This is an optimization exercise on Yosys and OpenROAD, whose aim is small area, not a production implementation.
In this exercise RTL edits were held to simulation tests only and were not proved equivalent to the original.
Some runs may be left out. An edit can pass the tests and still lose a function that they never use.
In runs 9 to 12 the design's own scripts or RTL, not TritonCTS, make the clock network.
No driver is modelled on the clock port, so clock power and skew are understated where the tree is cut down; a real chip needs a root buffer or a tree.

File: run.sh
#!/bin/bash
# synth_recipe.tcl (not shown) runs the flow's synth.tcl, then flattens the netlist and writes it again
# the make line also repeats each setting of config.mk as NAME=value (left out here)
make -C /OpenROAD-flow-scripts/flow DESIGN_CONFIG=/design/flow/config.mk WORK_HOME=/design/flow/orfs CLKGATE_MAP_FILE= SYNTH_SCRIPT=/design/flow/synth_recipe.tcl finish
File: constraint.sdc
create_clock -name core_clock -period 150.0 [get_ports {clk}]
set_input_delay 30.0000 -clock core_clock [delete_from_list [all_inputs] [get_ports {clk}]]
set_output_delay 30.0000 -clock core_clock [all_outputs]
set_load 0.01 [all_outputs]
File: design.v
module Oven (input ON_OFF_INPUT,
			 input UP,
			 input DOWN,
			 input SW9,
			 input SW8,
			 input clk, 
			 input rst,					 
			 output reg ON_OFF_OUTPUT,	 
			 output reg READY,			 
			 output reg DONE,				 
			 output reg [7:0] HEX0,
			 output reg [7:0] HEX1,
			 output reg [7:0] HEX2,
			 output reg [7:0] HEX3
			);
	reg [11:0] kitchen_clock;			 
	reg [11:0] kitchen_timer;			 
	parameter ROOM_TEMP = 65;
	parameter DEFAULT_TEMP = 300;
	parameter MAX_TEMP = 500;
	reg [8:0] oven_temp;			 
	reg [8:0] preheat_temp;	 
	reg decrease_temp;
	reg one_sec_clk;
	parameter ONE_SEC = 48;
	reg [$clog2(ONE_SEC+2)-1:0] one_sec_count;
	wire one_sec_tick = (one_sec_count > ONE_SEC) && (one_sec_clk == 0);
	always @ (posedge clk) begin
		if (rst) begin
			one_sec_count <= 0;
			one_sec_clk <= 0;
		end
		else if (one_sec_count <= ONE_SEC) one_sec_count <= one_sec_count + 1;
		else begin
			one_sec_count <= 0;
			one_sec_clk <= ~one_sec_clk;
		end
	end
	reg new_clk;
	parameter MAX_COUNT = 10;
	reg [$clog2(MAX_COUNT+2)-1:0] count;
	wire new_tick = (count > MAX_COUNT) && (new_clk == 0);
	always @ (posedge clk) begin
		if (rst) begin
			count <= 0;
			new_clk <= 0;
		end
		else if (count <= MAX_COUNT) count <= count + 1;
		else begin
			count <= 0;
			new_clk <= ~new_clk;
		end
	end
	localparam OFF = 0, PREHEAT = 1, MAINTAIN = 2;
	reg [1:0] current_oven_state, next_oven_state;
	localparam SHOW_CLOCK = 0, SHOW_TEMP = 1, SET_TIMER = 2, SET_TEMP = 3;
	reg [1:0] current_display_state, next_display_state;
	localparam NONE = 0, INCREASE_TIMER = 1, DECREASE_TIMER = 2, INCREASE_TEMP = 3, DECREASE_TEMP = 4;
	reg [2:0] current_increase_decrease_state, next_increase_decrease_state;
	always @ (*) begin
		next_display_state = current_display_state;
		next_increase_decrease_state = NONE;
		next_oven_state = current_oven_state;
		case (current_oven_state)
			OFF: if (ON_OFF_INPUT == 1) next_oven_state = PREHEAT;
			PREHEAT: begin
				if (ON_OFF_INPUT == 0) next_oven_state = OFF;
				else if (oven_temp < preheat_temp + 1 && oven_temp > preheat_temp - 1) next_oven_state = MAINTAIN;
			end
			MAINTAIN: begin
				if (ON_OFF_INPUT == 0) next_oven_state = OFF;
				else if (oven_temp > preheat_temp + 1 || oven_temp < preheat_temp - 1) next_oven_state = PREHEAT;
			end
		endcase
		if (SW9 == 0 && SW8 == 0) next_display_state = SHOW_CLOCK;
		if (SW9 == 0 && SW8 == 1) next_display_state = SHOW_TEMP;
		if (SW9 == 1 && SW8 == 0) next_display_state = SET_TIMER;
		if (SW9 == 1 && SW8 == 1) next_display_state = SET_TEMP;
		if (SW9 == 1 && SW8 == 0) begin
			if (~UP) next_increase_decrease_state = INCREASE_TIMER;
			else if (~DOWN) next_increase_decrease_state = DECREASE_TIMER;
			else next_increase_decrease_state = NONE;
		end
		if (SW9 == 1 && SW8 == 1) begin
			if (~UP) next_increase_decrease_state = INCREASE_TEMP;
			else if (~DOWN) next_increase_decrease_state = DECREASE_TEMP;
			else next_increase_decrease_state = NONE;
		end
		if (SW9 == 0) next_increase_decrease_state = NONE;
	end
	always @ (posedge clk) begin
		if (rst) begin
			current_oven_state <= OFF;
			current_display_state <= SHOW_CLOCK;
			current_increase_decrease_state <= NONE;
		end
		else if (new_tick) begin
			current_oven_state <= next_oven_state;
			current_display_state <= next_display_state;
			current_increase_decrease_state <= next_increase_decrease_state;
		end
	end
	always @ (posedge clk) begin
		if (rst) begin
			kitchen_clock <= 0;
			kitchen_timer <= 0;
			oven_temp <= ROOM_TEMP;
			preheat_temp <= DEFAULT_TEMP;
			decrease_temp <= 0;
			ON_OFF_OUTPUT <= 0;
			READY <= 0;
			DONE <= 0;
		end
		else if (one_sec_tick) begin
		kitchen_clock <= kitchen_clock + 1;
		if (kitchen_timer > 0 && READY == 1) kitchen_timer <= kitchen_timer - 1;
		case (current_increase_decrease_state)
			INCREASE_TIMER: if (kitchen_timer <= 3570) kitchen_timer <= kitchen_timer + 30;
			DECREASE_TIMER: if (kitchen_timer >= 30) kitchen_timer <= kitchen_timer - 30;
			INCREASE_TEMP: if (preheat_temp <= 450) preheat_temp <= preheat_temp + 50;
			DECREASE_TEMP: if (preheat_temp >= 150) preheat_temp <= preheat_temp - 50;
		endcase
		case (current_oven_state)
			PREHEAT: begin
				ON_OFF_OUTPUT <= 1;
				READY <= 0;
				if (oven_temp < preheat_temp - 1) oven_temp <= oven_temp + 2;
				else begin
					if (decrease_temp == 0) decrease_temp <= 1;
					else begin
						oven_temp <= oven_temp - 1;
						decrease_temp <= 0;
					end
				end
			end
			MAINTAIN: begin
				ON_OFF_OUTPUT <= 1;
				READY <= 1;
				if (kitchen_timer == 0) DONE <= 1;
				else DONE <= 0;
				if (oven_temp == preheat_temp - 1) oven_temp <= oven_temp + 2;
				else begin
					if (decrease_temp == 0) decrease_temp <= 1;
					else begin
						oven_temp <= oven_temp - 1;
						decrease_temp <= 0;
					end
				end
			end
			OFF: begin
				ON_OFF_OUTPUT <= 0;
				READY <= 0;
				if (oven_temp > ROOM_TEMP) begin
					if (decrease_temp == 0) decrease_temp <= 1;
					else begin
						oven_temp <= oven_temp - 1;
						decrease_temp <= 0;
					end
				end
			end
		endcase			
		end
	end
	reg [1:0] display_setting;
	reg [3:0] H3;
	reg [3:0] H2;
	reg [3:0] H1;
	reg [3:0] H0;
	always @ (*) begin
		case (current_display_state)
			SHOW_CLOCK: display_setting = 0;
			SHOW_TEMP: display_setting = 1;
			SET_TIMER: display_setting = 2;
			SET_TEMP: display_setting = 3;
		endcase
	end
	always @ (*) begin
		H3 = 0;
		H2 = 0;
		H1 = 0;
		H0 = 0;
		HEX3 = 0;
		HEX2 = 0;
		HEX1 = 0;
		HEX0 = 0;
		if (display_setting == 0 || display_setting == 2) begin
			if (display_setting  == 0) begin
				H3 = (kitchen_clock / 60) / 10;
				H2 = (kitchen_clock / 60) - (H3 * 10);
				H1 = (kitchen_clock % 60) / 10;
				H0 = (kitchen_clock % 60) - (H1 * 10);
			end
			if (display_setting == 2) begin
				H3 = (kitchen_timer / 60) / 10;
				H2 = (kitchen_timer / 60) - (H3 * 10);
				H1 = (kitchen_timer % 60) / 10;
				H0 = (kitchen_timer % 60) - (H1 * 10);
			end
			case (H3)
				0: HEX3 = 8'b11000000;			 
				1: HEX3 = 8'b11111001;			 
				2: HEX3 = 8'b10100100;			 
				3: HEX3 = 8'b10110000;			 
				4: HEX3 = 8'b10011001;			 
				5: HEX3 = 8'b10010010;			 
				6: HEX3 = 8'b10000010;			 
				7: HEX3 = 8'b11111000;			 
				8: HEX3 = 8'b10000000;			 
				9: HEX3 = 8'b10010000;			 
				default: HEX3 = 8'b10111111;	 
			endcase
			case (H2)
				0: HEX2 = 8'b01000000;			 
				1: HEX2 = 8'b01111001;			 
				2: HEX2 = 8'b00100100;			 
				3: HEX2 = 8'b00110000;			 
				4: HEX2 = 8'b00011001;			 
				5: HEX2 = 8'b00010010;			 
				6: HEX2 = 8'b00000010;			 
				7: HEX2 = 8'b01111000;			 
				8: HEX2 = 8'b00000000;			 
				9: HEX2 = 8'b00010000;			 
				default: HEX2 = 8'b00111111;	 
			endcase
			case (H1)
				0: HEX1 = 8'b11000000;			 
				1: HEX1 = 8'b11111001;			 
				2: HEX1 = 8'b10100100;			 
				3: HEX1 = 8'b10110000;			 
				4: HEX1 = 8'b10011001;			 
				5: HEX1 = 8'b10010010;			 
				6: HEX1 = 8'b10000010;			 
				7: HEX1 = 8'b11111000;			 
				8: HEX1 = 8'b10000000;			 
				9: HEX1 = 8'b10010000;			 
				default: HEX1 = 8'b10111111;	 
			endcase
			case (H0)
				0: HEX0 = 8'b11000000;			 
				1: HEX0 = 8'b11111001;			 
				2: HEX0 = 8'b10100100;			 
				3: HEX0 = 8'b10110000;			 
				4: HEX0 = 8'b10011001;			 
				5: HEX0 = 8'b10010010;			 
				6: HEX0 = 8'b10000010;			 
				7: HEX0 = 8'b11111000;			 
				8: HEX0 = 8'b10000000;			 
				9: HEX0 = 8'b10010000;			 
				default: HEX0 = 8'b10111111;	 
			endcase
		end
		if (display_setting == 1 || display_setting == 3) begin
			if (display_setting == 1) begin
				H1 = oven_temp % 10;
				H2 = ((oven_temp - H1) % 100) / 10;
				H3 = ((oven_temp - H1) - H2 * 10) / 100;
			end
			if (display_setting == 3) begin
				H1 = preheat_temp % 10;
				H2 = ((preheat_temp - H1) % 100) / 10;
				H3 = ((preheat_temp - H1) - H2 * 10) / 100;
			end
			case (H3)
				0: HEX3 = 8'b11000000;			 
				1: HEX3 = 8'b11111001;			 
				2: HEX3 = 8'b10100100;			 
				3: HEX3 = 8'b10110000;			 
				4: HEX3 = 8'b10011001;			 
				5: HEX3 = 8'b10010010;			 
				6: HEX3 = 8'b10000010;			 
				7: HEX3 = 8'b11111000;			 
				8: HEX3 = 8'b10000000;			 
				9: HEX3 = 8'b10010000;			 
				default: HEX3 = 8'b10111111;	 
			endcase
			case (H2)
				0: HEX2 = 8'b11000000;			 
				1: HEX2 = 8'b11111001;			 
				2: HEX2 = 8'b10100100;			 
				3: HEX2 = 8'b10110000;			 
				4: HEX2 = 8'b10011001;			 
				5: HEX2 = 8'b10010010;			 
				6: HEX2 = 8'b10000010;			 
				7: HEX2 = 8'b11111000;			 
				8: HEX2 = 8'b10000000;			 
				9: HEX2 = 8'b10010000;			 
				default: HEX2 = 8'b10111111;	 
			endcase
			case (H1)
				0: HEX1 = 8'b11000000;			 
				1: HEX1 = 8'b11111001;			 
				2: HEX1 = 8'b10100100;			 
				3: HEX1 = 8'b10110000;			 
				4: HEX1 = 8'b10011001;			 
				5: HEX1 = 8'b10010010;			 
				6: HEX1 = 8'b10000010;			 
				7: HEX1 = 8'b11111000;			 
				8: HEX1 = 8'b10000000;			 
				9: HEX1 = 8'b10010000;			 
				default: HEX1 = 8'b10111111;	 
			endcase
			HEX0 = 8'b10001110;
		end
	end
endmodule
File: config.mk
export PLATFORM = sky130hd
export DESIGN_NAME = Oven
export DESIGN_NICKNAME = Oven
export VERILOG_FILES = /design/flow/design.v
export SDC_FILE = /design/flow/constraint.sdc
export NUM_CORES = 4
export LEC_CHECK = 0
export CAP_MARGIN = 20
export CORE_MARGIN = 2
export CORE_UTILIZATION = 40
export SLEW_MARGIN = 20
==> flow_metrics.env, run 1 <==
export IMPL_pin_count=42
export IMPL_setup_ws_ns=101.38
export IMPL_yosysMostFrequentCell="nor2_1"
export IMPL_numCtsBuffers=9
export IMPL_slowest_stage="nor2b_1"
export IMPL_detail_route_first_pass_iterations=6
export IMPL_synth_top_area_share_pct=10.3
export IMPL_grt_usage_pct=23.2
export IMPL_fp_dieArea_sq_um=45200
export IMPL_area_sequential_sq_um=1280
export IMPL_synth_compound_area_share_pct=36.0
export IMPL_detailed_place_hpwl_microns=40900
export IMPL_clock_buffers=9
export IMPL_cts_resized_gates=0
export IMPL_synth_top_family_by_area="compound AO/OA/AOI/OAI gates"
export IMPL_rows=76
export IMPL_ys_flop_type="dfxtp_1"
export IMPL_yosys_area_share_simple_pct=28.4
export IMPL_syn_inst=2555
export IMPL_initial_core_util_pct=40.5
export IMPL_layout_commonest_cell="nor2_1"
export IMPL_synthDistinctLibCells=128
export IMPL_status="complete, no violations"
export IMPL_largest_class="multi-input gates"
export IMPL_cts_buffer_depth=2
export IMPL_post_route_util_pct=42.8
export IMPL_setup_viol_count_final=0
export IMPL_largestRegisters="kitchen_clock x12, kitchen_timer x12, oven_temp x9"
export IMPL_grt_remaining_overflow=0
export IMPL_nets=2647
export IMPL_synthTopCellsByCount="270 x nor2_1, 231 x nand2_1, 195 x a21oi_1, 165 x o21ai_0, 143 x ha_1"
export IMPL_layout_drive_gt1_share_pct=6.42
export IMPL_yosys_area_top_type="ha_1"
export IMPL_wl_per_cell_microns=17.4
export IMPL_gp_congestion=0.936
export IMPL_clk_pin_slew_worst_paths_ns=0.06
export IMPL_max_freq_ghz=0.0206
export IMPL_min_path_type="reg2reg"
export IMPL_preCtsSetupSlack_ns=102.19
export IMPL_rsz0062_at_grt="no"
export IMPL_htreeDepth=3
export IMPL_tap_cells=585
export IMPL_final_antenna_net_count=0
export IMPL_period_share_pct=32.4
export IMPL_timing_hold_ws_ns=0.454
export IMPL_grt_first_pass_wirelength_microns=88100
export IMPL_setup_tns_ns=0
export IMPL_yosys_register_bits=64
export IMPL_buffer_area_share_pct=2.71
export IMPL_final_area_sq_um=18400
export IMPL_dp_cells=3062
export IMPL_async_flop_share_pct=0
export IMPL_antenna_found_initial=0
export IMPL_avgViaCountPerCell=6.28
export IMPL_instances_no_fill=3078
export IMPL_postSynthAreaPerCell_sq_um=6.81
export IMPL_comb_multi_input_count=2210
export IMPL_route_detailed_drc=0
export IMPL_numPortBuffers=38
export IMPL_worstSetupEndpointType="primary output"
export IMPL_placed_area_sq_um=18000
export IMPL_post_cts_buffers=0
export IMPL_ys_warn_count=1
export IMPL_muxShareOfSynthArea_pct=3.54
export IMPL_cp_common_cell="ha_1"
export IMPL_multi_input_area_sq_um=15000
export IMPL_syn_cell_area_sq_um=17400
export IMPL_path_max_fanout=16
export IMPL_synth_edf_count=0
export IMPL_flops_and_latches=64
export IMPL_holdBufCountCts=0
export IMPL_chipWidth_microns=213
export IMPL_antenna_cells=0
export IMPL_cpPeakStageDelay_ns=0.79
export IMPL_synth_area_leaders="ha_1 10%, dfxtp_1 7.4%, nor2_1 5.8%"
export IMPL_clock_area_share_pct=1.79
export IMPL_n_all_inverters=149
export IMPL_critPathRequiredTime_ns=120.00
export IMPL_cap_violations=0
export IMPL_slew_viol_final=0
export IMPL_die_y_microns=213
export IMPL_grt_max_degree=57
export IMPL_final_cell_mix="270 x nor2_1, 231 x nand2_1, 195 x a21oi_1"
export IMPL_synth_xor_area_share_pct=6.34
export IMPL_dr_first_iter_drc_count=1925
export IMPL_n_all_buffers=54
export IMPL_slew_headroom_pct=21.5
export IMPL_cts_tree="done"
export IMPL_crit_type="reg2out"
export IMPL_cts_sinks=64
export IMPL_timing_final_crit_period_ns=48.62
export IMPL_worst_pin_slew_ns=1.17
export IMPL_syn2layout_area_growth_pct=5.68
export IMPL_worstSkewPairLatency_ns=0.35
export IMPL_finalHoldViolCount=0
export IMPL_core_area_sq_um=43000
export IMPL_arrival_ns=18.62
export IMPL_seq_share_pct=6.98
export IMPL_cts_root_buf="clkbuf_16"
export IMPL_multi_input_area_share_pct=81.5
export IMPL_synthAdderAreaFrac_pct=11.7
export IMPL_clock_skew_ns=0.00676
export IMPL_grt_pass1_vias=17500
export IMPL_fill_cells=4472
export IMPL_start_kind="flip-flop"
export IMPL_seq_area_frac_synth_pct=7.37
## run 1: kinds of logic (layout without fill, tap and decap cells)
logic type | count (synthesis) | in the layout
compound gates | 881 | 881
xor+xnor | 125 | 125
fa+ha+maj | 158 | 158
buf+inv | 283 | 219
flops | 64 | 64
mux | 57 | 57
other cells | 1 | 3
simple gates | 986 | 986
## run 1: final timing paths
| path | slack, ns | cells after the start | to | start |
|---|---|---|---|---|
| max reg2reg | 145.86 | 16 | oven_temp[6] | preheat_temp[1] |
| max | 101.38 | 61 | HEX3[4] | oven_temp[2] |
| min | 0.45 | 2 | new_clk | new_clk |
| min reg2reg | 0.45 | 2 | new_clk | new_clk |
## run 1: critical path, delay by kind of cell, from the launching register on
kind	cells	cell delay [ns]
compound gates	30	8.92
simple gates	16	3.88
fa+ha+maj	7	2.11
xor+xnor	3	1.36
buf+inv	5	1.32
flops	1	0.68
## run 1: layer usage
metal	routed length [microns]	GRT usage [%]
met1	24000	30.9
met2	25600	40.3
met3	2810	1.74
met4	1130	5.93
met5	0	0
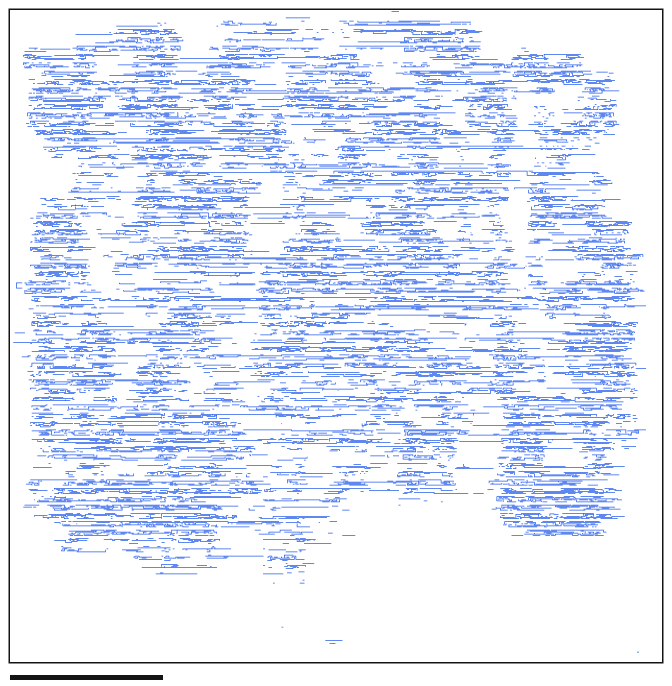
Fig. 1. Met1 routing (run 1).
The bar under the picture is 50 microns long.
nets with wire on the layer: 2,495
wire length on this layer: 24.0 mm
main direction: horizontal
share of all routed wire: 45%
longest straight run: 64.4 microns

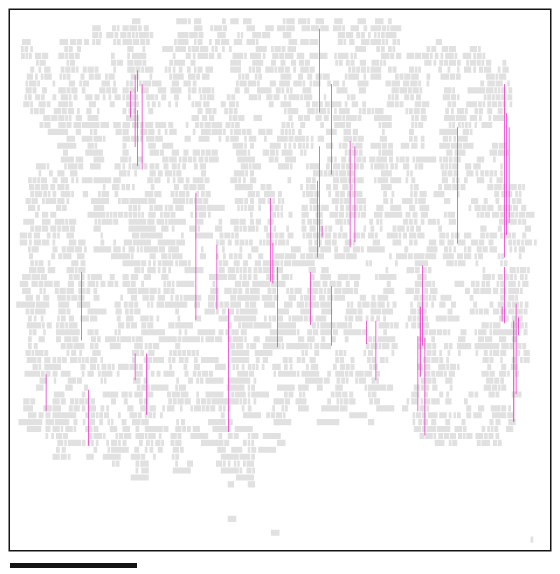
Fig. 2. Signal wires on met4 (run 1).
The bar under the picture is 50 microns long.
share of all routed wire: 2.1%
wire length on this layer: 1,130 microns
main direction: vertical
vias: 19,300
drt total wl: 53,500 microns

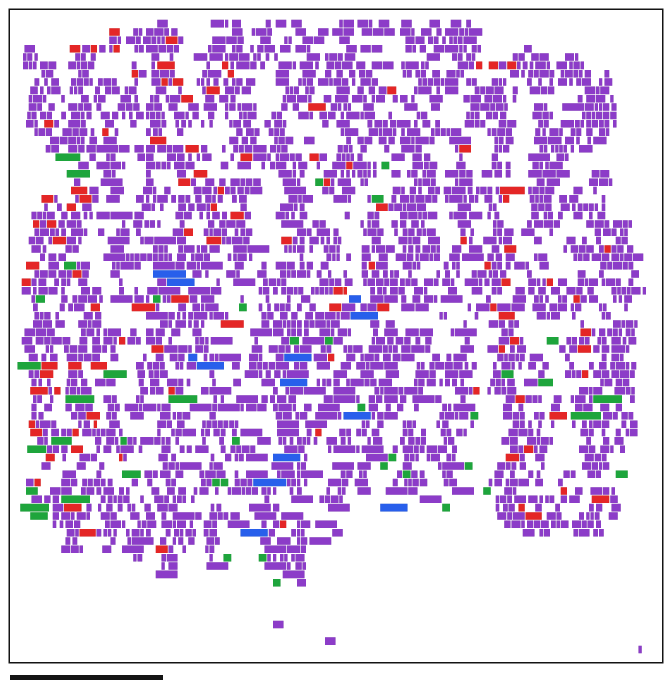
Fig. 3. Cells by drive strength (run 1).
The bar under the picture is 50 microns long.
| color | size | cells | share | most used |
|---|---|---|---|---|
| purple | x1 and smaller | 2,333 | 94% | nor2_1 |
| blue | x6 and larger | 13 | 0.52% | clkbuf_16 |
| green | x3 and x4 | 43 | 1.7% | buf_4 |
| red | x2 | 104 | 4.2% | or2_2 |

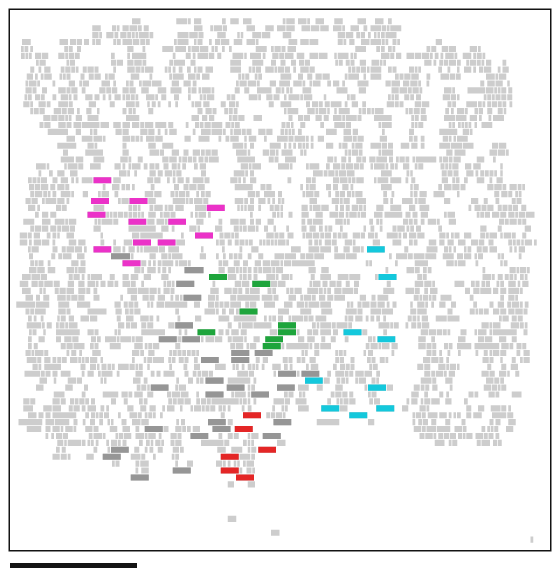
Fig. 4. Register map, names as in the netlist (run 1).
The bar under the picture is 50 microns long. Other sequential cells in the stronger gray, the rest of the logic in the fainter gray.
| color | signal | placed flops |
|---|---|---|
| green | preheat_temp | 8 |
| magenta | kitchen_clock | 12 |
| cyan | oven_temp | 9 |
| red | one_sec_count | 6 |

==> run 2: a larger rewrite; changed files in full <==
==> design.v <==
module Oven (input ON_OFF_INPUT,
			 input UP,
			 input DOWN,
			 input SW9,
			 input SW8,
			 input clk,
			 input rst,					 
			 output reg ON_OFF_OUTPUT,	 
			 output reg READY,			 
			 output reg DONE,				 
			 output reg [7:0] HEX0,
			 output reg [7:0] HEX1,
			 output reg [7:0] HEX2,
			 output reg [7:0] HEX3
			);
	reg [2:0] c8;
	reg [1:0] c3;		 
	reg [4:0] c25;
	wire sec_tick  = ~c8[1] & c8[0] & c25[4] & c25[3];
	wire samp_tick = c8[1] & c8[0] & ~c8[2] & c3[1];
	always @ (posedge clk) begin
		if (rst) begin
			c8 <= 0;
			c3 <= 0;
			c25 <= 0;
		end
		else begin
			c8 <= c8 + 1;
			c3 <= {c3[0], ~(c3[0] | c3[1])};
			c25 <= (c25[4] & c25[3]) ? 5'd0 : c25 + 1;
		end
	end
	reg [2:0] m;
	reg st_on, st_mt;
	reg [3:0] ks0; reg [2:0] ks1; reg [3:0] km0; reg [2:0] km1;
	reg [3:0] ts0; reg [2:0] ts1; reg [3:0] tm0; reg [2:0] tm1;
	reg [2:0] oh; reg [3:0] ot; reg [3:0] ou;
	reg [2:0] ph; reg pf;
	reg decrease_temp;
	wire ot_is_pt = pf ? (ot == 4'd5) : (ot == 4'd0);
	wire eq   = (oh == ph) & ot_is_pt & (ou == 4'd0);
	wire eqp1 = (oh == ph) & ot_is_pt & (ou == 4'd1);
	wire eqm1 = pf ? ((oh == ph) & (ot == 4'd4) & (ou == 4'd9))
	               : ((oh == ph - 3'd1) & (ot == 4'd9) & (ou == 4'd9));
	wire lt_p = (oh < ph) | ((oh == ph) & pf & (ot < 4'd5));
	wire near = eq | eqm1 | eqp1;
	wire above_room = (oh != 0) | (ot > 4'd6) | ((ot == 4'd6) & (ou > 4'd5));
	always @ (posedge clk) begin
		if (rst) begin
			m <= 0;
			st_on <= 0;
			st_mt <= 0;
		end
		else if (samp_tick) begin
			m <= {SW9 & ~(UP & DOWN), SW9 & UP, SW8};
			st_on <= ON_OFF_INPUT;
			st_mt <= ON_OFF_INPUT & st_on & (st_mt ? near : eq);
		end
	end
	wire act_inc = m[2] & ~m[1];
	wire act_dec = m[2] & m[1];
	wire t_zero = (ts0 == 0) & (ts1 == 0) & (tm0 == 0) & (tm1 == 0);
	wire t_le_3570 = ~((tm1 == 3'd6) | ((tm1 == 3'd5) & (tm0 == 4'd9) & ((ts1 > 3'd3) | ((ts1 == 3'd3) & (ts0 != 0)))));
	wire t_ge_30 = (tm1 != 0) | (tm0 != 0) | (ts1 >= 3'd3);
	wire heat = st_on & (st_mt ? eqm1 : (lt_p & ~eqm1));
	wire cool = ~heat & (st_on | above_room);
	always @ (posedge clk) begin
		if (rst) begin
			ks0 <= 0; ks1 <= 0; km0 <= 0; km1 <= 0;
			ts0 <= 0; ts1 <= 0; tm0 <= 0; tm1 <= 0;
			oh <= 3'd0; ot <= 4'd6; ou <= 4'd5;
			ph <= 3'd3; pf <= 0;
			decrease_temp <= 0;
			ON_OFF_OUTPUT <= 0;
			READY <= 0;
			DONE <= 0;
		end
		else if (sec_tick) begin
			if (km1 == 3'd6 && km0 == 4'd8 && ks1 == 3'd1 && ks0 == 4'd5) begin
				ks0 <= 0; ks1 <= 0; km0 <= 0; km1 <= 0;
			end
			else if (ks0 != 4'd9) ks0 <= ks0 + 1;
			else begin
				ks0 <= 0;
				if (ks1 != 3'd5) ks1 <= ks1 + 1;
				else begin
					ks1 <= 0;
					if (km0 != 4'd9) km0 <= km0 + 1;
					else begin
						km0 <= 0;
						km1 <= km1 + 1;
					end
				end
			end
			if (~m[0] & act_inc & t_le_3570) begin
				if (ts1 < 3'd3) ts1 <= ts1 + 3'd3;
				else begin
					ts1 <= ts1 - 3'd3;
					if (tm0 != 4'd9) tm0 <= tm0 + 1;
					else begin
						tm0 <= 0;
						tm1 <= tm1 + 1;
					end
				end
			end
			else if (~m[0] & act_dec & t_ge_30) begin
				if (ts1 >= 3'd3) ts1 <= ts1 - 3'd3;
				else begin
					ts1 <= ts1 + 3'd3;
					if (tm0 != 0) tm0 <= tm0 - 1;
					else begin
						tm0 <= 4'd9;
						tm1 <= tm1 - 1;
					end
				end
			end
			else if (READY & ~t_zero) begin
				if (ts0 != 0) ts0 <= ts0 - 1;
				else begin
					ts0 <= 4'd9;
					if (ts1 != 0) ts1 <= ts1 - 1;
					else begin
						ts1 <= 3'd5;
						if (tm0 != 0) tm0 <= tm0 - 1;
						else begin
							tm0 <= 4'd9;
							tm1 <= tm1 - 1;
						end
					end
				end
			end
			if (m[0] & act_inc & ~(ph == 3'd5)) begin
				if (pf) begin ph <= ph + 1; pf <= 0; end
				else pf <= 1;
			end
			else if (m[0] & act_dec & ~(ph == 3'd1 & ~pf)) begin
				if (pf) pf <= 0;
				else begin ph <= ph - 1; pf <= 1; end
			end
			if (heat) begin
				if (ou < 4'd8) ou <= ou + 4'd2;
				else begin
					ou <= ou - 4'd8;
					if (ot != 4'd9) ot <= ot + 1;
					else begin
						ot <= 0;
						oh <= oh + 1;
					end
				end
			end
			else if (cool) begin
				decrease_temp <= ~decrease_temp;
				if (decrease_temp) begin
					if (ou != 0) ou <= ou - 1;
					else begin
						ou <= 4'd9;
						if (ot != 0) ot <= ot - 1;
						else begin
							ot <= 4'd9;
							oh <= oh - 1;
						end
					end
				end
			end
			ON_OFF_OUTPUT <= st_on;
			READY <= st_mt;
			if (st_mt) DONE <= t_zero;
		end
	end
	function [6:0] seg;
		input [3:0] d;
		case (d)
			4'd0: seg = 7'b1000000;
			4'd1: seg = 7'b1111001;
			4'd2: seg = 7'b0100100;
			4'd3: seg = 7'b0110000;
			4'd4: seg = 7'b0011001;
			4'd5: seg = 7'b0010010;
			4'd6: seg = 7'b0000010;
			4'd7: seg = 7'b1111000;
			4'd8: seg = 7'b0000000;
			4'd9: seg = 7'b0010000;
			default: seg = 7'b0111111;
		endcase
	endfunction
	wire is_temp = m[0];
	wire is_set = m[1] | m[2];
	reg [3:0] d3, d2, d1, d0;
	always @ (*) begin
		case ({is_temp, is_set})
			2'b00: begin d3 = {1'b0, km1}; d2 = km0; d1 = {1'b0, ks1}; d0 = ks0; end
			2'b01: begin d3 = {1'b0, tm1}; d2 = tm0; d1 = {1'b0, ts1}; d0 = ts0; end
			2'b10: begin d3 = {1'b0, oh}; d2 = ot; d1 = ou; d0 = 4'd0; end
			default: begin d3 = {1'b0, ph}; d2 = pf ? 4'd5 : 4'd0; d1 = 4'd0; d0 = 4'd0; end
		endcase
		HEX3 = {1'b1, seg(d3)};
		HEX2 = {is_temp, seg(d2)};
		HEX1 = {1'b1, seg(d1)};
		HEX0 = is_temp ? 8'b10001110 : {1'b1, seg(d0)};
	end
endmodule
==> config.mk <==
export PLATFORM = sky130hd
export DESIGN_NAME = Oven
export DESIGN_NICKNAME = Oven
export VERILOG_FILES = /design/flow/design.v
export SDC_FILE = /design/flow/constraint.sdc
export NUM_CORES = 4
export LEC_CHECK = 0
export ABC_AREA = 1
export CAP_MARGIN = 20
export CORE_MARGIN = 2
export CORE_UTILIZATION = 40
export SLEW_MARGIN = 20
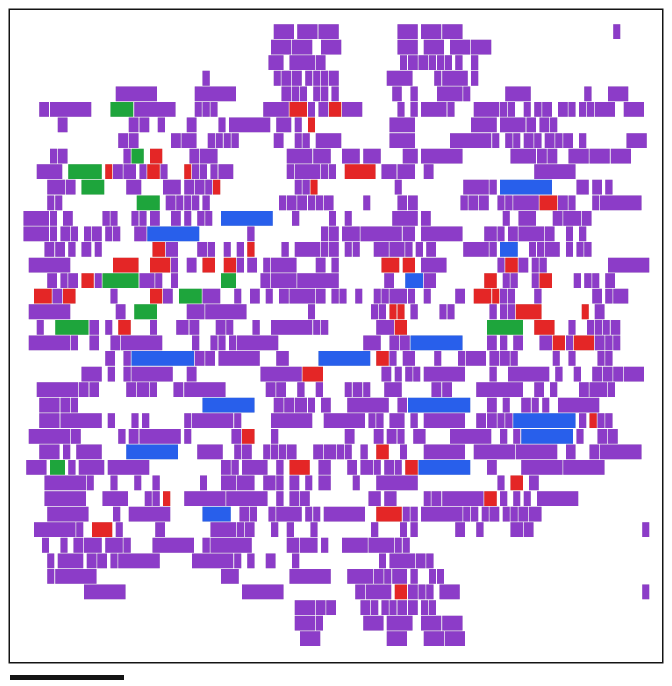
Fig. 5. Cells by drive strength (run 2).
The bar under the picture is 20 microns long.
Layout area overhead: 17.5%
final instance area: 5680 sq um
fin worst setup slack: 116.84 ns

==> flow_metrics.env, run 2 <==
export IMPL_status="complete, no violations"
export IMPL_max_freq_ghz=0.0302
export IMPL_syn_cell_area_sq_um=4830
export IMPL_antenna_found_initial=0
export IMPL_synthDistinctLibCells=57
export IMPL_grt_remaining_overflow=0
export IMPL_ys_flop_type="dfxtp_1"
export IMPL_cp_cell_sequence="inv_1 > nor2_2 > nand2_1 > o221ai_1 > o21bai_1 > inv_1 > ha_1 > o21ai_0 > nand2_1 > o21ai_0 > clkdlybuf4s50_1"
export IMPL_synth_xor_area_share_pct=2.64
export IMPL_cpPeakStageDelay_ns=0.56
export IMPL_yosys_area_share_simple_pct=29.4
export IMPL_postSynthAreaPerCell_sq_um=6.76
export IMPL_cap_violations=0
export IMPL_setup_tns_ns=0
export IMPL_multi_input_area_sq_um=3070
export IMPL_critPathLaunch="m[0]"
export IMPL_cts_resized_gates=0
export IMPL_antenna_cells=0
export IMPL_gp_congestion=0.899
export IMPL_route_detailed_drc=0
export IMPL_synth_top_family_by_area="simple AND/OR/NAND/NOR gates"
export IMPL_initial_core_util_pct=40.6
export IMPL_synth_compound_area_share_pct=19.3
export IMPL_yosys_register_bits=62
export IMPL_critPathRequiredTime_ns=120.00
export IMPL_fp_dieArea_sq_um=13000
export IMPL_largest_reg_flops=5
export IMPL_worstReg2RegEnd="oh[2]"
export IMPL_wl_per_cell_microns=13.9
export IMPL_cp_endpoint="HEX2[4]"
export IMPL_avgViaCountPerCell=5.18
export IMPL_rows=40
export IMPL_final_antenna_net_count=0
export IMPL_numCtsBuffers=9
export IMPL_cts_buffer_depth=2
export IMPL_muxShareOfSynthArea_pct=0
export IMPL_r2r_start="ph[2]"
export IMPL_detail_route_first_pass_iterations=5
export IMPL_final_cell_mix="133 x nand2_1, 104 x inv_1, 71 x nor2_1"
export IMPL_core_area_sq_um=11900
export IMPL_critPathBufInv=3
export IMPL_arrival_ns=3.16
export IMPL_grt_pass1_vias=4391
export IMPL_detailed_place_hpwl_microns=9730
export IMPL_grt_usage_pct=20.0
export IMPL_synth_area_leaders="dfxtp_1 26%, ha_1 11%, nand2_1 10%"
export IMPL_clock_skew_ns=0.00617
export IMPL_crit_type="reg2out"
export IMPL_ys_warn_count=1
export IMPL_clk_pin_slew_worst_paths_ns=0.06
export IMPL_post_cts_buffers=0
export IMPL_path_max_fanout=11
export IMPL_period_share_pct=22.1
export IMPL_cts_tree="done"
export IMPL_synth_top_area_share_pct=25.7
export IMPL_slew_headroom_pct=56.5
export IMPL_holdBufCountCts=0
export IMPL_area_sequential_sq_um=1240
export IMPL_nets=805
export IMPL_dr_first_iter_drc_count=265
export IMPL_worst_path_dominant_cell_family="buffers and inverters"
export IMPL_worstSetupEndpointType="primary output"
export IMPL_async_flop_share_pct=0
export IMPL_layout_drive_gt1_share_pct=10.2
export IMPL_synth_edf_count=0
export IMPL_setup_viol_count_final=0
export IMPL_cts_sinks=62
export IMPL_htreeDepth=3
export IMPL_slowest_stage="clkdlybuf4s50_1"
export IMPL_layout_commonest_cell="nand2_1"
export IMPL_instances_no_fill=905
export IMPL_timing_hold_ws_ns=0.419
export IMPL_seq_area_frac_synth_pct=25.7
export IMPL_preCtsSetupSlack_ns=117.20
export IMPL_yosys_area_top_type="dfxtp_1"
export IMPL_slew_viol_final=0
export IMPL_timing_final_crit_period_ns=33.16
export IMPL_post_route_util_pct=47.7
export IMPL_r2r_worst_path_cells=17
export IMPL_finalHoldViolCount=0
export IMPL_chipWidth_microns=114
export IMPL_placed_area_sq_um=5330
export IMPL_yosysMostFrequentCell="nand2_1"
export IMPL_synthAdderAreaFrac_pct=12.0
export IMPL_min_path_type="reg2reg"
export IMPL_numPortBuffers=38
export IMPL_largest_register="c25"
export IMPL_start_kind="flip-flop"
export IMPL_cts_root_buf="clkbuf_16"
export IMPL_syn_inst=715
export IMPL_worst_pin_slew_ns=0.646
export IMPL_synthTopCellsByCount="133 x nand2_1, 104 x inv_1, 71 x nor2_1, 62 x dfxtp_1, 61 x o21ai_0"
export IMPL_fill_cells=1222
export IMPL_pin_count=42
export IMPL_r2r_slack_ns=147.15
export IMPL_rsz0062_at_grt="no"
export IMPL_grt_first_pass_wirelength_microns=20800
export IMPL_dp_cells=889
export IMPL_die_y_microns=114
export IMPL_worstSkewPairLatency_ns=0.33
export IMPL_grt_max_degree=30
export IMPL_cp_depth=11
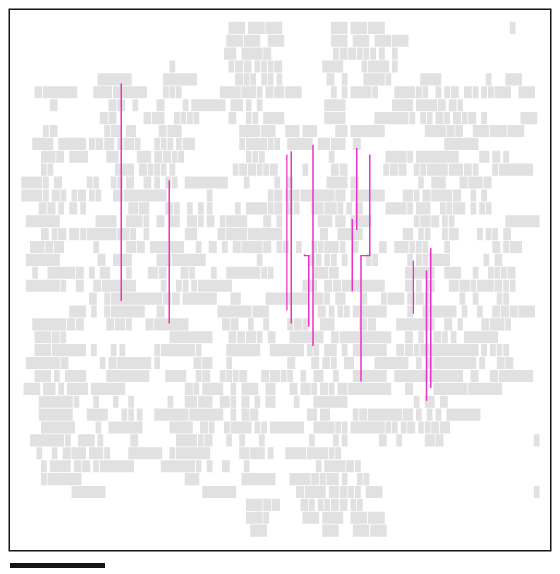
Fig. 6. Signal wires on met4 (run 2).
The bar under the picture is 20 microns long.
longest straight run: 45.6 microns
main direction: vertical
nets with wire on the layer: 11
wire length on this layer: 351 microns
share of all routed wire: 2.8%
drt total wl: 12,600 microns
vias: 4,691

-- run 2: worst min path at each step --
stage                  to  startpoint  slack (ns)  depth (start not counted)
floorplan           c3[0]       c3[0]        0.39                          1
global placement    c3[0]       c3[0]        0.40                          1
detailed placement  c3[0]       c3[0]        0.41                          1
CTS                 c3[0]       c3[1]        0.43                          1
global route        c3[0]       c3[1]        0.45                          1
finish              c3[0]       c3[1]        0.42                          1
-- run 2: layer usage --
metal / share of wire, % / up-vias / global-route usage [%] / routed length, microns
li1: - / 2411 / - / -
met1: 48 / 2160 / 26.2 / 6010
met2: 45 / 92 / 31.8 / 5710
met3: 3.8 / 28 / 4.41 / 478
met4: 2.8 / 0 / 8.62 / 350
met5: 0 / - / 0 / 0
-- run 2: final cells by class --
class / count / area share (%)
Clock buffer: 10 / 4.21
Clock inverter: 6 / 2.03
Inverter: 118 / 7.84
Multi-Input combinational cell: 523 / 54.0
Sequential cell: 62 / 21.9
Tap cell: 147 / 3.24
Timing Repair Buffer: 39 / 6.83
## Run 3: files that changed since run 2, shown whole
removed: run.sh
==> design.v <==
module Oven (input ON_OFF_INPUT,
			 input UP,
			 input DOWN,
			 input SW9,
			 input SW8,
			 input clk,
			 input rst,					 
			 output reg ON_OFF_OUTPUT,	 
			 output reg READY,			 
			 output reg DONE,				 
			 output reg [7:0] HEX0,
			 output reg [7:0] HEX1,
			 output reg [7:0] HEX2,
			 output reg [7:0] HEX3
			);
	function [3:0] inc10;
		input [3:0] d;
		inc10 = {d[3] ? ~d[0] : (d[2] & d[1] & d[0]), d[2] ^ (d[1] & d[0]), ~d[3] & (d[1] ^ d[0]), ~d[0]};
	endfunction
	function [3:0] dec10;
		input [3:0] d;
		dec10 = {(d[3] & d[0]) | ~(d[3] | d[2] | d[1] | d[0]),
		         d[2] ? (d[1] | d[0]) : (d[3] & ~d[0]),
		         d[1] ? d[0] : (~d[0] & (d[3] | d[2])),
		         ~d[0]};
	endfunction
	function [2:0] inc6;
		input [2:0] d;
		inc6 = {(d[2] & ~d[0]) | (d[1] & d[0]), ~d[2] & (d[1] ^ d[0]), ~d[0]};
	endfunction
	function [2:0] dec6;
		input [2:0] d;
		dec6 = {(d[2] & d[0]) | ~(d[2] | d[1] | d[0]), (d[1] & d[0]) | (d[2] & ~d[0]), ~d[0]};
	endfunction
	function [2:0] add3;
		input [2:0] d;
		add3 = {~d[2] & (d[1] ^ d[0]), d[0] ? d[2] : ~(d[2] | d[1]), ~d[0]};
	endfunction
	function [2:0] inc8;
		input [2:0] d;
		inc8 = {d[2] ^ (d[1] & d[0]), d[1] ^ d[0], ~d[0]};
	endfunction
	function [2:0] dec8;
		input [2:0] d;
		dec8 = {d[2] ^ ~(d[1] | d[0]), d[1] ^ ~d[0], ~d[0]};
	endfunction
	function [6:0] seg;
		input [3:0] d;
		seg = ~{d[3] | (d[2] & ~d[1]) | (~d[2] & d[1]) | (d[1] & ~d[0]),
		        d[3] | (~d[1] & ~d[0]) | (d[2] & ~d[1]) | (d[2] & ~d[0]),
		        (~d[2] & ~d[0]) | (d[1] & ~d[0]),
		        d[3] | (~d[2] & ~d[0]) | (d[1] & ~d[0]) | (~d[2] & d[1]) | (d[2] & ~d[1] & d[0]),
		        d[2] | ~d[1] | d[0],
		        ~d[2] | (~d[1] & ~d[0]) | (d[1] & d[0]),
		        d[3] | d[1] | (d[2] & d[0]) | (~d[2] & ~d[0])};
	endfunction
	reg [2:0] c8;
	reg [1:0] c3;		 
	reg [4:0] c25;
	wire c25_end = c25[4] & c25[3];
	wire sec_tick  = ~c8[1] & c8[0] & c25_end;
	wire samp_tick = c8[1] & c8[0] & ~c8[2] & c3[1];
	always @ (posedge clk) begin
		if (rst) begin
			c8 <= 0;
			c3 <= 0;
			c25 <= 0;
		end
		else begin
			c8 <= inc8(c8);
			c3 <= {c3[0], ~(c3[0] | c3[1])};
			c25 <= c25_end ? 5'd0 : {c25[4] ^ (c25[3] & c25[2] & c25[1] & c25[0]),
			                         c25[3] ^ (c25[2] & c25[1] & c25[0]),
			                         c25[2] ^ (c25[1] & c25[0]),
			                         c25[1] ^ c25[0], ~c25[0]};
		end
	end
	reg [2:0] m;
	reg st_on, st_mt;
	reg [3:0] ks0; reg [1:0] kb; reg kh; reg [3:0] km0; reg [2:0] km1;
	reg [3:0] ts0; reg [1:0] tb; reg th; reg [3:0] tm0; reg [2:0] tm1;
	reg [2:0] oh; reg [3:0] ot; reg [3:0] ou;
	reg [2:0] ph; reg pf;
	reg decrease_temp;
	wire h_eq  = (oh == ph);
	wire t_pt  = pf ? (~ot[3] & ot[2] & ~ot[1] & ot[0]) : (ot == 4'd0);
	wire u0    = (ou == 4'd0);
	wire eq    = h_eq & t_pt & u0;											 
	wire eqp1  = h_eq & t_pt & ~ou[3] & ~ou[2] & ~ou[1] & ou[0];			 
	wire u9    = ou[3] & ou[0];
	wire eqm1  = u9 & (pf ? (h_eq & ~ot[3] & ot[2] & ~ot[1] & ~ot[0])		 
	                      : ((oh == dec8(ph)) & ot[3] & ot[0]));
	wire h_lt  = (oh[2] < ph[2]) | ((oh[2] == ph[2]) & ((oh[1] < ph[1]) | ((oh[1] == ph[1]) & (oh[0] < ph[0]))));
	wire lt_p  = h_lt | (h_eq & pf & ~ot[3] & ~(ot[2] & (ot[1] | ot[0])));	 
	wire near  = eq | eqm1 | eqp1;
	wire above_room = (oh != 3'd0) | ot[3] | (ot[2] & ot[1] & (ot[0] | (ou[3] | (ou[2] & ou[1]))));
	always @ (posedge clk) begin
		if (rst) begin
			m <= 0;
			st_on <= 0;
			st_mt <= 0;
		end
		else if (samp_tick) begin
			m <= {SW9 & ~(UP & DOWN), SW9 & UP, SW8};
			st_on <= ON_OFF_INPUT;
			st_mt <= ON_OFF_INPUT & st_on & (st_mt ? near : eq);
		end
	end
	wire ts0_0     = (ts0 == 4'd0);
	wire tb_0      = ~tb[1] & ~tb[0];
	wire tm0_0     = (tm0 == 4'd0);
	wire tm0_9     = tm0[3] & tm0[0];
	wire t_zero    = ts0_0 & tb_0 & ~th & tm0_0 & (tm1 == 3'd0);
	wire t_le_3570 = ~((tm1[2] & tm1[1]) | (tm1[2] & tm1[0] & tm0_9 & th & ~(ts0_0 & tb_0)));
	wire t_ge_30   = (tm1 != 3'd0) | ~tm0_0 | th;
	wire t_inc     = ~m[0] & m[2] & ~m[1] & t_le_3570;
	wire t_dec     = ~m[0] & m[2] & m[1] & t_ge_30;
	wire t_cd      = ~t_inc & ~t_dec & READY & ~t_zero;
	wire t_cd_b    = t_cd & ts0_0;				 
	wire t_half    = t_inc | t_dec | (t_cd_b & tb_0);	 
	wire t_up      = t_inc & th;					 
	wire t_down    = (t_dec | (t_cd_b & tb_0)) & ~th;	 
	wire ks0_9  = ks0[3] & ks0[0];
	wire kb_2   = kb[1];
	wire km0_9  = km0[3] & km0[0];
	wire k_wrap = km1[2] & km1[1] & km0[3] & ~km0[0] & ~kh & ~kb[1] & kb[0] & ~ks0[3] & ks0[2] & ~ks0[1] & ks0[0];
	wire heat = st_on & (st_mt ? eqm1 : (lt_p & ~eqm1));
	wire cool = ~heat & (st_on | above_room);
	wire drop = cool & decrease_temp;
	always @ (posedge clk) begin
		if (rst) begin
			ks0 <= 0; kb <= 0; kh <= 0; km0 <= 0; km1 <= 0;
			ts0 <= 0; tb <= 0; th <= 0; tm0 <= 0; tm1 <= 0;
			oh <= 3'd0; ot <= 4'd6; ou <= 4'd5;
			ph <= 3'd3; pf <= 0;
			decrease_temp <= 0;
			ON_OFF_OUTPUT <= 0;
			READY <= 0;
			DONE <= 0;
		end
		else if (sec_tick) begin
			if (k_wrap) begin
				ks0 <= 0; kb <= 0; kh <= 0; km0 <= 0; km1 <= 0;
			end
			else begin
				ks0 <= inc10(ks0);
				if (ks0_9) kb <= {kb[0], ~(kb[0] | kb[1])};
				if (ks0_9 & kb_2) kh <= ~kh;
				if (ks0_9 & kb_2 & kh) km0 <= inc10(km0);
				if (ks0_9 & kb_2 & kh & km0_9) km1 <= inc8(km1);
			end
			if (t_cd) ts0 <= dec10(ts0);
			if (t_cd_b) tb <= {tb_0, tb[1]};
			if (t_half) th <= ~th;
			if (t_up) begin
				tm0 <= inc10(tm0);
				if (tm0_9) tm1 <= inc8(tm1);
			end
			else if (t_down) begin
				tm0 <= dec10(tm0);
				if (tm0_0) tm1 <= dec8(tm1);
			end
			if (m[0] & m[2] & ~m[1] & ~(ph[2] & ph[0])) begin
				if (pf) ph <= inc8(ph);
				pf <= ~pf;
			end
			else if (m[0] & m[2] & m[1] & ~(~ph[2] & ~ph[1] & ~pf)) begin
				if (~pf) ph <= dec8(ph);
				pf <= ~pf;
			end
			if (heat) begin
				ou <= {~ou[3] & (ou[2] & ou[1]), ou[2] ^ ou[1], ~ou[1] & ~ou[3], ou[0]};
				if (ou[3]) begin
					ot <= inc10(ot);
					if (ot[3] & ot[0]) oh <= inc8(oh);
				end
			end
			else if (cool) begin
				decrease_temp <= ~decrease_temp;
				if (decrease_temp) begin
					ou <= dec10(ou);
					if (u0) begin
						ot <= dec10(ot);
						if (ot == 4'd0) oh <= dec8(oh);
					end
				end
			end
			ON_OFF_OUTPUT <= st_on;
			READY <= st_mt;
			if (st_mt) DONE <= t_zero;
		end
	end
	wire is_temp = m[0];
	wire is_set  = m[1] | m[2];
	reg [3:0] d3, d2, d1, d0;
	function [3:0] tens;
		input h;
		input [1:0] b;
		tens = {1'b0, h & (b[1] | b[0]), h ? ~(b[1] | b[0]) : b[1], b[0] ^ h};
	endfunction
	always @ (*) begin
		case ({is_temp, is_set})
			2'b00:   begin d3 = {1'b0, km1}; d2 = km0; d1 = tens(kh, kb); d0 = ks0; end
			2'b01:   begin d3 = {1'b0, tm1}; d2 = tm0; d1 = tens(th, tb); d0 = ts0; end
			2'b10:   begin d3 = {1'b0, oh};  d2 = ot;  d1 = ou;          d0 = 4'd0; end
			default: begin d3 = {1'b0, ph};  d2 = {1'b0, pf, 1'b0, pf}; d1 = 4'd0; d0 = 4'd0; end
		endcase
		HEX3 = {1'b1, seg(d3)};
		HEX2 = {is_temp, seg(d2)};
		HEX1 = {1'b1, seg(d1)};
		HEX0 = is_temp ? 8'b10001110 : {1'b1, seg(d0)};
	end
endmodule
==> flow/run.sh <==
#!/bin/bash
# Own layout flow: the standard flow with three changes.
#  1. After the standard synthesis (standard.sh synth, unchanged), the combinational logic
#     is re-mapped by Yosys/ABC with an area-oriented script (flow/abc.script). The
#     flip-flops of the standard synthesis are kept as they are (names, cells, nets).
#  2. Ports are buffered with buf_1 instead of the larger default buffer.
#  3. CTS uses clkbuf_4 and no dummy loads.
# Each step's full output goes to a log file of its own in the work folder.
set -euo pipefail
W=$PWD
F=$W/flow
RES=$W/orfs/results/$FLOW_PLATFORM/Oven/base
bash standard.sh synth > $W/synth.log 2>&1
cp $RES/1_2_yosys.v $W/standard_synth.v
# registers: every cell type that holds state is kept as a black box
KEEP=$(grep -o "sky130_fd_sc_hd__d[a-z]*_[0-9]*" $W/standard_synth.v | sort -u | tr '\n' ' ' | sed 's/ $//')
echo "kept cells: $KEEP" > $W/resyn.log
OWN_LIB=$(ls $FLOW_HOME/platforms/$FLOW_PLATFORM/lib/sky130_fd_sc_hd__tt_025C_1v80.lib) \
OWN_IN=$W/standard_synth.v OWN_OUT=$W/resyn.v OWN_KEEP="$KEEP" OWN_ABC_SCRIPT=$F/abc.script \
  yosys -c $F/resyn.tcl >> $W/resyn.log 2>&1
OWN_LIB=$(ls $FLOW_HOME/platforms/$FLOW_PLATFORM/lib/sky130_fd_sc_hd__tt_025C_1v80.lib) \
OWN_IN=$W/standard_synth.v OWN_OUT=$W/resyn.v OWN_KEEP="$KEEP" \
  yosys -c $F/check.tcl > $W/resyn_check.log 2>&1
cp $W/resyn.v $RES/1_2_yosys.v
bash standard.sh finish \
  "BUFFER_PORTS_ARGS=-buffer_cell sky130_fd_sc_hd__buf_1" \
  "CTS_ARGS=-sink_clustering_enable -repair_clock_nets -dont_use_dummy_load -buf_list sky130_fd_sc_hd__clkbuf_4" \
  > $W/layout.log 2>&1
==> flow/abc.script <==
strash
 &get -n
 &deepsyn -T 20
 &put
 &get -n
 &dch -f
 &nf -R 1000
 &put
==> flow/check.tcl <==
# Checks of the re-mapped netlist: it is well formed, and its logic is equivalent to the
# standard synthesis netlist (the flip-flops, kept as they are, cut the design into
# combinational parts that are proven equal net by net).
yosys -import
set lib $::env(OWN_LIB)
read_liberty -lib $lib
read_verilog $::env(OWN_OUT)
hierarchy -top $::env(FLOW_TOP)
check -assert
design -reset
read_liberty -overwrite -ignore_miss_func $lib
read_verilog $::env(OWN_IN)
yosys rename $::env(FLOW_TOP) gold
read_verilog $::env(OWN_OUT)
yosys rename $::env(FLOW_TOP) gate
foreach m [split $::env(OWN_KEEP) " "] { blackbox $m }
flatten
opt_clean
equiv_make gold gate equiv
hierarchy -top equiv
equiv_simple -seq 0
equiv_status -assert
==> flow/resyn.tcl <==
# Re-map the combinational logic of the standard synthesis netlist with a stronger,
# area-oriented ABC script. Flip-flop instances (names, cell types, Q nets) are kept.
yosys -import
set lib $::env(OWN_LIB)
read_liberty -overwrite -ignore_miss_func -setattr liberty_cell $lib
read_verilog $::env(OWN_IN)
hierarchy -top $::env(FLOW_TOP)
foreach m [split $::env(OWN_KEEP) " "] { blackbox $m }
flatten
yosys rename -hide w:*.*
opt_clean
techmap
opt -fast
# the platform's don't-use cells (DONT_USE_CELLS: probe and lpflow cells)
set fh [open $lib r]; set txt [read $fh]; close $fh
set dont_use {}
foreach {all name} [regexp -all -inline {cell \("?(sky130_fd_sc_hd__[a-z0-9_]+)"?\)} $txt] {
  if {[string match *lpflow* $name] || [string match *probe* $name]} { lappend dont_use -dont_use $name }
}
abc -script $::env(OWN_ABC_SCRIPT) -liberty $lib {*}$dont_use
opt_clean -purge
hilomap -singleton -hicell sky130_fd_sc_hd__conb_1 HI -locell sky130_fd_sc_hd__conb_1 LO
insbuf -buf sky130_fd_sc_hd__buf_4 A X
splitnets
opt_clean
tee -o $::env(OWN_OUT).stat stat -liberty $lib
write_verilog -noattr -noexpr -nohex -nodec $::env(OWN_OUT)
==> standard.sh <==
#!/bin/bash
# synth_recipe.tcl (not shown) runs the flow's synth.tcl, then flattens the netlist and writes it again
# the make line also repeats each setting of config.mk as NAME=value (left out here)
make -C /OpenROAD-flow-scripts/flow DESIGN_CONFIG=/design/flow/config.mk WORK_HOME=/design/flow/orfs CLKGATE_MAP_FILE= SYNTH_SCRIPT=/design/flow/synth_recipe.tcl "${@:-finish}"
==> config.mk <==
export PLATFORM = sky130hd
export DESIGN_NAME = Oven
export DESIGN_NICKNAME = Oven
export VERILOG_FILES = /design/flow/design.v
export SDC_FILE = /design/flow/constraint.sdc
export NUM_CORES = 4
export LEC_CHECK = 0
export CAP_MARGIN = 20
export CORE_MARGIN = 2
export CORE_UTILIZATION = 40
export SLEW_MARGIN = 20
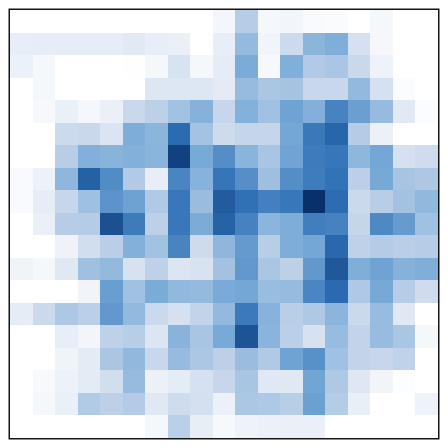
Fig. 7. Wiring heat map (run 3).
19 x 19 tiles, from white (low) to dark blue (high), scaled to the fullest tile. Values are wire area over tile area, all layers added.
fullest tile: 0.54
tiles over half the peak: 17%
emptiest ninth of the die: top left

==> flow_metrics.env, run 3 <==
export IMPL_largest_register="c25"
export IMPL_cap_violations=0
export IMPL_largest_reg_flops=5
export IMPL_layout_commonest_cell="nand2_1"
export IMPL_clk_pin_slew_worst_paths_ns=0.12
export IMPL_preCtsSetupSlack_ns=117.15
export IMPL_ys_warn_count=1
export IMPL_final_antenna_net_count=0
export IMPL_antenna_cells=0
export IMPL_worstSetupEndpointType="primary output"
export IMPL_nets=496
export IMPL_route_met3_wl_microns=468
export IMPL_wl_per_cell_microns=14.4
export IMPL_cts_sinks=62
export IMPL_slew_viol_final=0
export IMPL_detail_route_first_pass_iterations=4
export IMPL_detailed_place_hpwl_microns=6450
export IMPL_grt_first_pass_wirelength_microns=14000
export IMPL_numCtsBuffers=9
export IMPL_dr_first_iter_drc_count=175
export IMPL_setup_ws_ns=116.69
export IMPL_grt_max_degree=38
export IMPL_holdBufCountCts=0
export IMPL_initial_core_util_pct=40.9
export IMPL_route_detailed_drc=0
export IMPL_worst_pin_slew_ns=0.853
export IMPL_numPortBuffers=38
export IMPL_wl_met1_microns=4080
export IMPL_finalHoldViolCount=0
export IMPL_layout_drive_gt1_share_pct=2.26
export IMPL_worstSkewPairLatency_ns=0.42
export IMPL_routed_wl_microns=8500
export IMPL_core_area_sq_um=8130
export IMPL_max_freq_ghz=0.0300
export IMPL_dr_total_vias=3260
export IMPL_avgViaCountPerCell=5.51
export IMPL_clock_skew_ns=0.0441
export IMPL_cts_resized_gates=0
export IMPL_fp_dieArea_sq_um=9070
export IMPL_grt_remaining_overflow=0
export IMPL_post_cts_buffers=0
export IMPL_cts_root_buf="clkbuf_4"
export IMPL_slew_headroom_pct=42.7
export IMPL_arrival_ns=3.31
export IMPL_dp_cells=583
export IMPL_pin_count=42
export IMPL_htreeDepth=3
export IMPL_antenna_found_initial=0
export IMPL_syn2layout_area_growth_pct=10.0
export IMPL_period_share_pct=22.2
export IMPL_placed_area_sq_um=3600
export IMPL_syn_inst=440
export IMPL_min_path_type="reg2reg"
export IMPL_highest_layer="met4"
export IMPL_rsz0062_at_grt="no"
export IMPL_path_max_fanout=11
export IMPL_syn_cell_area_sq_um=3330
export IMPL_critPathRequiredTime_ns=120.00
export IMPL_met2_length_microns=3770
export IMPL_setup_tns_ns=0
export IMPL_timing_hold_ws_ns=0.403
export IMPL_rows=33
export IMPL_final_cell_mix="64 x nand2_1, 63 x nor2_1, 62 x dfxtp_1"
export IMPL_start_kind="flip-flop"
export IMPL_chipWidth_microns=95.2
export IMPL_post_route_util_pct=45.0
export IMPL_grt_pass1_vias=2947
export IMPL_grt_usage_pct=20.1
export IMPL_setup_viol_count_final=0
export IMPL_status="complete, no violations"
export IMPL_gp_congestion=0.880
export IMPL_postSynthAreaPerCell_sq_um=7.57
export IMPL_fill_cells=841
export IMPL_crit_type="reg2out"
export IMPL_cts_tree="done"
export IMPL_cts_buffer_depth=2
export IMPL_die_y_microns=95.2
export IMPL_final_area_sq_um=3660
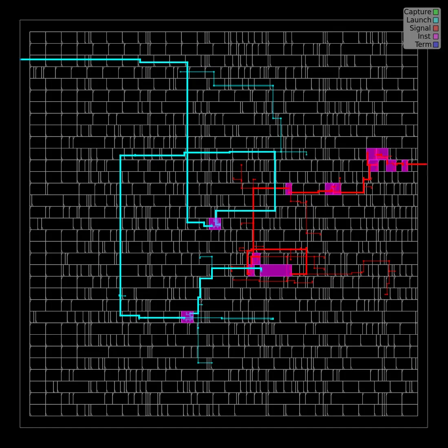
Fig. 8. Critical path on the layout (run 3).
minimum clock period: 33.31 ns
Non-Filler Instances: 592

run 3: cell type report:
cell class              instances  area, sq um  area share [%]
well taps                     105          131            3.59
inverters                      16         60.1            1.64
flip-flops and latches         62         1240            33.9
multi-input cells             360         2010            54.7
repair buffers                 40          158            4.30
clock buffers                   9         67.6            1.84
run 3: worst max-delay path: stages (launching register included):
cell and delay (ns):
dfxtp_1 0.54, clkinv_1 0.30, nor3_1 0.76, nand2_1 0.18, o21ai_0 0.11, a21oi_1 0.09
or2_0 0.25, and2_0 0.16, nor3b_1 0.22, nor2b_1 0.15, buf_1 0.15
run 3: path summary, 6_finish.rpt:
check	depth (start not counted)	slack [ns]	start	endpoint
max reg2reg	22	144.77	oh[2]	oh[2]
min	1	0.40	c3[1]	c3[0]
min reg2reg	1	0.40	c3[1]	c3[0]
max	10	116.69	m[0]	HEX1[0]
run 3: per-layer routing:
| layer | vias up | track usage (%) |
|---|---|---|
| met4 | 0 | 7.97 |
| met5 | - | 0 |
| met2 | 92 | 32.2 |
| met1 | 1474 | 25.8 |
| met3 | 13 | 5.14 |
| li1 | 1681 | - |
## Run 4: what changed since run 3
--- a/design.v
+++ b/design.v
@@ -59,3 +59,4 @@
 	reg [4:0] c25;
-	wire c25_end = c25[4] & c25[3];
+	wire c25_end = ~c25[2] & ~c25[3] & ~c25[4];
+	wire [15:0] c25_fb = 16'b0010001010001000;
 	wire sec_tick  = ~c8[1] & c8[0] & c25_end;
@@ -66,3 +67,3 @@
 			c3 <= 0;
-			c25 <= 0;
+			c25 <= 5'd7;
 		end
@@ -71,6 +72,3 @@
 			c3 <= {c3[0], ~(c3[0] | c3[1])};
-			c25 <= c25_end ? 5'd0 : {c25[4] ^ (c25[3] & c25[2] & c25[1] & c25[0]),
-			                         c25[3] ^ (c25[2] & c25[1] & c25[0]),
-			                         c25[2] ^ (c25[1] & c25[0]),
-			                         c25[1] ^ c25[0], ~c25[0]};
+			c25 <= {c25[3:0], c25[4] ^ c25_fb[c25[3:0]]};
 		end
==> flow/run.sh (replaced) <==
#!/bin/bash
# Own layout flow: the standard flow with three changes.
#  1. After the standard synthesis (standard.sh synth, unchanged), the combinational logic
#     is re-mapped by Yosys/ABC with an area-oriented script (flow/abc.script), run with
#     four random seeds; the smallest result is kept. The flip-flops of the standard
#     synthesis are kept as they are (names, cells, nets), and the re-mapped logic is
#     proven equivalent to the standard netlist (flow/check.tcl) before it is used.
#  2. Ports are buffered with buf_1 instead of the larger default buffer.
#  3. CTS uses clkbuf_4 and no dummy loads.
# Each step's full output goes to a log file of its own in the work folder.
set -euo pipefail
W=$PWD
F=$W/flow
RES=$W/orfs/results/$FLOW_PLATFORM/Oven/base
export OWN_LIB=$(ls $FLOW_HOME/platforms/$FLOW_PLATFORM/lib/sky130_fd_sc_hd__tt_025C_1v80.lib)
bash standard.sh synth > $W/synth.log 2>&1
cp $RES/1_2_yosys.v $W/standard_synth.v
export OWN_IN=$W/standard_synth.v
# registers: every cell type that holds state is kept as a black box
export OWN_KEEP=$(grep -o "sky130_fd_sc_hd__d[a-z]*_[0-9]*" $W/standard_synth.v | sort -u | tr '\n' ' ' | sed 's/ $//')
for sd in 0 1 2 3; do
  sed "s/@SEED@/$sd/" $F/abc.script > $W/abc_$sd.script
  OWN_OUT=$W/resyn_$sd.v OWN_ABC_SCRIPT=$W/abc_$sd.script yosys -c $F/resyn.tcl > $W/resyn_$sd.log 2>&1 &
done
wait
best=$(for sd in 0 1 2 3; do echo "$(grep 'Chip area' $W/resyn_$sd.v.stat | awk '{print $NF}') $sd"; done | sort -g | head -1 | cut -d' ' -f2)
echo "kept cells: $OWN_KEEP; areas: $(grep -h 'Chip area' $W/resyn_*.v.stat | awk '{print $NF}' | tr '\n' ' '); best seed $best" > $W/resyn.log
cp $W/resyn_$best.v $W/resyn.v
OWN_OUT=$W/resyn.v yosys -c $F/check.tcl > $W/resyn_check.log 2>&1
cp $W/resyn.v $RES/1_2_yosys.v
bash standard.sh finish \
  "BUFFER_PORTS_ARGS=-buffer_cell sky130_fd_sc_hd__buf_1" \
  "CTS_ARGS=-sink_clustering_enable -repair_clock_nets -dont_use_dummy_load -buf_list sky130_fd_sc_hd__clkbuf_4" \
  > $W/layout.log 2>&1
==> flow/abc.script (replaced) <==
strash
&get -n
&deepsyn -T 40 -S @SEED@
&put
&get -n
&dch -f
&nf -R 1000
&put
--- a/flow/resyn.tcl
+++ b/flow/resyn.tcl
@@ -22,3 +22,3 @@
 hilomap -singleton -hicell sky130_fd_sc_hd__conb_1 HI -locell sky130_fd_sc_hd__conb_1 LO
-insbuf -buf sky130_fd_sc_hd__buf_4 A X
+insbuf -buf sky130_fd_sc_hd__buf_1 A X
 splitnets
--- a/config.mk
+++ b/config.mk
@@ -7,2 +7,3 @@
 export LEC_CHECK = 0
+export ABC_AREA = 1
 export CAP_MARGIN = 20
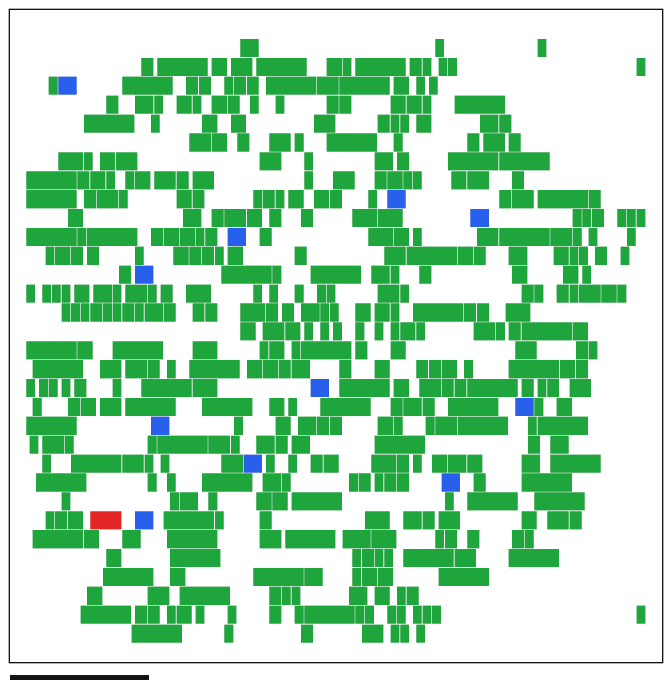
Fig. 9. Cells by drive strength (run 4).
The bar under the picture is 20 microns long.
| color | size | cells | share | most used |
|---|---|---|---|---|
| blue | x3 and x4 | 11 | 2.4% | clkbuf_4 |
| red | x2 | 1 | 0.22% | nor4_2 |
| green | x1 and smaller | 450 | 97% | dfxtp_1 |

==> flow_metrics.env, run 4 <==
export IMPL_syn_inst=415
export IMPL_setup_ws_ns=116.85
export IMPL_cts_resized_gates=0
export IMPL_start_kind="flip-flop"
export IMPL_fp_dieArea_sq_um=8810
export IMPL_dp_cells=555
export IMPL_worst_pin_slew_ns=0.777
export IMPL_slew_viol_final=0
export IMPL_worstSetupEndpointType="primary output"
export IMPL_worstReg2RegEnd="oh[2]"
export IMPL_setup_tns_ns=0
export IMPL_preCtsSetupSlack_ns=117.34
export IMPL_cap_violations=0
export IMPL_critPathRequiredTime_ns=120.00
export IMPL_cts_sinks=62
export IMPL_rsz0062_at_grt="no"
export IMPL_placed_area_sq_um=3510
export IMPL_layout_commonest_cell="dfxtp_1"
export IMPL_hp_start="c3[0]"
export IMPL_initial_core_util_pct=41.6
export IMPL_cts_root_buf="clkbuf_4"
export IMPL_r2r_worst_path_cells=19
export IMPL_nets=471
export IMPL_wl_met1_microns=4010
export IMPL_path_max_fanout=10
export IMPL_crit_type="reg2out"
export IMPL_slew_headroom_pct=47.8
export IMPL_r2r_slack_ns=145.49
export IMPL_rows=32
export IMPL_route_detailed_drc=0
export IMPL_chipWidth_microns=93.9
export IMPL_grt_remaining_overflow=0
export IMPL_dr_first_iter_drc_count=178
export IMPL_timing_final_crit_period_ns=33.15
export IMPL_syn2layout_area_growth_pct=10.9
export IMPL_route_met3_wl_microns=476
export IMPL_use_met2_pct=31.8
export IMPL_period_share_pct=22.1
export IMPL_busiest_layer="met2"
export IMPL_die_y_microns=93.9
export IMPL_grt_first_pass_wirelength_microns=14000
export IMPL_max_freq_ghz=0.0302
export IMPL_r2r_start="oh[2]"
export IMPL_use_met3_pct=5.22
export IMPL_fill_cells=817
export IMPL_setup_viol_count_final=0
export IMPL_post_cts_buffers=0
export IMPL_layout_drive_gt1_share_pct=2.60
export IMPL_avgViaCountPerCell=5.77
export IMPL_postSynthAreaPerCell_sq_um=7.78
export IMPL_syn_cell_area_sq_um=3230
export IMPL_final_antenna_net_count=0
export IMPL_detail_route_first_pass_iterations=5
export IMPL_cts_buffer_depth=2
export IMPL_met2_length_microns=3920
export IMPL_gp_congestion=0.841
export IMPL_cts_tree="done"
export IMPL_largest_reg_flops=5
export IMPL_htreeDepth=3
export IMPL_antenna_cells=0
export IMPL_grt_max_degree=36
export IMPL_clock_skew_ns=0.0345
export IMPL_largest_register="c25"
export IMPL_final_area_sq_um=3580
export IMPL_antenna_found_initial=0
export IMPL_status="complete, no violations"
export IMPL_detailed_place_hpwl_microns=6190
export IMPL_grt_pass1_vias=2904
export IMPL_final_cell_mix="62 x dfxtp_1, 51 x nor2_1, 44 x nand2_1"
export IMPL_ys_warn_count=1
export IMPL_highest_layer="met4"
export IMPL_pin_count=42
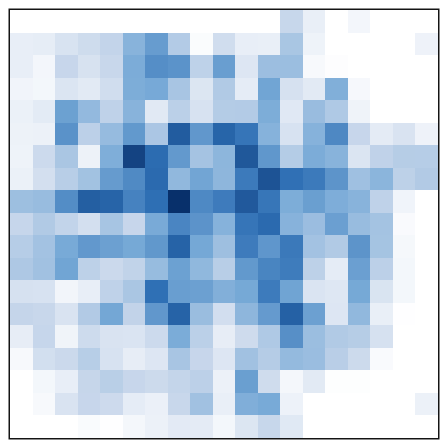
Fig. 10. Wiring heat map (run 4).
19 x 19 tiles, from white (low) to dark blue (high), scaled to the fullest tile. Values are wire area over tile area, all layers added.
gr usage total: 20.3%
drt total wl: 8500 microns
Avg WL per Cell: 15.1 microns
vias: 3,256

==> run 4: final cells by class <==
type | count | area [sq um] | share of cell area, %
clock buffer | 9 | 67.6 | 1.89
tap | 102 | 128 | 3.56
inverter | 12 | 45.0 | 1.26
timing repair buffer | 40 | 158 | 4.40
sequential | 62 | 1240 | 34.6
multi-input combinational | 339 | 1940 | 54.2
==> run 4: metrics by stage <==
stage	hold WS, ns	util (%)
finish	0.422	46.1
global route	0.441	46.1
CTS	0.423	46.1
detailed placement	0.406	45.2
global placement	0.401	45.2
floorplan	0.389	-
==> run 4: worst max-delay path, cell delays in order, from the launching register on <==
cell and delay [ns]:
dfxtp_1 0.41, nor2_1 0.51, nor2_1 0.22, a222oi_1 0.38, o21ai_0 0.26, a21oi_1 0.25, nor2b_1 0.26, nor3_1 0.10
or2_0 0.22, buf_1 0.13
==> run 4: worst max-delay path by stage <==
stage               endpoint  from  slack (ns)
global route         HEX3[4]  m[1]      116.45
global placement     HEX3[4]  m[1]      117.53
detailed placement   HEX3[4]  m[1]      117.34
floorplan            HEX3[4]  m[1]      117.67
finish               HEX3[4]  m[1]      116.85
CTS                  HEX3[4]  m[1]      116.83
## Run 5: what changed since run 4
--- a/config.mk
+++ b/config.mk
@@ -10,3 +10,3 @@
 export CORE_MARGIN = 2
-export CORE_UTILIZATION = 40
+export CORE_UTILIZATION = 65
 export SLEW_MARGIN = 20
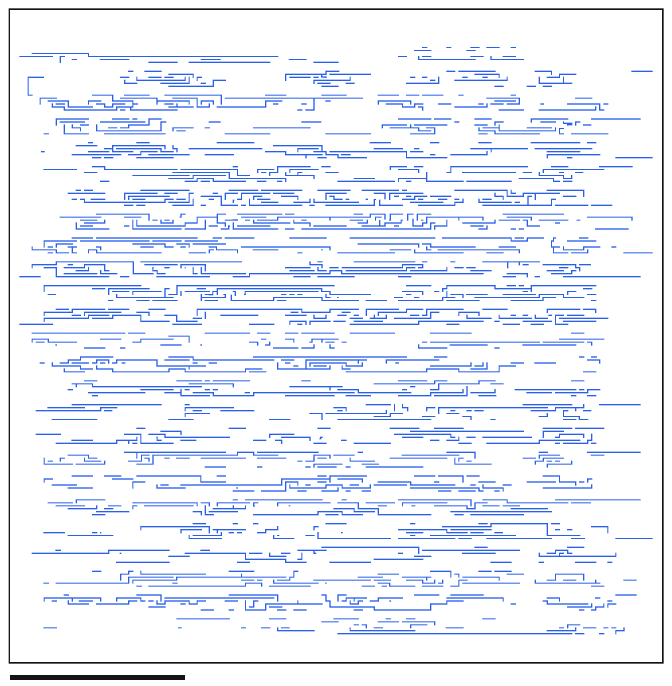
Fig. 11. Met1 routing (run 5).
The bar under the picture is 20 microns long.
vias: 3,295
drt total wl: 8030 microns
met1 GRT Util: 38.7%

==> flow_metrics.env, run 5 <==
export IMPL_largest_register="c25"
export IMPL_setup_tns_ns=0
export IMPL_holdBufCountCts=0
export IMPL_final_antenna_net_count=0
export IMPL_grt_usage_pct=30.3
export IMPL_timing_hold_ws_ns=0.421
export IMPL_cts_resized_gates=0
export IMPL_cap_violations=0
export IMPL_detailed_place_hpwl_microns=5870
export IMPL_rows=25
export IMPL_crit_type="reg2out"
export IMPL_cts_buffer_depth=2
export IMPL_cts_sinks=62
export IMPL_clock_skew_ns=0.0257
export IMPL_antenna_cells=0
export IMPL_antenna_found_initial=0
export IMPL_hp_start="c3[0]"
export IMPL_setup_ws_ns=116.92
export IMPL_grt_max_degree=36
export IMPL_ys_warn_count=1
export IMPL_instances_no_fill=529
export IMPL_grt_first_pass_wirelength_microns=12800
export IMPL_max_freq_ghz=0.0302
export IMPL_slew_headroom_pct=56.2
export IMPL_worstSkewPairLatency_ns=0.40
export IMPL_dp_cells=520
export IMPL_layout_drive_gt1_share_pct=2.38
export IMPL_hold_depth=1
export IMPL_chipWidth_microns=74.5
export IMPL_path_max_fanout=10
export IMPL_fp_dieArea_sq_um=5550
export IMPL_dr_first_iter_drc_count=272
export IMPL_min_to="c3[0]"
export IMPL_rsz0062_at_grt="no"
export IMPL_htreeDepth=3
export IMPL_route_detailed_drc=0
export IMPL_layout_commonest_cell="dfxtp_1"
export IMPL_period_share_pct=22.1
export IMPL_cpPeakStageDelay_ns=0.49
export IMPL_worst_pin_slew_ns=0.652
export IMPL_pin_count=42
export IMPL_detail_route_first_pass_iterations=6
export IMPL_post_route_util_pct=74.3
export IMPL_timing_final_crit_period_ns=33.08
export IMPL_slowest_stage="nor2_1"
export IMPL_setup_viol_count_final=0
export IMPL_finalHoldViolCount=0
export IMPL_fill_cells=392
export IMPL_r2r_start="oh[2]"
export IMPL_critPathRequiredTime_ns=120.00
export IMPL_placed_area_sq_um=3460
export IMPL_status="complete, no violations"
export IMPL_wl_per_cell_microns=15.2
export IMPL_clk_pin_slew_worst_paths_ns=0.11
export IMPL_syn_inst=415
export IMPL_grt_remaining_overflow=0
export IMPL_final_area_sq_um=3530
export IMPL_post_cts_buffers=0
export IMPL_min_path_type="reg2reg"
export IMPL_slew_viol_final=0
export IMPL_nets=471
export IMPL_r2r_worst_path_cells=19
export IMPL_start_kind="flip-flop"
export IMPL_worstReg2RegEnd="oh[2]"
export IMPL_cts_root_buf="clkbuf_4"
export IMPL_die_y_microns=74.5
export IMPL_worstSetupEndpointType="primary output"
export IMPL_cp_cell_sequence="nor2_1 > and2_0 > a222oi_1 > o21ai_0 > clkinv_1 > xnor2_1 > nand2_1 > a21oi_1 > nor2b_1 > buf_1"
export IMPL_arrival_ns=3.08
export IMPL_final_cell_mix="62 x dfxtp_1, 51 x nor2_1, 44 x nand2_1"
export IMPL_preCtsSetupSlack_ns=117.42
export IMPL_numCtsBuffers=9
export IMPL_r2r_slack_ns=145.51
export IMPL_postSynthAreaPerCell_sq_um=7.78
export IMPL_initial_core_util_pct=67.9
export IMPL_gp_congestion=0.971
export IMPL_syn2layout_area_growth_pct=9.33
export IMPL_critPathLaunch="m[1]"
export IMPL_cts_tree="done"
export IMPL_avgViaCountPerCell=6.23
export IMPL_largest_reg_flops=5
export IMPL_grt_pass1_vias=2835
export IMPL_syn_cell_area_sq_um=3230
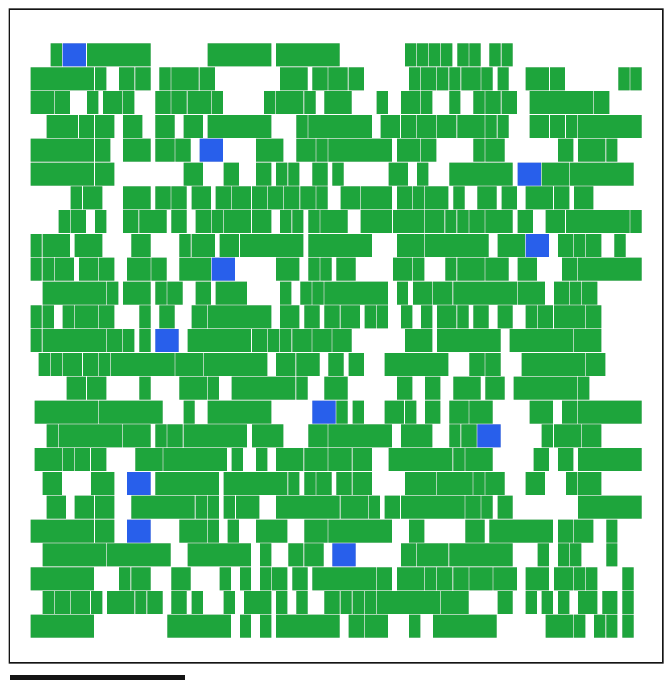
Fig. 12. Cells by drive strength (run 5).
The bar under the picture is 20 microns long.
| color | size | cells | share | most used |
|---|---|---|---|---|
| blue | x3 and x4 | 11 | 2.4% | clkbuf_4 |
| green | x1 and smaller | 451 | 98% | dfxtp_1 |

-- run 5: final cells by class --
type / count / area (sq um) / area share [%]
inverters: 12 / 45.0 / 1.28
clock buffers: 9 / 67.6 / 1.91
repair buffers: 40 / 158 / 4.46
multi-input cells: 339 / 1940 / 54.8
flip-flops and latches: 62 / 1240 / 35.1
well taps: 67 / 83.8 / 2.37
-- run 5: worst max-delay path, delay by kind of cell (launching register included) --
family | cells | cell delay (ns)
compound gates | 3 | 0.50
xor+xnor | 1 | 0.22
buf+inv | 2 | 0.33
flops | 1 | 0.40
simple gates | 4 | 1.21
-- run 5: how the worst max path moves through the flow --
stage	to	slack, ns	cells past startpoint
finish	HEX1[0]	116.92	10
global route	HEX3[4]	116.69	9
CTS	HEX1[0]	116.95	10
detailed placement	HEX1[0]	117.42	10
global placement	HEX3[4]	117.58	9
floorplan	HEX3[4]	117.67	8
-- run 5: layer usage --
layer,track usage [%],vias to the layer above,wire length (microns)
li1,-,1628,-
met1,38.7,1529,3570
met2,48.5,121,3790
met3,7.72,17,512
met4,13.5,0,157
met5,0,-,0
## Run 6: what changed since run 5
--- a/flow/abc.script
+++ b/flow/abc.script
@@ -8 +8,7 @@
 &put
+mfs2
+strash
+&get -n
+&dch -f
+&nf -R 1000
+&put
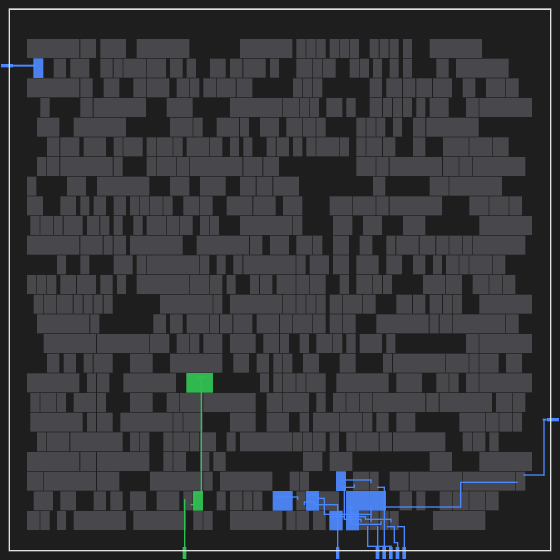
Fig. 13. Port wiring (run 6).
| color | port | bits | direction | edge | end cells | buffers | wire |
|---|---|---|---|---|---|---|---|
| blue | HEX0 | 8 | output | 6 bottom, 1 right, 1 left | 8 | 7 | 119 microns |
| green | UP | 1 | input | bottom | 2 | 1 | 27.4 microns |

==> flow_metrics.env, run 6 <==
export IMPL_start_kind="flip-flop"
export IMPL_grt_remaining_overflow=0
export IMPL_hold_depth=1
export IMPL_dr_total_vias=3238
export IMPL_nets=480
export IMPL_grt_first_pass_wirelength_microns=13100
export IMPL_holdBufCountCts=0
export IMPL_rsz0062_at_grt="no"
export IMPL_avgViaCountPerCell=6.02
export IMPL_critPathRequiredTime_ns=120.00
export IMPL_chipWidth_microns=74.7
export IMPL_slowest_stage="nor2_1"
export IMPL_largest_register="c25"
export IMPL_pin_count=42
export IMPL_syn2layout_area_growth_pct=9.09
export IMPL_cts_sinks=62
export IMPL_status="complete, no violations"
export IMPL_clock_skew_ns=0.0307
export IMPL_largest_reg_flops=5
export IMPL_slew_viol_final=0
export IMPL_detailed_place_hpwl_microns=5640
export IMPL_fill_cells=387
export IMPL_setup_tns_ns=0
export IMPL_timing_hold_ws_ns=0.432
export IMPL_min_path_type="reg2reg"
export IMPL_timing_final_crit_period_ns=33.19
export IMPL_wl_per_cell_microns=14.6
export IMPL_critPathBufInv=1
export IMPL_syn_cell_area_sq_um=3250
export IMPL_grt_usage_pct=30.8
export IMPL_layout_drive_gt1_share_pct=2.34
export IMPL_cpPeakStageDelay_ns=0.57
export IMPL_routed_wl_microns=7880
export IMPL_ys_warn_count=1
export IMPL_worstSetupEndpointType="primary output"
export IMPL_r2r_start="oh[1]"
export IMPL_r2r_worst_path_cells=17
export IMPL_period_share_pct=22.1
export IMPL_route_detailed_drc=0
export IMPL_antenna_cells=0
export IMPL_hp_start="c3[0]"
export IMPL_area_sequential_sq_um=1240
export IMPL_preCtsSetupSlack_ns=117.34
export IMPL_dr_first_iter_drc_count=170
export IMPL_antenna_found_initial=0
export IMPL_htreeDepth=3
export IMPL_final_antenna_net_count=0
export IMPL_fp_dieArea_sq_um=5580
export IMPL_grt_pass1_vias=2808
export IMPL_gp_congestion=0.934
export IMPL_syn_inst=425
export IMPL_cts_tree="done"
export IMPL_crit_type="reg2out"
export IMPL_multi_input_area_sq_um=1970
export IMPL_post_cts_buffers=0
export IMPL_setup_viol_count_final=0
export IMPL_finalHoldViolCount=0
export IMPL_cp_cell_sequence="nor2_1 > nor2_1 > a222oi_1 > nand2_1 > nor2b_1 > or2_0 > nand2_1 > and2_0 > nor3_1 > buf_1"
export IMPL_layout_commonest_cell="nor2_1"
export IMPL_critPathLaunch="m[1]"
export IMPL_rows=25
export IMPL_max_freq_ghz=0.0301
export IMPL_worst_pin_slew_ns=0.796
export IMPL_arrival_ns=3.19
export IMPL_slew_headroom_pct=46.5
export IMPL_cts_resized_gates=0
export IMPL_cp_depth=10
export IMPL_worst_path_dominant_cell_family="simple AND/OR/NAND/NOR gates"
export IMPL_die_y_microns=74.7
export IMPL_initial_core_util_pct=68.3
export IMPL_setup_ws_ns=116.81
export IMPL_detail_route_first_pass_iterations=6
export IMPL_clk_pin_slew_worst_paths_ns=0.10
export IMPL_numPortBuffers=38
export IMPL_cap_violations=0
export IMPL_numCtsBuffers=9
export IMPL_cts_buffer_depth=2
export IMPL_final_cell_mix="68 x nor2_1, 62 x dfxtp_1, 46 x nand2_1"
export IMPL_worstSkewPairLatency_ns=0.42
export IMPL_path_max_fanout=12
export IMPL_cts_root_buf="clkbuf_4"
export IMPL_postSynthAreaPerCell_sq_um=7.64
export IMPL_grt_max_degree=50
export IMPL_core_area_sq_um=4750
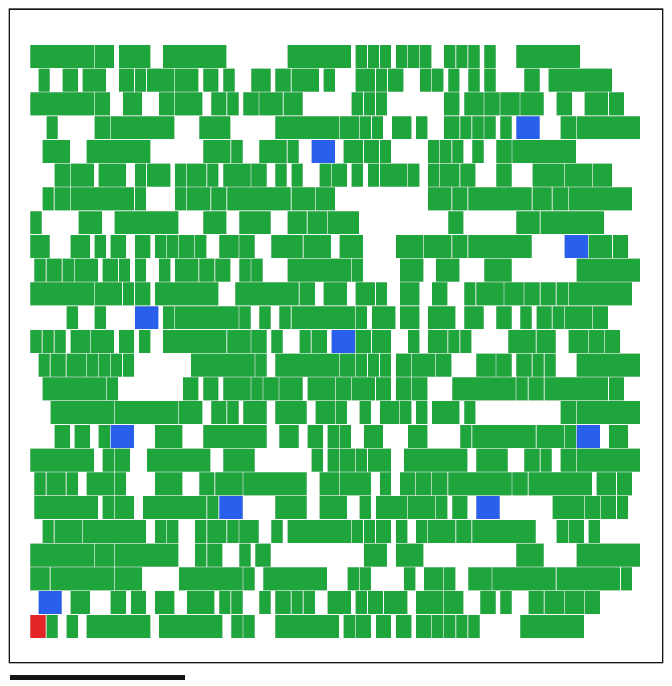
Fig. 14. Cells by drive strength (run 6).
The bar under the picture is 20 microns long.
| color | size | cells | share | most used |
|---|---|---|---|---|
| red | x2 | 1 | 0.21% | clkbuf_2 |
| green | x1 and smaller | 460 | 98% | nor2_1 |
| blue | x3 and x4 | 10 | 2.1% | clkbuf_4 |

-- run 6: metal layers --
layer,vias up,routed length [microns],global-route usage (%)
met2,105,3740,50.0
met1,1486,3600,41.0
li1,1636,-,-
met5,-,0,0
met4,0,112,8.33
met3,11,426,7.76
-- run 6: per-stage QoR --
| step | std cells | area (sq um) | util [%] |
|---|---|---|---|
| floorplan | 427 | 3250 | - |
| global placement | 529 | 3470 | 73.1 |
| detailed placement | 529 | 3470 | 73.1 |
| CTS | 538 | 3540 | 74.5 |
| global route | 538 | 3540 | 74.5 |
| finish | 538 | 3540 | 74.5 |
-- run 6: area by class of cell --
type                            instances  area share, %
Sequential cell                        62           35.0
Inverter                                8          0.848
Tap cell                               67           2.37
Clock buffer                            9           1.91
Multi-Input combinational cell        353           55.6
Timing Repair Buffer                   39           4.27
-- run 6: final timing paths --
path / endpoint / slack (ns)
min: c3[0] / 0.43
max reg2reg: oh[0] / 145.91
min reg2reg: c3[0] / 0.43
max: HEX3[6] / 116.81
## Run 7: what changed since run 6
--- a/flow/run.sh
+++ b/flow/run.sh
@@ -32,3 +32,3 @@
   "BUFFER_PORTS_ARGS=-buffer_cell sky130_fd_sc_hd__buf_1" \
-  "CTS_ARGS=-sink_clustering_enable -repair_clock_nets -dont_use_dummy_load -buf_list sky130_fd_sc_hd__clkbuf_4" \
+  "CTS_ARGS=-sink_clustering_enable -repair_clock_nets -dont_use_dummy_load -buf_list sky130_fd_sc_hd__clkbuf_2 sky130_fd_sc_hd__clkbuf_4 sky130_fd_sc_hd__clkbuf_8" \
   > $W/layout.log 2>&1
==> flow/abc.script (replaced) <==
strash
&get -n
&deepsyn -T 40 -S @SEED@
&put
&get -n
&dch -f
&nf -R 1000
&put
==> flow_metrics.env, run 7 <==
export IMPL_chipWidth_microns=74.5
export IMPL_haltStage="4_1_cts"
export IMPL_postSynthAreaPerCell_sq_um=7.78
export IMPL_die_y_microns=74.5
export IMPL_ys_warn_count=1
export IMPL_syn_cell_area_sq_um=3230
export IMPL_rows=25
export IMPL_numPortBuffers=38
export IMPL_initial_core_util_pct=67.9
export IMPL_dp_cells=520
export IMPL_pin_count=42
export IMPL_error_message="[ERROR STA-0564] clock_tree_synthesis positional arguments not supported."
export IMPL_gp_congestion=0.971
export IMPL_status="stopped before the end"
export IMPL_syn_inst=415
export IMPL_detailed_place_hpwl_microns=5870
[run 7: worst min path at each step]
stage,depth (start not counted),slack (ns),to
after detailed placement,1,0.41,c3[0]
after global placement,1,0.40,c3[0]
after floorplan,1,0.39,c3[0]
[run 7: stage by stage]
step	instance area, sq um	setup slack (ns)
after floorplan	3240	117.67
after detailed placement	3460	117.42
after global placement	3460	117.58
## Run 8: what changed since run 7
==> flow/run.sh (replaced) <==
#!/bin/bash
# Own layout flow: the standard flow with three changes.
#  1. After the standard synthesis (standard.sh synth, unchanged), the combinational logic
#     is re-mapped by Yosys/ABC with an area-oriented script (flow/abc.script), from eight
#     random seeds; the smallest result is kept. The flip-flops of the standard synthesis
#     are kept as they are (names, cells, nets), and each result is proven equivalent to
#     the standard netlist, flip-flop by flip-flop (flow/check.tcl), before it is used.
#  2. Ports are buffered with buf_1 instead of the larger default buffer.
#  3. CTS uses clkbuf_4 and no dummy loads.
# Each tool's full output goes to a log file of its own in the work folder.
set -euo pipefail
W=$PWD
F=$W/flow
RES=$W/orfs/results/$FLOW_PLATFORM/Oven/base
export OWN_LIB=$(ls $FLOW_HOME/platforms/$FLOW_PLATFORM/lib/sky130_fd_sc_hd__tt_025C_1v80.lib)
bash standard.sh synth > $W/synth.log 2>&1
cp $RES/1_2_yosys.v $W/standard_synth.v
export OWN_IN=$W/standard_synth.v
# registers: every cell type that holds state is kept as a black box
export OWN_KEEP=$(grep -o "sky130_fd_sc_hd__d[a-z]*_[0-9]*" $W/standard_synth.v | sort -u | tr '\n' ' ' | sed 's/ $//')
cand() {
  local c=$W/cand_$1
  sed "s/@SEED@/$1/" $F/abc.script > $c.abc
  OWN_OUT=$c.v OWN_ABC_SCRIPT=$c.abc yosys -c $F/resyn.tcl > $c.resyn.log 2>&1
  OWN_OUT=$c.v yosys -c $F/check.tcl > $c.check.log 2>&1
  grep 'Chip area' $c.v.stat | awk '{print $NF}' > $c.ok
}
for sd in 0 1 2 3; do cand $sd & done; wait
for sd in 4 5 6 7; do cand $sd & done; wait
for f in $W/cand_*.ok; do echo "$f $(cat $f)"; done > $W/candidates.log
best=$(for f in $W/cand_*.ok; do [[ -s $f ]] && echo "$(cat $f) ${f%.ok}"; done | sort -g | head -1 | cut -d' ' -f2)
echo "best: $best" >> $W/candidates.log
cp $best.v $W/final_synth.v
cp $best.v $RES/1_2_yosys.v
bash standard.sh finish \
  "BUFFER_PORTS_ARGS=-buffer_cell sky130_fd_sc_hd__buf_1" \
  "CTS_ARGS=-sink_clustering_enable -repair_clock_nets -dont_use_dummy_load -buf_list sky130_fd_sc_hd__clkbuf_4" \
  > $W/layout.log 2>&1
==> flow/abc.script (replaced) <==
strash
&get -n
&deepsyn -T 30 -S @SEED@
&put
&get -n
&dch -f
&nf -R 1000
&put
mfs2 -a -e -W 4 -M 1000
strash
&get -n
&dch -f
&nf -R 1000
&put
mfs2 -a -e -W 4 -M 1000
strash
&get -n
&dch -f
&nf -R 1000
&put
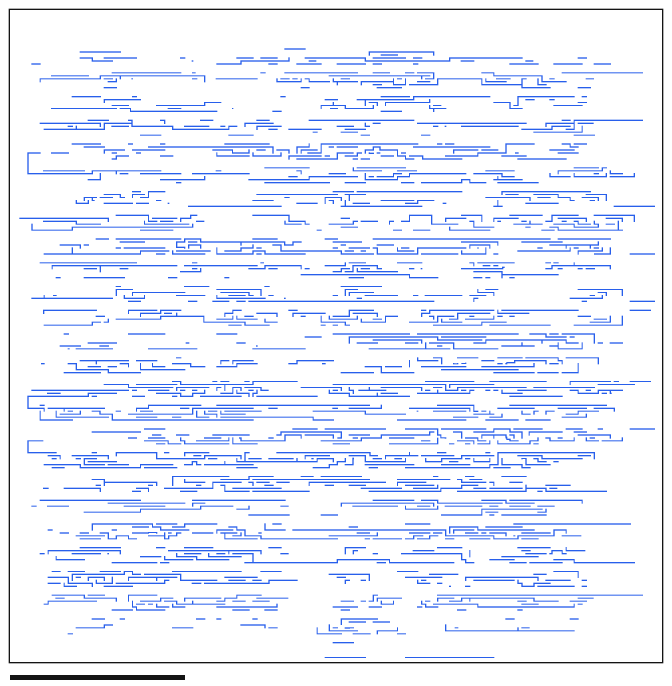
Fig. 15. Met1 routing (run 8).
The bar under the picture is 20 microns long.
share of all routed wire: 46%
nets with wire on the layer: 440
main direction: horizontal
longest straight run: 23.5 microns
met1 GRT Util: 40.6%
vias: 3,278
drt total wl: 8030 microns

==> flow_metrics.env, run 8 <==
export IMPL_min_to="c3[0]"
export IMPL_dr_first_iter_drc_count=276
export IMPL_cts_buffer_depth=2
export IMPL_largest_register="c25"
export IMPL_numPortBuffers=38
export IMPL_core_area_sq_um=4790
export IMPL_pin_count=42
export IMPL_route_detailed_drc=0
export IMPL_use_met2_pct=48.1
export IMPL_syn_inst=425
export IMPL_r2r_slack_ns=146.33
export IMPL_cp_depth=9
export IMPL_post_route_util_pct=74.2
export IMPL_critPathLaunch="m[1]"
export IMPL_gp_congestion=0.907
export IMPL_largest_reg_flops=5
export IMPL_crit_type="reg2out"
export IMPL_detail_route_first_pass_iterations=6
export IMPL_slew_headroom_pct=33.3
export IMPL_cp_cell_sequence="or2_0 > nor2_1 > a221oi_1 > a21oi_1 > a221oi_1 > nand2_1 > nor2_1 > and3_1 > buf_1"
export IMPL_clk_pin_slew_worst_paths_ns=0.10
export IMPL_post_cts_buffers=0
export IMPL_holdBufCountCts=0
export IMPL_ys_warn_count=1
export IMPL_instances_no_fill=539
export IMPL_critPathRequiredTime_ns=120.00
export IMPL_layout_commonest_cell="dfxtp_1"
export IMPL_fill_cells=395
export IMPL_cap_violations=0
export IMPL_slew_viol_final=0
export IMPL_chipWidth_microns=74.7
export IMPL_max_freq_ghz=0.0299
export IMPL_die_y_microns=74.7
export IMPL_hold_depth=1
export IMPL_highest_layer="met4"
export IMPL_grt_pass1_vias=2845
export IMPL_min_path_type="reg2reg"
export IMPL_antenna_cells=0
export IMPL_preCtsSetupSlack_ns=117.10
export IMPL_syn_cell_area_sq_um=3250
export IMPL_route_met3_wl_microns=553
export IMPL_rows=25
export IMPL_worstSetupEndpointType="primary output"
export IMPL_syn2layout_area_growth_pct=9.32
export IMPL_postSynthAreaPerCell_sq_um=7.64
export IMPL_timing_final_crit_period_ns=33.45
export IMPL_placed_area_sq_um=3480
export IMPL_cp_endpoint="HEX2[0]"
export IMPL_layout_drive_gt1_share_pct=2.54
export IMPL_arrival_ns=3.45
export IMPL_htreeDepth=3
export IMPL_setup_ws_ns=116.55
export IMPL_r2r_start="oh[1]"
export IMPL_period_share_pct=22.3
export IMPL_clock_skew_ns=0.0415
export IMPL_cts_root_buf="clkbuf_4"
export IMPL_use_met3_pct=8.70
export IMPL_wl_per_cell_microns=14.9
export IMPL_final_cell_mix="62 x dfxtp_1, 57 x nand2_1, 48 x nor2_1"
export IMPL_dp_cells=530
export IMPL_final_antenna_net_count=0
export IMPL_initial_core_util_pct=67.9
export IMPL_nets=481
export IMPL_grt_usage_pct=30.4
export IMPL_status="complete, no violations"
export IMPL_grt_first_pass_wirelength_microns=12900
export IMPL_detailed_place_hpwl_microns=5840
export IMPL_busiest_layer="met2"
export IMPL_setup_tns_ns=0
export IMPL_cts_resized_gates=0
export IMPL_worstSkewPairLatency_ns=0.43
export IMPL_cts_tree="done"
export IMPL_start_kind="flip-flop"
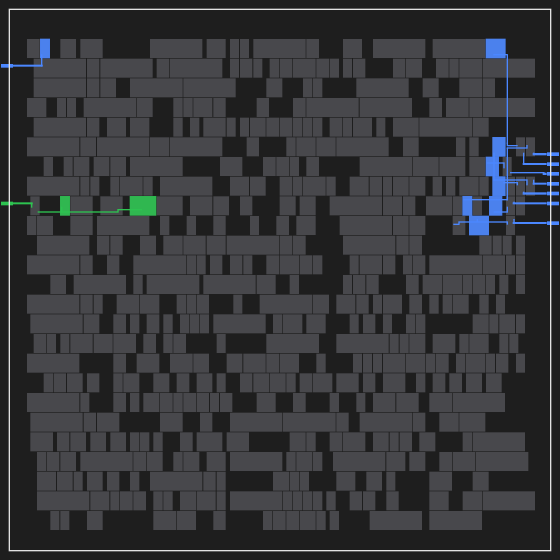
Fig. 16. Port wiring (run 8).
| color | port | bits | direction | edge | end cells | buffers | wire |
|---|---|---|---|---|---|---|---|
| green | UP | 1 | input | left | 2 | 1 | 18.3 microns |
| blue | HEX0 | 8 | output | 7 right, 1 left | 8 | 7 | 88.5 microns |

==> run 8: final cells by class <==
| cell class | instances | area, sq um | share of cell area (%) |
|---|---|---|---|
| multi-input cells | 351 | 1960 | 55.3 |
| clock buffers | 9 | 67.6 | 1.90 |
| well taps | 67 | 83.8 | 2.36 |
| inverters | 10 | 37.5 | 1.06 |
| repair buffers | 40 | 159 | 4.47 |
| flip-flops and latches | 62 | 1240 | 35.0 |
==> run 8: worst register-to-register path, cell delays in order, from the launching register on <==
cell      delay [ns]
dfxtp_1         0.41
clkinv_1        0.18
a21oi_1         0.21
o21ai_0         0.19
nor3_1          0.37
nand4_1         0.13
o21ai_0         0.09
and3_1          0.21
nor3_1          0.06
a21oi_1         0.18
clkinv_1        0.09
a221oi_1        0.42
and3_1          0.38
nand3_1         0.17
nor3_1          0.18
a31oi_1         0.07
xor2_1          0.16
nor2_1          0.05
## Run 9: what changed since run 8
--- a/flow/run.sh
+++ b/flow/run.sh
@@ -3,3 +3,3 @@
 #  1. After the standard synthesis (standard.sh synth, unchanged), the combinational logic
-#     is re-mapped by Yosys/ABC with an area-oriented script (flow/abc.script), from eight
+#     is re-mapped by Yosys/ABC with an area-oriented script (flow/abc.script), from twelve
 #     random seeds; the smallest result is kept. The flip-flops of the standard synthesis
@@ -8,3 +8,4 @@
 #  2. Ports are buffered with buf_1 instead of the larger default buffer.
-#  3. CTS uses clkbuf_4 and no dummy loads.
+#  3. The clock tree is built by flow/own_cts.tcl (a root buffer and one leaf buffer per
+#     cluster of about 7 flip-flops) instead of TritonCTS.
 # Each tool's full output goes to a log file of its own in the work folder.
@@ -27,4 +28,5 @@
 }
-for sd in 0 1 2 3; do cand $sd & done; wait
-for sd in 4 5 6 7; do cand $sd & done; wait
+for r in 0 1 2; do
+  for i in 0 1 2 3; do cand $((4 * r + i)) & done; wait
+done
 for f in $W/cand_*.ok; do echo "$f $(cat $f)"; done > $W/candidates.log
@@ -36,3 +38,3 @@
   "BUFFER_PORTS_ARGS=-buffer_cell sky130_fd_sc_hd__buf_1" \
-  "CTS_ARGS=-sink_clustering_enable -repair_clock_nets -dont_use_dummy_load -buf_list sky130_fd_sc_hd__clkbuf_4" \
+  "PRE_CTS_TCL=$F/own_cts.tcl" \
   > $W/layout.log 2>&1
==> flow/own_cts.tcl (new file) <==
set block [ord::get_db_block]
set db [ord::get_db]
set clknet [$block findNet [get_full_name [lindex [get_property [lindex [all_clocks] 0] sources] 0]]]
set root_name sky130_fd_sc_hd__clkbuf_2
set leaf_name sky130_fd_sc_hd__buf_4
set root_m [$db findMaster $root_name]
set leaf_m [$db findMaster $leaf_name]
set sinks {}
foreach it [$clknet getITerms] {
  set b [[$it getInst] getBBox]
  lappend sinks [list $it [expr ([$b xMin] + [$b xMax]) / 2] [expr ([$b yMin] + [$b yMax]) / 2]]
}
set n [llength $sinks]
set k [expr {($n + 6) / 7}]
# k-means on the sink positions, seeded with sinks spread along the sorted order
set sorted [lsort -real -index 1 $sinks]
set cent {}
for {set i 0} {$i < $k} {incr i} {
  set s [lindex $sorted [expr int(($i + 0.5) * $n / $k)]]
  lappend cent [list [lindex $s 1] [lindex $s 2]]
}
for {set iter 0} {$iter < 50} {incr iter} {
  set assign {}
  foreach s $sinks {
    set best 0; set bd 1e30
    for {set i 0} {$i < $k} {incr i} {
      set c [lindex $cent $i]
      set d [expr abs([lindex $s 1] - [lindex $c 0]) + abs([lindex $s 2] - [lindex $c 1])]
      if {$d < $bd} { set bd $d; set best $i }
    }
    lappend assign $best
  }
  set newc {}
  for {set i 0} {$i < $k} {incr i} {
    set sx 0; set sy 0; set m 0
    foreach s $sinks a $assign { if {$a == $i} { set sx [expr $sx + [lindex $s 1]]; set sy [expr $sy + [lindex $s 2]]; incr m } }
    if {$m > 0} { lappend newc [list [expr $sx / $m] [expr $sy / $m]] } else { lappend newc [lindex $cent $i] }
  }
  set cent $newc
}
# root buffer
set rx 0; set ry 0
foreach c $cent { set rx [expr $rx + [lindex $c 0]]; set ry [expr $ry + [lindex $c 1]] }
set rx [expr int($rx / $k)]; set ry [expr int($ry / $k)]
set root [odb::dbInst_create $block $root_m clkbuf_own_root]
set rnet [odb::dbNet_create $block clknet_own_root]
$rnet setSigType CLOCK
for {set i 0} {$i < $k} {incr i} {
  set leaf [odb::dbInst_create $block $leaf_m clkbuf_own_leaf_$i]
  set lnet [odb::dbNet_create $block clknet_own_leaf_$i]
  $lnet setSigType CLOCK
  [$leaf findITerm A] connect $rnet
  [$leaf findITerm X] connect $lnet
  set c [lindex $cent $i]
  $leaf setLocation [expr int([lindex $c 0])] [expr int([lindex $c 1])]
  $leaf setPlacementStatus PLACED
  foreach s $sinks a $assign {
    if {$a == $i} { set it [lindex $s 0]; $it disconnect; $it connect $lnet }
  }
}
[$root findITerm A] connect $clknet
[$root findITerm X] connect $rnet
$root setLocation $rx $ry
$root setPlacementStatus PLACED
set_propagated_clock [all_clocks]
puts "own clock tree: $n sinks, $k leaves ($leaf_name), root $root_name"
proc clock_tree_synthesis {args} { puts "clock_tree_synthesis skipped: the clock tree was built by PRE_CTS_TCL" }
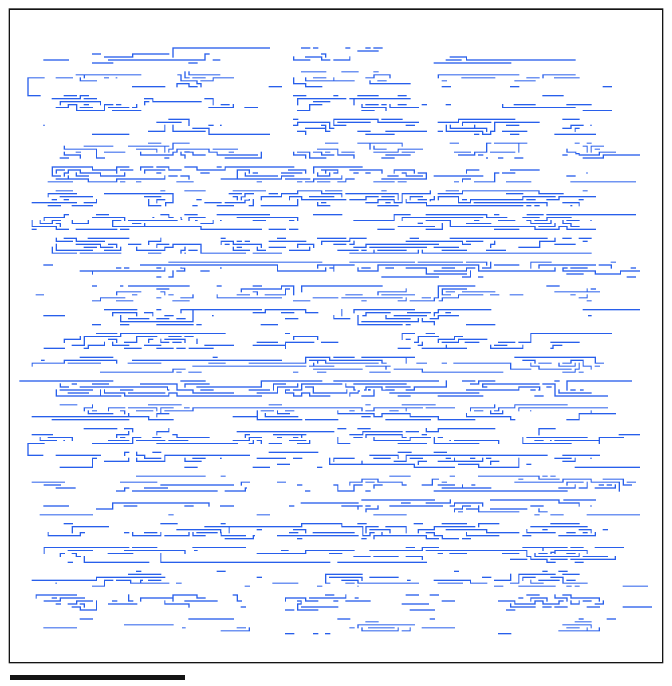
Fig. 17. Met1 routing (run 9).
The bar under the picture is 20 microns long.
share of all routed wire: 43%
nets with wire on the layer: 452
longest straight run: 19.3 microns
drt total wl: 7790 microns
met1 GRT Util: 34.6%

==> flow_metrics.env, run 9 <==
export IMPL_r2r_slack_ns=146.36
export IMPL_initial_core_util_pct=68.1
export IMPL_dr_first_iter_drc_count=219
export IMPL_worstReg2RegEnd="oh[2]"
export IMPL_r2r_start="oh[1]"
export IMPL_worstSetupEndpointType="primary output"
export IMPL_antenna_cells=0
export IMPL_gp_congestion=0.908
export IMPL_post_route_util_pct=74.7
export IMPL_slew_viol_final=0
export IMPL_worstSkewPairLatency_ns=0.51
export IMPL_die_y_microns=74.6
export IMPL_setup_tns_ns=0
export IMPL_preCtsSetupSlack_ns=117.39
export IMPL_clk_pin_slew_worst_paths_ns=0.09
export IMPL_final_cell_mix="67 x nor2_1, 62 x dfxtp_1, 42 x a21oi_1"
export IMPL_fill_cells=396
export IMPL_layout_commonest_cell="nor2_1"
export IMPL_hold_depth=1
export IMPL_grt_pass1_vias=2856
export IMPL_multi_input_area_sq_um=1960
export IMPL_grt_usage_pct=27.6
export IMPL_rows=25
export IMPL_postSynthAreaPerCell_sq_um=7.63
export IMPL_clock_skew_ns=0.0261
export IMPL_holdBufCountCts=0
export IMPL_critPathRequiredTime_ns=120.00
export IMPL_crit_type="reg2out"
export IMPL_arrival_ns=3.21
export IMPL_cp_endpoint="HEX3[4]"
export IMPL_cts_resized_gates=0
export IMPL_nets=481
export IMPL_wl_per_cell_microns=14.5
export IMPL_cap_violations=0
export IMPL_core_area_sq_um=4750
export IMPL_min_path_type="reg2reg"
export IMPL_grt_first_pass_wirelength_microns=12500
export IMPL_slew_headroom_pct=34.7
export IMPL_max_freq_ghz=0.0301
export IMPL_route_detailed_drc=0
export IMPL_numPortBuffers=38
export IMPL_dp_cells=529
export IMPL_setup_ws_ns=116.79
export IMPL_final_antenna_net_count=0
export IMPL_cp_cell_sequence="clkinv_1 > o21ai_0 > o22ai_1 > nor2_1 > a21boi_0 > nor2b_1 > nor3_1 > or2_0 > buf_1"
export IMPL_start_kind="flip-flop"
export IMPL_status="complete, no violations"
export IMPL_area_sequential_sq_um=1240
export IMPL_critPathLaunch="m[0]"
export IMPL_hp_start="c3[1]"
export IMPL_layout_drive_gt1_share_pct=2.97
export IMPL_largest_register="c25"
export IMPL_pin_count=42
export IMPL_timing_final_crit_period_ns=33.21
export IMPL_min_to="c3[0]"
export IMPL_post_cts_buffers=0
export IMPL_ys_warn_count=1
export IMPL_detail_route_first_pass_iterations=5
export IMPL_detailed_place_hpwl_microns=5780
export IMPL_placed_area_sq_um=3480
export IMPL_syn_inst=424
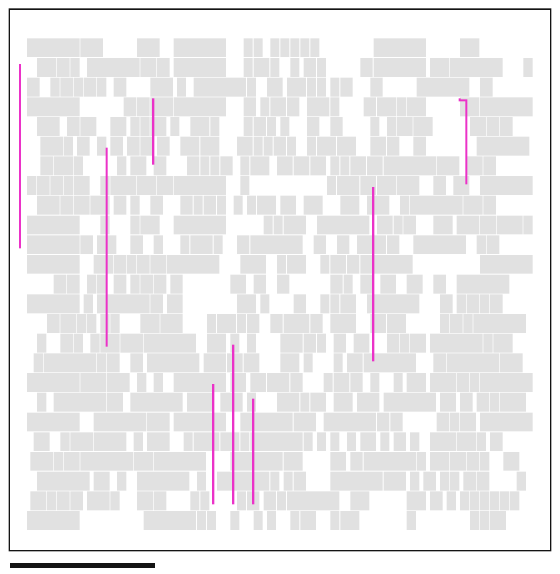
Fig. 18. Signal wires on met4 (run 9).
The bar under the picture is 20 microns long.
vias: 3,269

run 9: worst max-delay path: cells and delay by family, from the launching register on:
family,cells,cell delay [ns]
buf+inv,2,0.37
compound gates,3,0.93
simple gates,4,0.78
flops,1,0.65
run 9: metal layers:
| metal | share of wire, % | global-route usage [%] |
|---|---|---|
| met4 | 1.9 | 7.94 |
| met2 | 49 | 49.2 |
| met1 | 43 | 34.6 |
| met3 | 5.6 | 3.93 |
| met5 | 0 | 0 |
run 9: area by class of cell:
| class | count | area share [%] |
|---|---|---|
| Multi-Input combinational cell | 352 | 55.3 |
| Sequential cell | 62 | 35.0 |
| Timing Repair Buffer | 40 | 4.47 |
| Tap cell | 67 | 2.36 |
| Buffer | 10 | 2.04 |
| Inverter | 8 | 0.846 |
## Run 10: what changed since run 9
--- a/flow/run.sh
+++ b/flow/run.sh
@@ -3,3 +3,3 @@
 #  1. After the standard synthesis (standard.sh synth, unchanged), the combinational logic
-#     is re-mapped by Yosys/ABC with an area-oriented script (flow/abc.script), from twelve
+#     is re-mapped by Yosys/ABC with an area-oriented script (flow/abc.script), from twenty
 #     random seeds; the smallest result is kept. The flip-flops of the standard synthesis
@@ -28,3 +28,3 @@
 }
-for r in 0 1 2; do
+for r in 0 1 2 3 4; do
   for i in 0 1 2 3; do cand $((4 * r + i)) & done; wait
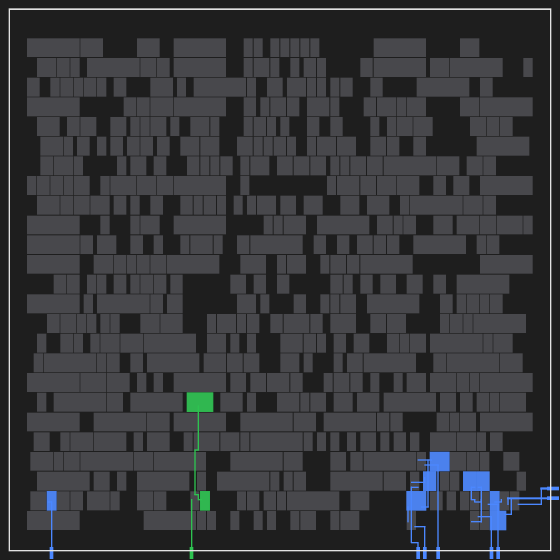
Fig. 19. Port wiring (run 10).
| color | port | bits | direction | edge | end cells | buffers | wire |
|---|---|---|---|---|---|---|---|
| blue | HEX0 | 8 | output | 6 bottom, 2 right | 8 | 7 | 88.9 microns |
| green | UP | 1 | input | bottom | 2 | 1 | 20.9 microns |
port buffer count: 38
boundary pin count: 42

==> flow_metrics.env, run 10 <==
export IMPL_period_share_pct=22.1
export IMPL_grt_use_met1_pct=34.6
export IMPL_met2_length_microns=3820
export IMPL_cap_violations=0
export IMPL_layout_commonest_cell="nor2_1"
export IMPL_critPathRequiredTime_ns=120.00
export IMPL_cpPeakStageDelay_ns=0.65
export IMPL_grt_remaining_overflow=0
export IMPL_clock_skew_ns=0.0261
export IMPL_fp_dieArea_sq_um=5560
export IMPL_antenna_found_initial=0
export IMPL_slowest_stage="dfxtp_1"
export IMPL_setup_viol_count_final=0
export IMPL_critPathLaunch="m[0]"
export IMPL_largest_register="c25"
export IMPL_route_met3_wl_microns=434
export IMPL_rsz0062_at_grt="no"
export IMPL_preCtsSetupSlack_ns=117.39
export IMPL_detailed_place_hpwl_microns=5780
export IMPL_dr_total_vias=3269
export IMPL_rows=25
export IMPL_post_cts_buffers=0
export IMPL_fill_cells=396
export IMPL_status="complete, no violations"
export IMPL_cts_resized_gates=0
export IMPL_wl_per_cell_microns=14.5
export IMPL_final_antenna_net_count=0
export IMPL_dr_first_iter_drc_count=219
export IMPL_wl_met1_microns=3390
export IMPL_grt_max_degree=48
export IMPL_largest_reg_flops=5
export IMPL_holdBufCountCts=0
export IMPL_antenna_cells=0
export IMPL_gp_congestion=0.908
export IMPL_use_met3_pct=3.93
export IMPL_syn_inst=424
export IMPL_slew_viol_final=0
export IMPL_worstSetupEndpointType="primary output"
export IMPL_crit_type="reg2out"
export IMPL_start_kind="flip-flop"
export IMPL_syn2layout_area_growth_pct=9.70
export IMPL_r2r_start="oh[1]"
export IMPL_syn_cell_area_sq_um=3240
export IMPL_worstSkewPairLatency_ns=0.51
export IMPL_initial_core_util_pct=68.1
export IMPL_path_max_fanout=15
export IMPL_cp_cell_sequence="clkinv_1 > o21ai_0 > o22ai_1 > nor2_1 > a21boi_0 > nor2b_1 > nor3_1 > or2_0 > buf_1"
export IMPL_finalHoldViolCount=0
export IMPL_worst_pin_slew_ns=0.966
export IMPL_layout_drive_gt1_share_pct=2.97
export IMPL_instances_no_fill=539
export IMPL_avgViaCountPerCell=6.06
export IMPL_highest_layer="met4"
export IMPL_dp_cells=529
export IMPL_arrival_ns=3.21
export IMPL_timing_final_crit_period_ns=33.21
export IMPL_final_cell_mix="67 x nor2_1, 62 x dfxtp_1, 42 x a21oi_1"
export IMPL_timing_hold_ws_ns=0.416
export IMPL_postSynthAreaPerCell_sq_um=7.63
export IMPL_nets=481
export IMPL_ys_warn_count=1
export IMPL_die_y_microns=74.6
export IMPL_use_met2_pct=49.2
export IMPL_slew_headroom_pct=34.7
export IMPL_grt_pass1_vias=2856
export IMPL_grt_first_pass_wirelength_microns=12500
export IMPL_grt_usage_pct=27.6
export IMPL_clk_pin_slew_worst_paths_ns=0.09
export IMPL_detail_route_first_pass_iterations=5
export IMPL_min_path_type="reg2reg"
export IMPL_max_freq_ghz=0.0301
export IMPL_busiest_layer="met2"
export IMPL_core_area_sq_um=4750
export IMPL_route_detailed_drc=0
export IMPL_routed_wl_microns=7790
export IMPL_placed_area_sq_um=3480
export IMPL_hp_start="c3[1]"
export IMPL_final_area_sq_um=3550
export IMPL_chipWidth_microns=74.6
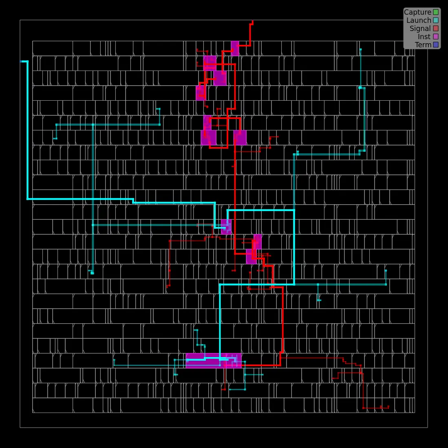
Fig. 20. Critical path on the layout (run 10).
Final Util: 74.7%
setup TNS: 0 ns
fin worst setup slack: 116.79 ns

==> run 10: cell counts in the layout (fill, tap and decap cells not counted) <==
No cell type changed its count.
==> run 10: final cells by class <==
cell class,count,area [sq um],share of cell area (%)
Timing Repair Buffer,40,159,4.47
Sequential cell,62,1240,35.0
Tap cell,67,83.8,2.36
Multi-Input combinational cell,352,1960,55.3
Inverter,8,30.0,0.846
Buffer,10,72.6,2.04
==> run 10: worst paths after layout <==
check / endpoint / slack [ns] / cells past startpoint
max: HEX3[4] / 116.79 / 9
min: c3[0] / 0.42 / 1
max reg2reg: oh[2] / 146.36 / 19
min reg2reg: c3[0] / 0.42 / 1
==> run 10: critical path: cells and delay by family, from the launching register on <==
kind | cells | cell delay [ns]
compound gates | 3 | 0.93
buf+inv | 2 | 0.37
flops | 1 | 0.65
simple gates | 4 | 0.78
## Run 11: what changed since run 10
--- a/flow/run.sh
+++ b/flow/run.sh
@@ -3,3 +3,3 @@
 #  1. After the standard synthesis (standard.sh synth, unchanged), the combinational logic
-#     is re-mapped by Yosys/ABC with an area-oriented script (flow/abc.script), from twenty
+#     is re-mapped by Yosys/ABC with an area-oriented script (flow/abc.script), from 32
 #     random seeds; the smallest result is kept. The flip-flops of the standard synthesis
@@ -28,3 +28,3 @@
 }
-for r in 0 1 2 3 4; do
+for r in 0 1 2 3 4 5 6 7; do
   for i in 0 1 2 3; do cand $((4 * r + i)) & done; wait
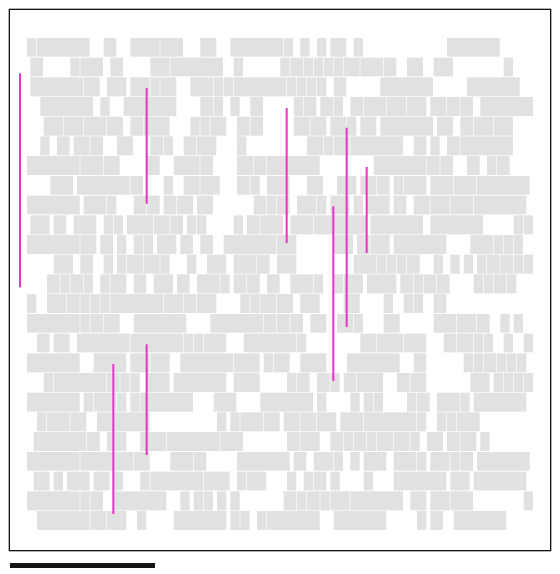
Fig. 21. Signal wires on met4 (run 11).
The bar under the picture is 20 microns long.
nets with wire on the layer: 8
share of all routed wire: 2.0%
main direction: vertical
wire length on this layer: 161 microns
longest straight run: 29.2 microns

==> flow_metrics.env, run 11 <==
export IMPL_critPathRequiredTime_ns=120.00
export IMPL_detailed_place_hpwl_microns=5790
export IMPL_syn_inst=418
export IMPL_core_area_sq_um=4750
export IMPL_worstSetupEndpointType="primary output"
export IMPL_worstSkewPairLatency_ns=0.51
export IMPL_period_share_pct=22.1
export IMPL_preCtsSetupSlack_ns=117.45
export IMPL_pin_count=42
export IMPL_final_area_sq_um=3550
export IMPL_chipWidth_microns=74.5
export IMPL_worst_pin_slew_ns=0.715
export IMPL_cpPeakStageDelay_ns=0.68
export IMPL_min_path_type="reg2reg"
export IMPL_fp_dieArea_sq_um=5550
export IMPL_worstReg2RegEnd="ot[2]"
export IMPL_initial_core_util_pct=68.0
export IMPL_syn_cell_area_sq_um=3230
export IMPL_dr_total_vias=3240
export IMPL_postSynthAreaPerCell_sq_um=7.73
export IMPL_grt_remaining_overflow=0
export IMPL_grt_usage_pct=28.2
export IMPL_r2r_slack_ns=146.32
export IMPL_layout_commonest_cell="nor2_1"
export IMPL_dr_first_iter_drc_count=304
export IMPL_setup_viol_count_final=0
export IMPL_start_kind="flip-flop"
export IMPL_timing_hold_ws_ns=0.414
export IMPL_ys_warn_count=1
export IMPL_cts_resized_gates=0
export IMPL_clk_pin_slew_worst_paths_ns=0.10
export IMPL_syn2layout_area_growth_pct=9.72
export IMPL_crit_type="reg2out"
export IMPL_final_cell_mix="64 x nor2_1, 62 x dfxtp_1, 44 x nand2_1"
export IMPL_layout_drive_gt1_share_pct=3.00
export IMPL_final_antenna_net_count=0
export IMPL_status="complete, no violations"
export IMPL_max_freq_ghz=0.0301
export IMPL_rsz0062_at_grt="no"
export IMPL_routed_wl_microns=7890
export IMPL_use_met3_pct=3.52
export IMPL_grt_pass1_vias=2769
export IMPL_grt_max_degree=51
export IMPL_grt_first_pass_wirelength_microns=12600
export IMPL_gp_congestion=0.831
export IMPL_antenna_cells=0
export IMPL_grt_use_met1_pct=37.8
export IMPL_nets=475
export IMPL_r2r_worst_path_cells=15
export IMPL_cap_violations=0
export IMPL_post_cts_buffers=0
export IMPL_arrival_ns=3.17
export IMPL_path_max_fanout=21
export IMPL_clock_skew_ns=0.0318
export IMPL_placed_area_sq_um=3470
export IMPL_route_detailed_drc=0
export IMPL_use_met2_pct=47.9
export IMPL_wl_per_cell_microns=14.8
export IMPL_critPathLaunch="m[0]"
export IMPL_avgViaCountPerCell=6.08
export IMPL_slowest_stage="nor3_1"
export IMPL_rows=25
export IMPL_detail_route_first_pass_iterations=5
export IMPL_antenna_found_initial=0
export IMPL_largest_reg_flops=5
export IMPL_cp_cell_sequence="nor3_1 > a32oi_1 > o21ai_0 > a31o_1 > nor2_1 > a211oi_1 > nand3_1 > a21oi_1 > buf_1"
export IMPL_holdBufCountCts=0
export IMPL_cp_endpoint="HEX1[6]"
export IMPL_setup_tns_ns=0
export IMPL_largest_register="c25"
export IMPL_dp_cells=523
export IMPL_r2r_start="ph[2]"
export IMPL_finalHoldViolCount=0
export IMPL_slew_headroom_pct=52.0
export IMPL_die_y_microns=74.5
export IMPL_slew_viol_final=0
export IMPL_busiest_layer="met2"
export IMPL_numPortBuffers=38
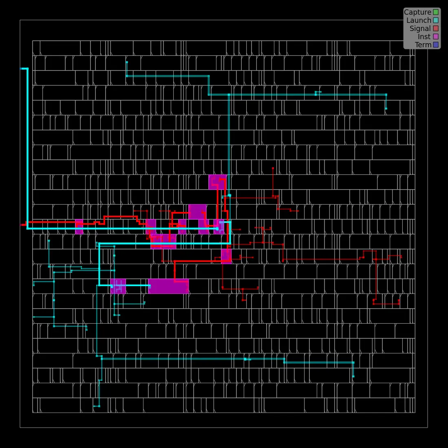
Fig. 22. Critical path on the layout (run 11).
Final Util: 74.6%
Non-Filler Instances: 533
minimum clock period: 33.17 ns
fin worst setup slack: 116.83 ns

[run 11: area by class of cell]
cell class / count / area [sq um]
multi-input combinational: 343 / 1950
sequential: 62 / 1240
fill: 391 / 1210
timing repair buffer: 40 / 159
tap: 67 / 83.8
buffer: 10 / 72.6
inverter: 11 / 41.3
[run 11: worst min path at each step]
stage,end,startpoint,cells past startpoint
finish,c3[0],c3[0],1
global placement,c3[0],c3[0],1
CTS,c3[0],c3[0],1
detailed placement,c3[0],c3[0],1
global route,c3[0],c3[0],1
floorplan,c3[0],c3[0],1
[run 11: metal layers]
layer / part of all wire, % / wire length [microns] / up-vias
met2: 47 / 3680 / 128
met5: 0 / 0 / -
met4: 2.0 / 161 / 0
met3: 7.2 / 571 / 16
li1: - / - / 1631
met1: 44 / 3480 / 1465
[run 11: critical path, delay by kind of cell (launching register included)]
family	cells	cell delay, ns
AOI/OAI and AO/OA	5	1.04
and+or+nand+nor	3	0.91
DFF	1	0.51
buffers and inverters	1	0.18
## Run 12: what changed since run 11
--- a/config.mk
+++ b/config.mk
@@ -8,5 +8,5 @@
 export ABC_AREA = 1
-export CAP_MARGIN = 20
+export CAP_MARGIN = 0
 export CORE_MARGIN = 2
 export CORE_UTILIZATION = 65
-export SLEW_MARGIN = 20
+export SLEW_MARGIN = 0
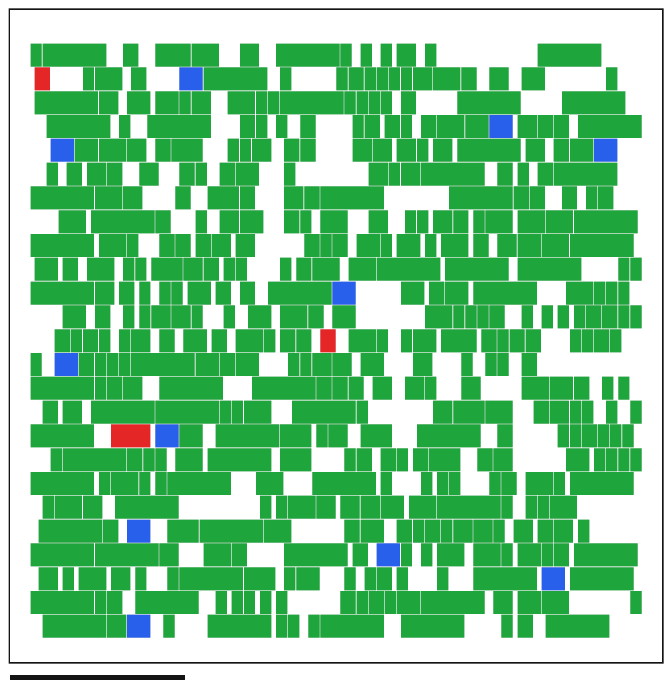
Fig. 23. Cells by drive strength (run 12).
The bar under the picture is 20 microns long.
Layout area overhead: 9.72%
final instance area: 3550 sq um

==> flow_metrics.env, run 12 <==
export IMPL_initial_core_util_pct=68.0
export IMPL_post_cts_buffers=0
export IMPL_multi_input_area_sq_um=1950
export IMPL_seq_share_pct=35.0
export IMPL_crit_type="reg2out"
export IMPL_period_share_pct=22.1
export IMPL_area_sequential_sq_um=1240
export IMPL_min_path_type="reg2reg"
export IMPL_route_detailed_drc=0
export IMPL_syn_inst=418
export IMPL_fp_dieArea_sq_um=5550
export IMPL_cts_resized_gates=0
export IMPL_slew_viol_final=0
export IMPL_slew_headroom_pct=52.0
export IMPL_antenna_cells=0
export IMPL_post_route_util_pct=74.6
export IMPL_rows=25
export IMPL_routed_wl_microns=7890
export IMPL_start_kind="flip-flop"
export IMPL_largest_class="multi-input gates"
export IMPL_holdBufCountCts=0
export IMPL_avgViaCountPerCell=6.08
export IMPL_detailed_place_hpwl_microns=5790
export IMPL_layout_drive_gt1_share_pct=3.00
export IMPL_worst_pin_slew_ns=0.715
export IMPL_setup_ws_ns=116.83
export IMPL_layout_commonest_cell="nor2_1"
export IMPL_slowest_stage="nor3_1"
export IMPL_clk_pin_slew_worst_paths_ns=0.10
export IMPL_setup_viol_count_final=0
export IMPL_detail_route_first_pass_iterations=5
export IMPL_dp_cells=523
export IMPL_wl_per_cell_microns=14.8
export IMPL_grt_pass1_vias=2769
export IMPL_timing_hold_ws_ns=0.414
export IMPL_n_all_inverters=11
export IMPL_critPathRequiredTime_ns=120.00
export IMPL_grt_remaining_overflow=0
export IMPL_dr_first_iter_drc_count=304
export IMPL_rsz0062_at_grt="no"
export IMPL_pin_count=42
export IMPL_largest_reg_flops=5
export IMPL_fill_cells=391
export IMPL_core_area_sq_um=4750
export IMPL_grt_max_degree=51
export IMPL_placed_area_sq_um=3470
export IMPL_largest_register="c25"
export IMPL_multi_input_area_share_pct=54.9
export IMPL_postSynthAreaPerCell_sq_um=7.73
export IMPL_ys_warn_count=1
export IMPL_tap_cells=67
export IMPL_timing_final_crit_period_ns=33.17
export IMPL_gp_congestion=0.831
export IMPL_path_max_fanout=21
export IMPL_setup_tns_ns=0
export IMPL_dr_total_vias=3240
export IMPL_die_y_microns=74.5
export IMPL_grt_first_pass_wirelength_microns=12600
export IMPL_antenna_found_initial=0
export IMPL_cap_violations=0
export IMPL_clock_skew_ns=0.0318
export IMPL_max_freq_ghz=0.0301
export IMPL_worstSetupEndpointType="primary output"
export IMPL_status="complete, no violations"
export IMPL_cpPeakStageDelay_ns=0.68
export IMPL_finalHoldViolCount=0
export IMPL_syn_cell_area_sq_um=3230
export IMPL_grt_usage_pct=28.2
export IMPL_cp_cell_sequence="nor3_1 > a32oi_1 > o21ai_0 > a31o_1 > nor2_1 > a211oi_1 > nand3_1 > a21oi_1 > buf_1"
export IMPL_final_cell_mix="64 x nor2_1, 62 x dfxtp_1, 44 x nand2_1"
export IMPL_numPortBuffers=38
export IMPL_instances_no_fill=533
export IMPL_chipWidth_microns=74.5
export IMPL_preCtsSetupSlack_ns=117.45
export IMPL_comb_multi_input_count=343
export IMPL_flops_and_latches=62
export IMPL_worstSkewPairLatency_ns=0.51
export IMPL_nets=475
export IMPL_arrival_ns=3.17
export IMPL_final_antenna_net_count=0
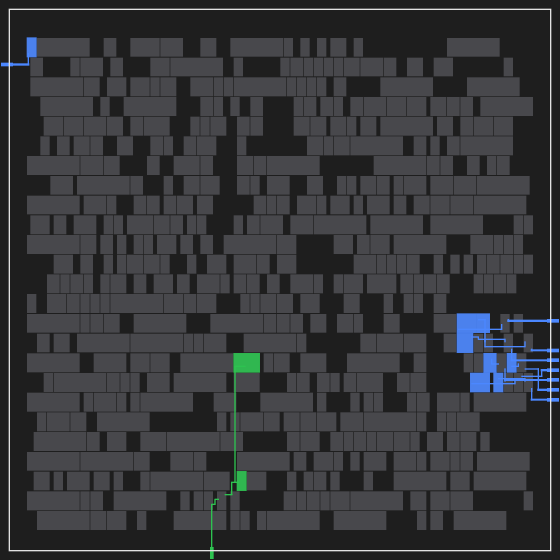
Fig. 24. Port wiring (run 12).
| color | port | bits | direction | edge | end cells | buffers | wire |
|---|---|---|---|---|---|---|---|
| green | UP | 1 | input | bottom | 2 | 1 | 28.4 microns |
| blue | HEX0 | 8 | output | 7 right, 1 left | 8 | 7 | 75.4 microns |

==> run 12: cell counts in the layout (fill, tap and decap cells not counted) <==
Identical to the previous run, type by type.
==> run 12: worst paths after layout <==
check	start	to	slack, ns	depth (start not counted)
setup / recovery	m[0]	HEX1[6]	116.83	9
hold / removal	c3[0]	c3[0]	0.41	1
setup reg to reg	ph[2]	ot[2]	146.32	15
hold reg to reg	c3[0]	c3[0]	0.41	1
==> run 12: worst max-delay path, delay by kind of cell, from the launching register on <==
kind	cells	cell delay, ns
AO/OA/AOI/OAI	5	1.04
AND/OR/NAND/NOR	3	0.91
flip-flops	1	0.51
buffers and inverters	1	0.18
==> run 12: layer usage <==
layer	vias to the layer above	track usage, %	routed length [microns]	part of all wire (%)
li1	1631	-	-	-
met4	0	7.94	161	2.0
met2	128	47.9	3680	47
met3	16	3.52	571	7.2
met1	1465	37.8	3480	44
met5	-	0	0	0

## static timing again, ports no longer ideal
How much do the figures lean on ideal ports? The routed layouts below were timed once more, with nothing changed but the port constraints. Step 1 (the two cells are an assumption about what drives the block):
set clk [get_ports {clk}]
set_driving_cell -lib_cell sky130_fd_sc_hd__clkbuf_16 $clk
set_driving_cell -lib_cell sky130_fd_sc_hd__buf_2 [delete_from_list [all_inputs] $clk]
Step 2 adds t to the input delays and takes it off the output delays; t is the mean of the earliest and latest rising clock arrival at the registers after step 1. Input paths then give back, and output paths get back, about the clock's delay inside the block. Three values: ideal, step 1, step 2; two values: the first two.
| run | t (ns) | setup slack, ns | slew at the worst register clock pin (ns) |
|---|---|---|---|
| run 1 | 0.396 | 101.381 / 101.332 / 101.728 | 0.06 / 0.06 |
| run 2 | 0.372 | 116.836 / 116.796 / 117.168 | 0.06 / 0.06 |
| run 3 | 0.424 | 116.692 / 116.664 / 117.088 | 0.12 / 0.12 |
| run 4 | 0.431 | 116.852 / 116.822 / 117.253 | 0.12 / 0.12 |
| run 5 | 0.419 | 116.922 / 116.894 / 117.313 | 0.11 / 0.11 |
| run 6 | 0.431 | 116.812 / 116.784 / 117.215 | 0.11 / 0.11 |
| run 8 | 0.432 | 116.549 / 116.523 / 116.955 | 0.12 / 0.12 |
| run 9 | 0.526 | 116.789 / 116.763 / 117.288 | 0.09 / 0.09 |
| run 10 | 0.526 | 116.789 / 116.763 / 117.288 | 0.09 / 0.09 |
| run 11 | 0.523 | 116.832 / 116.806 / 117.329 | 0.10 / 0.10 |
| run 12 | 0.523 | 116.832 / 116.806 / 117.329 | 0.10 / 0.10 |
After both steps setup and hold are still met in every run listed.
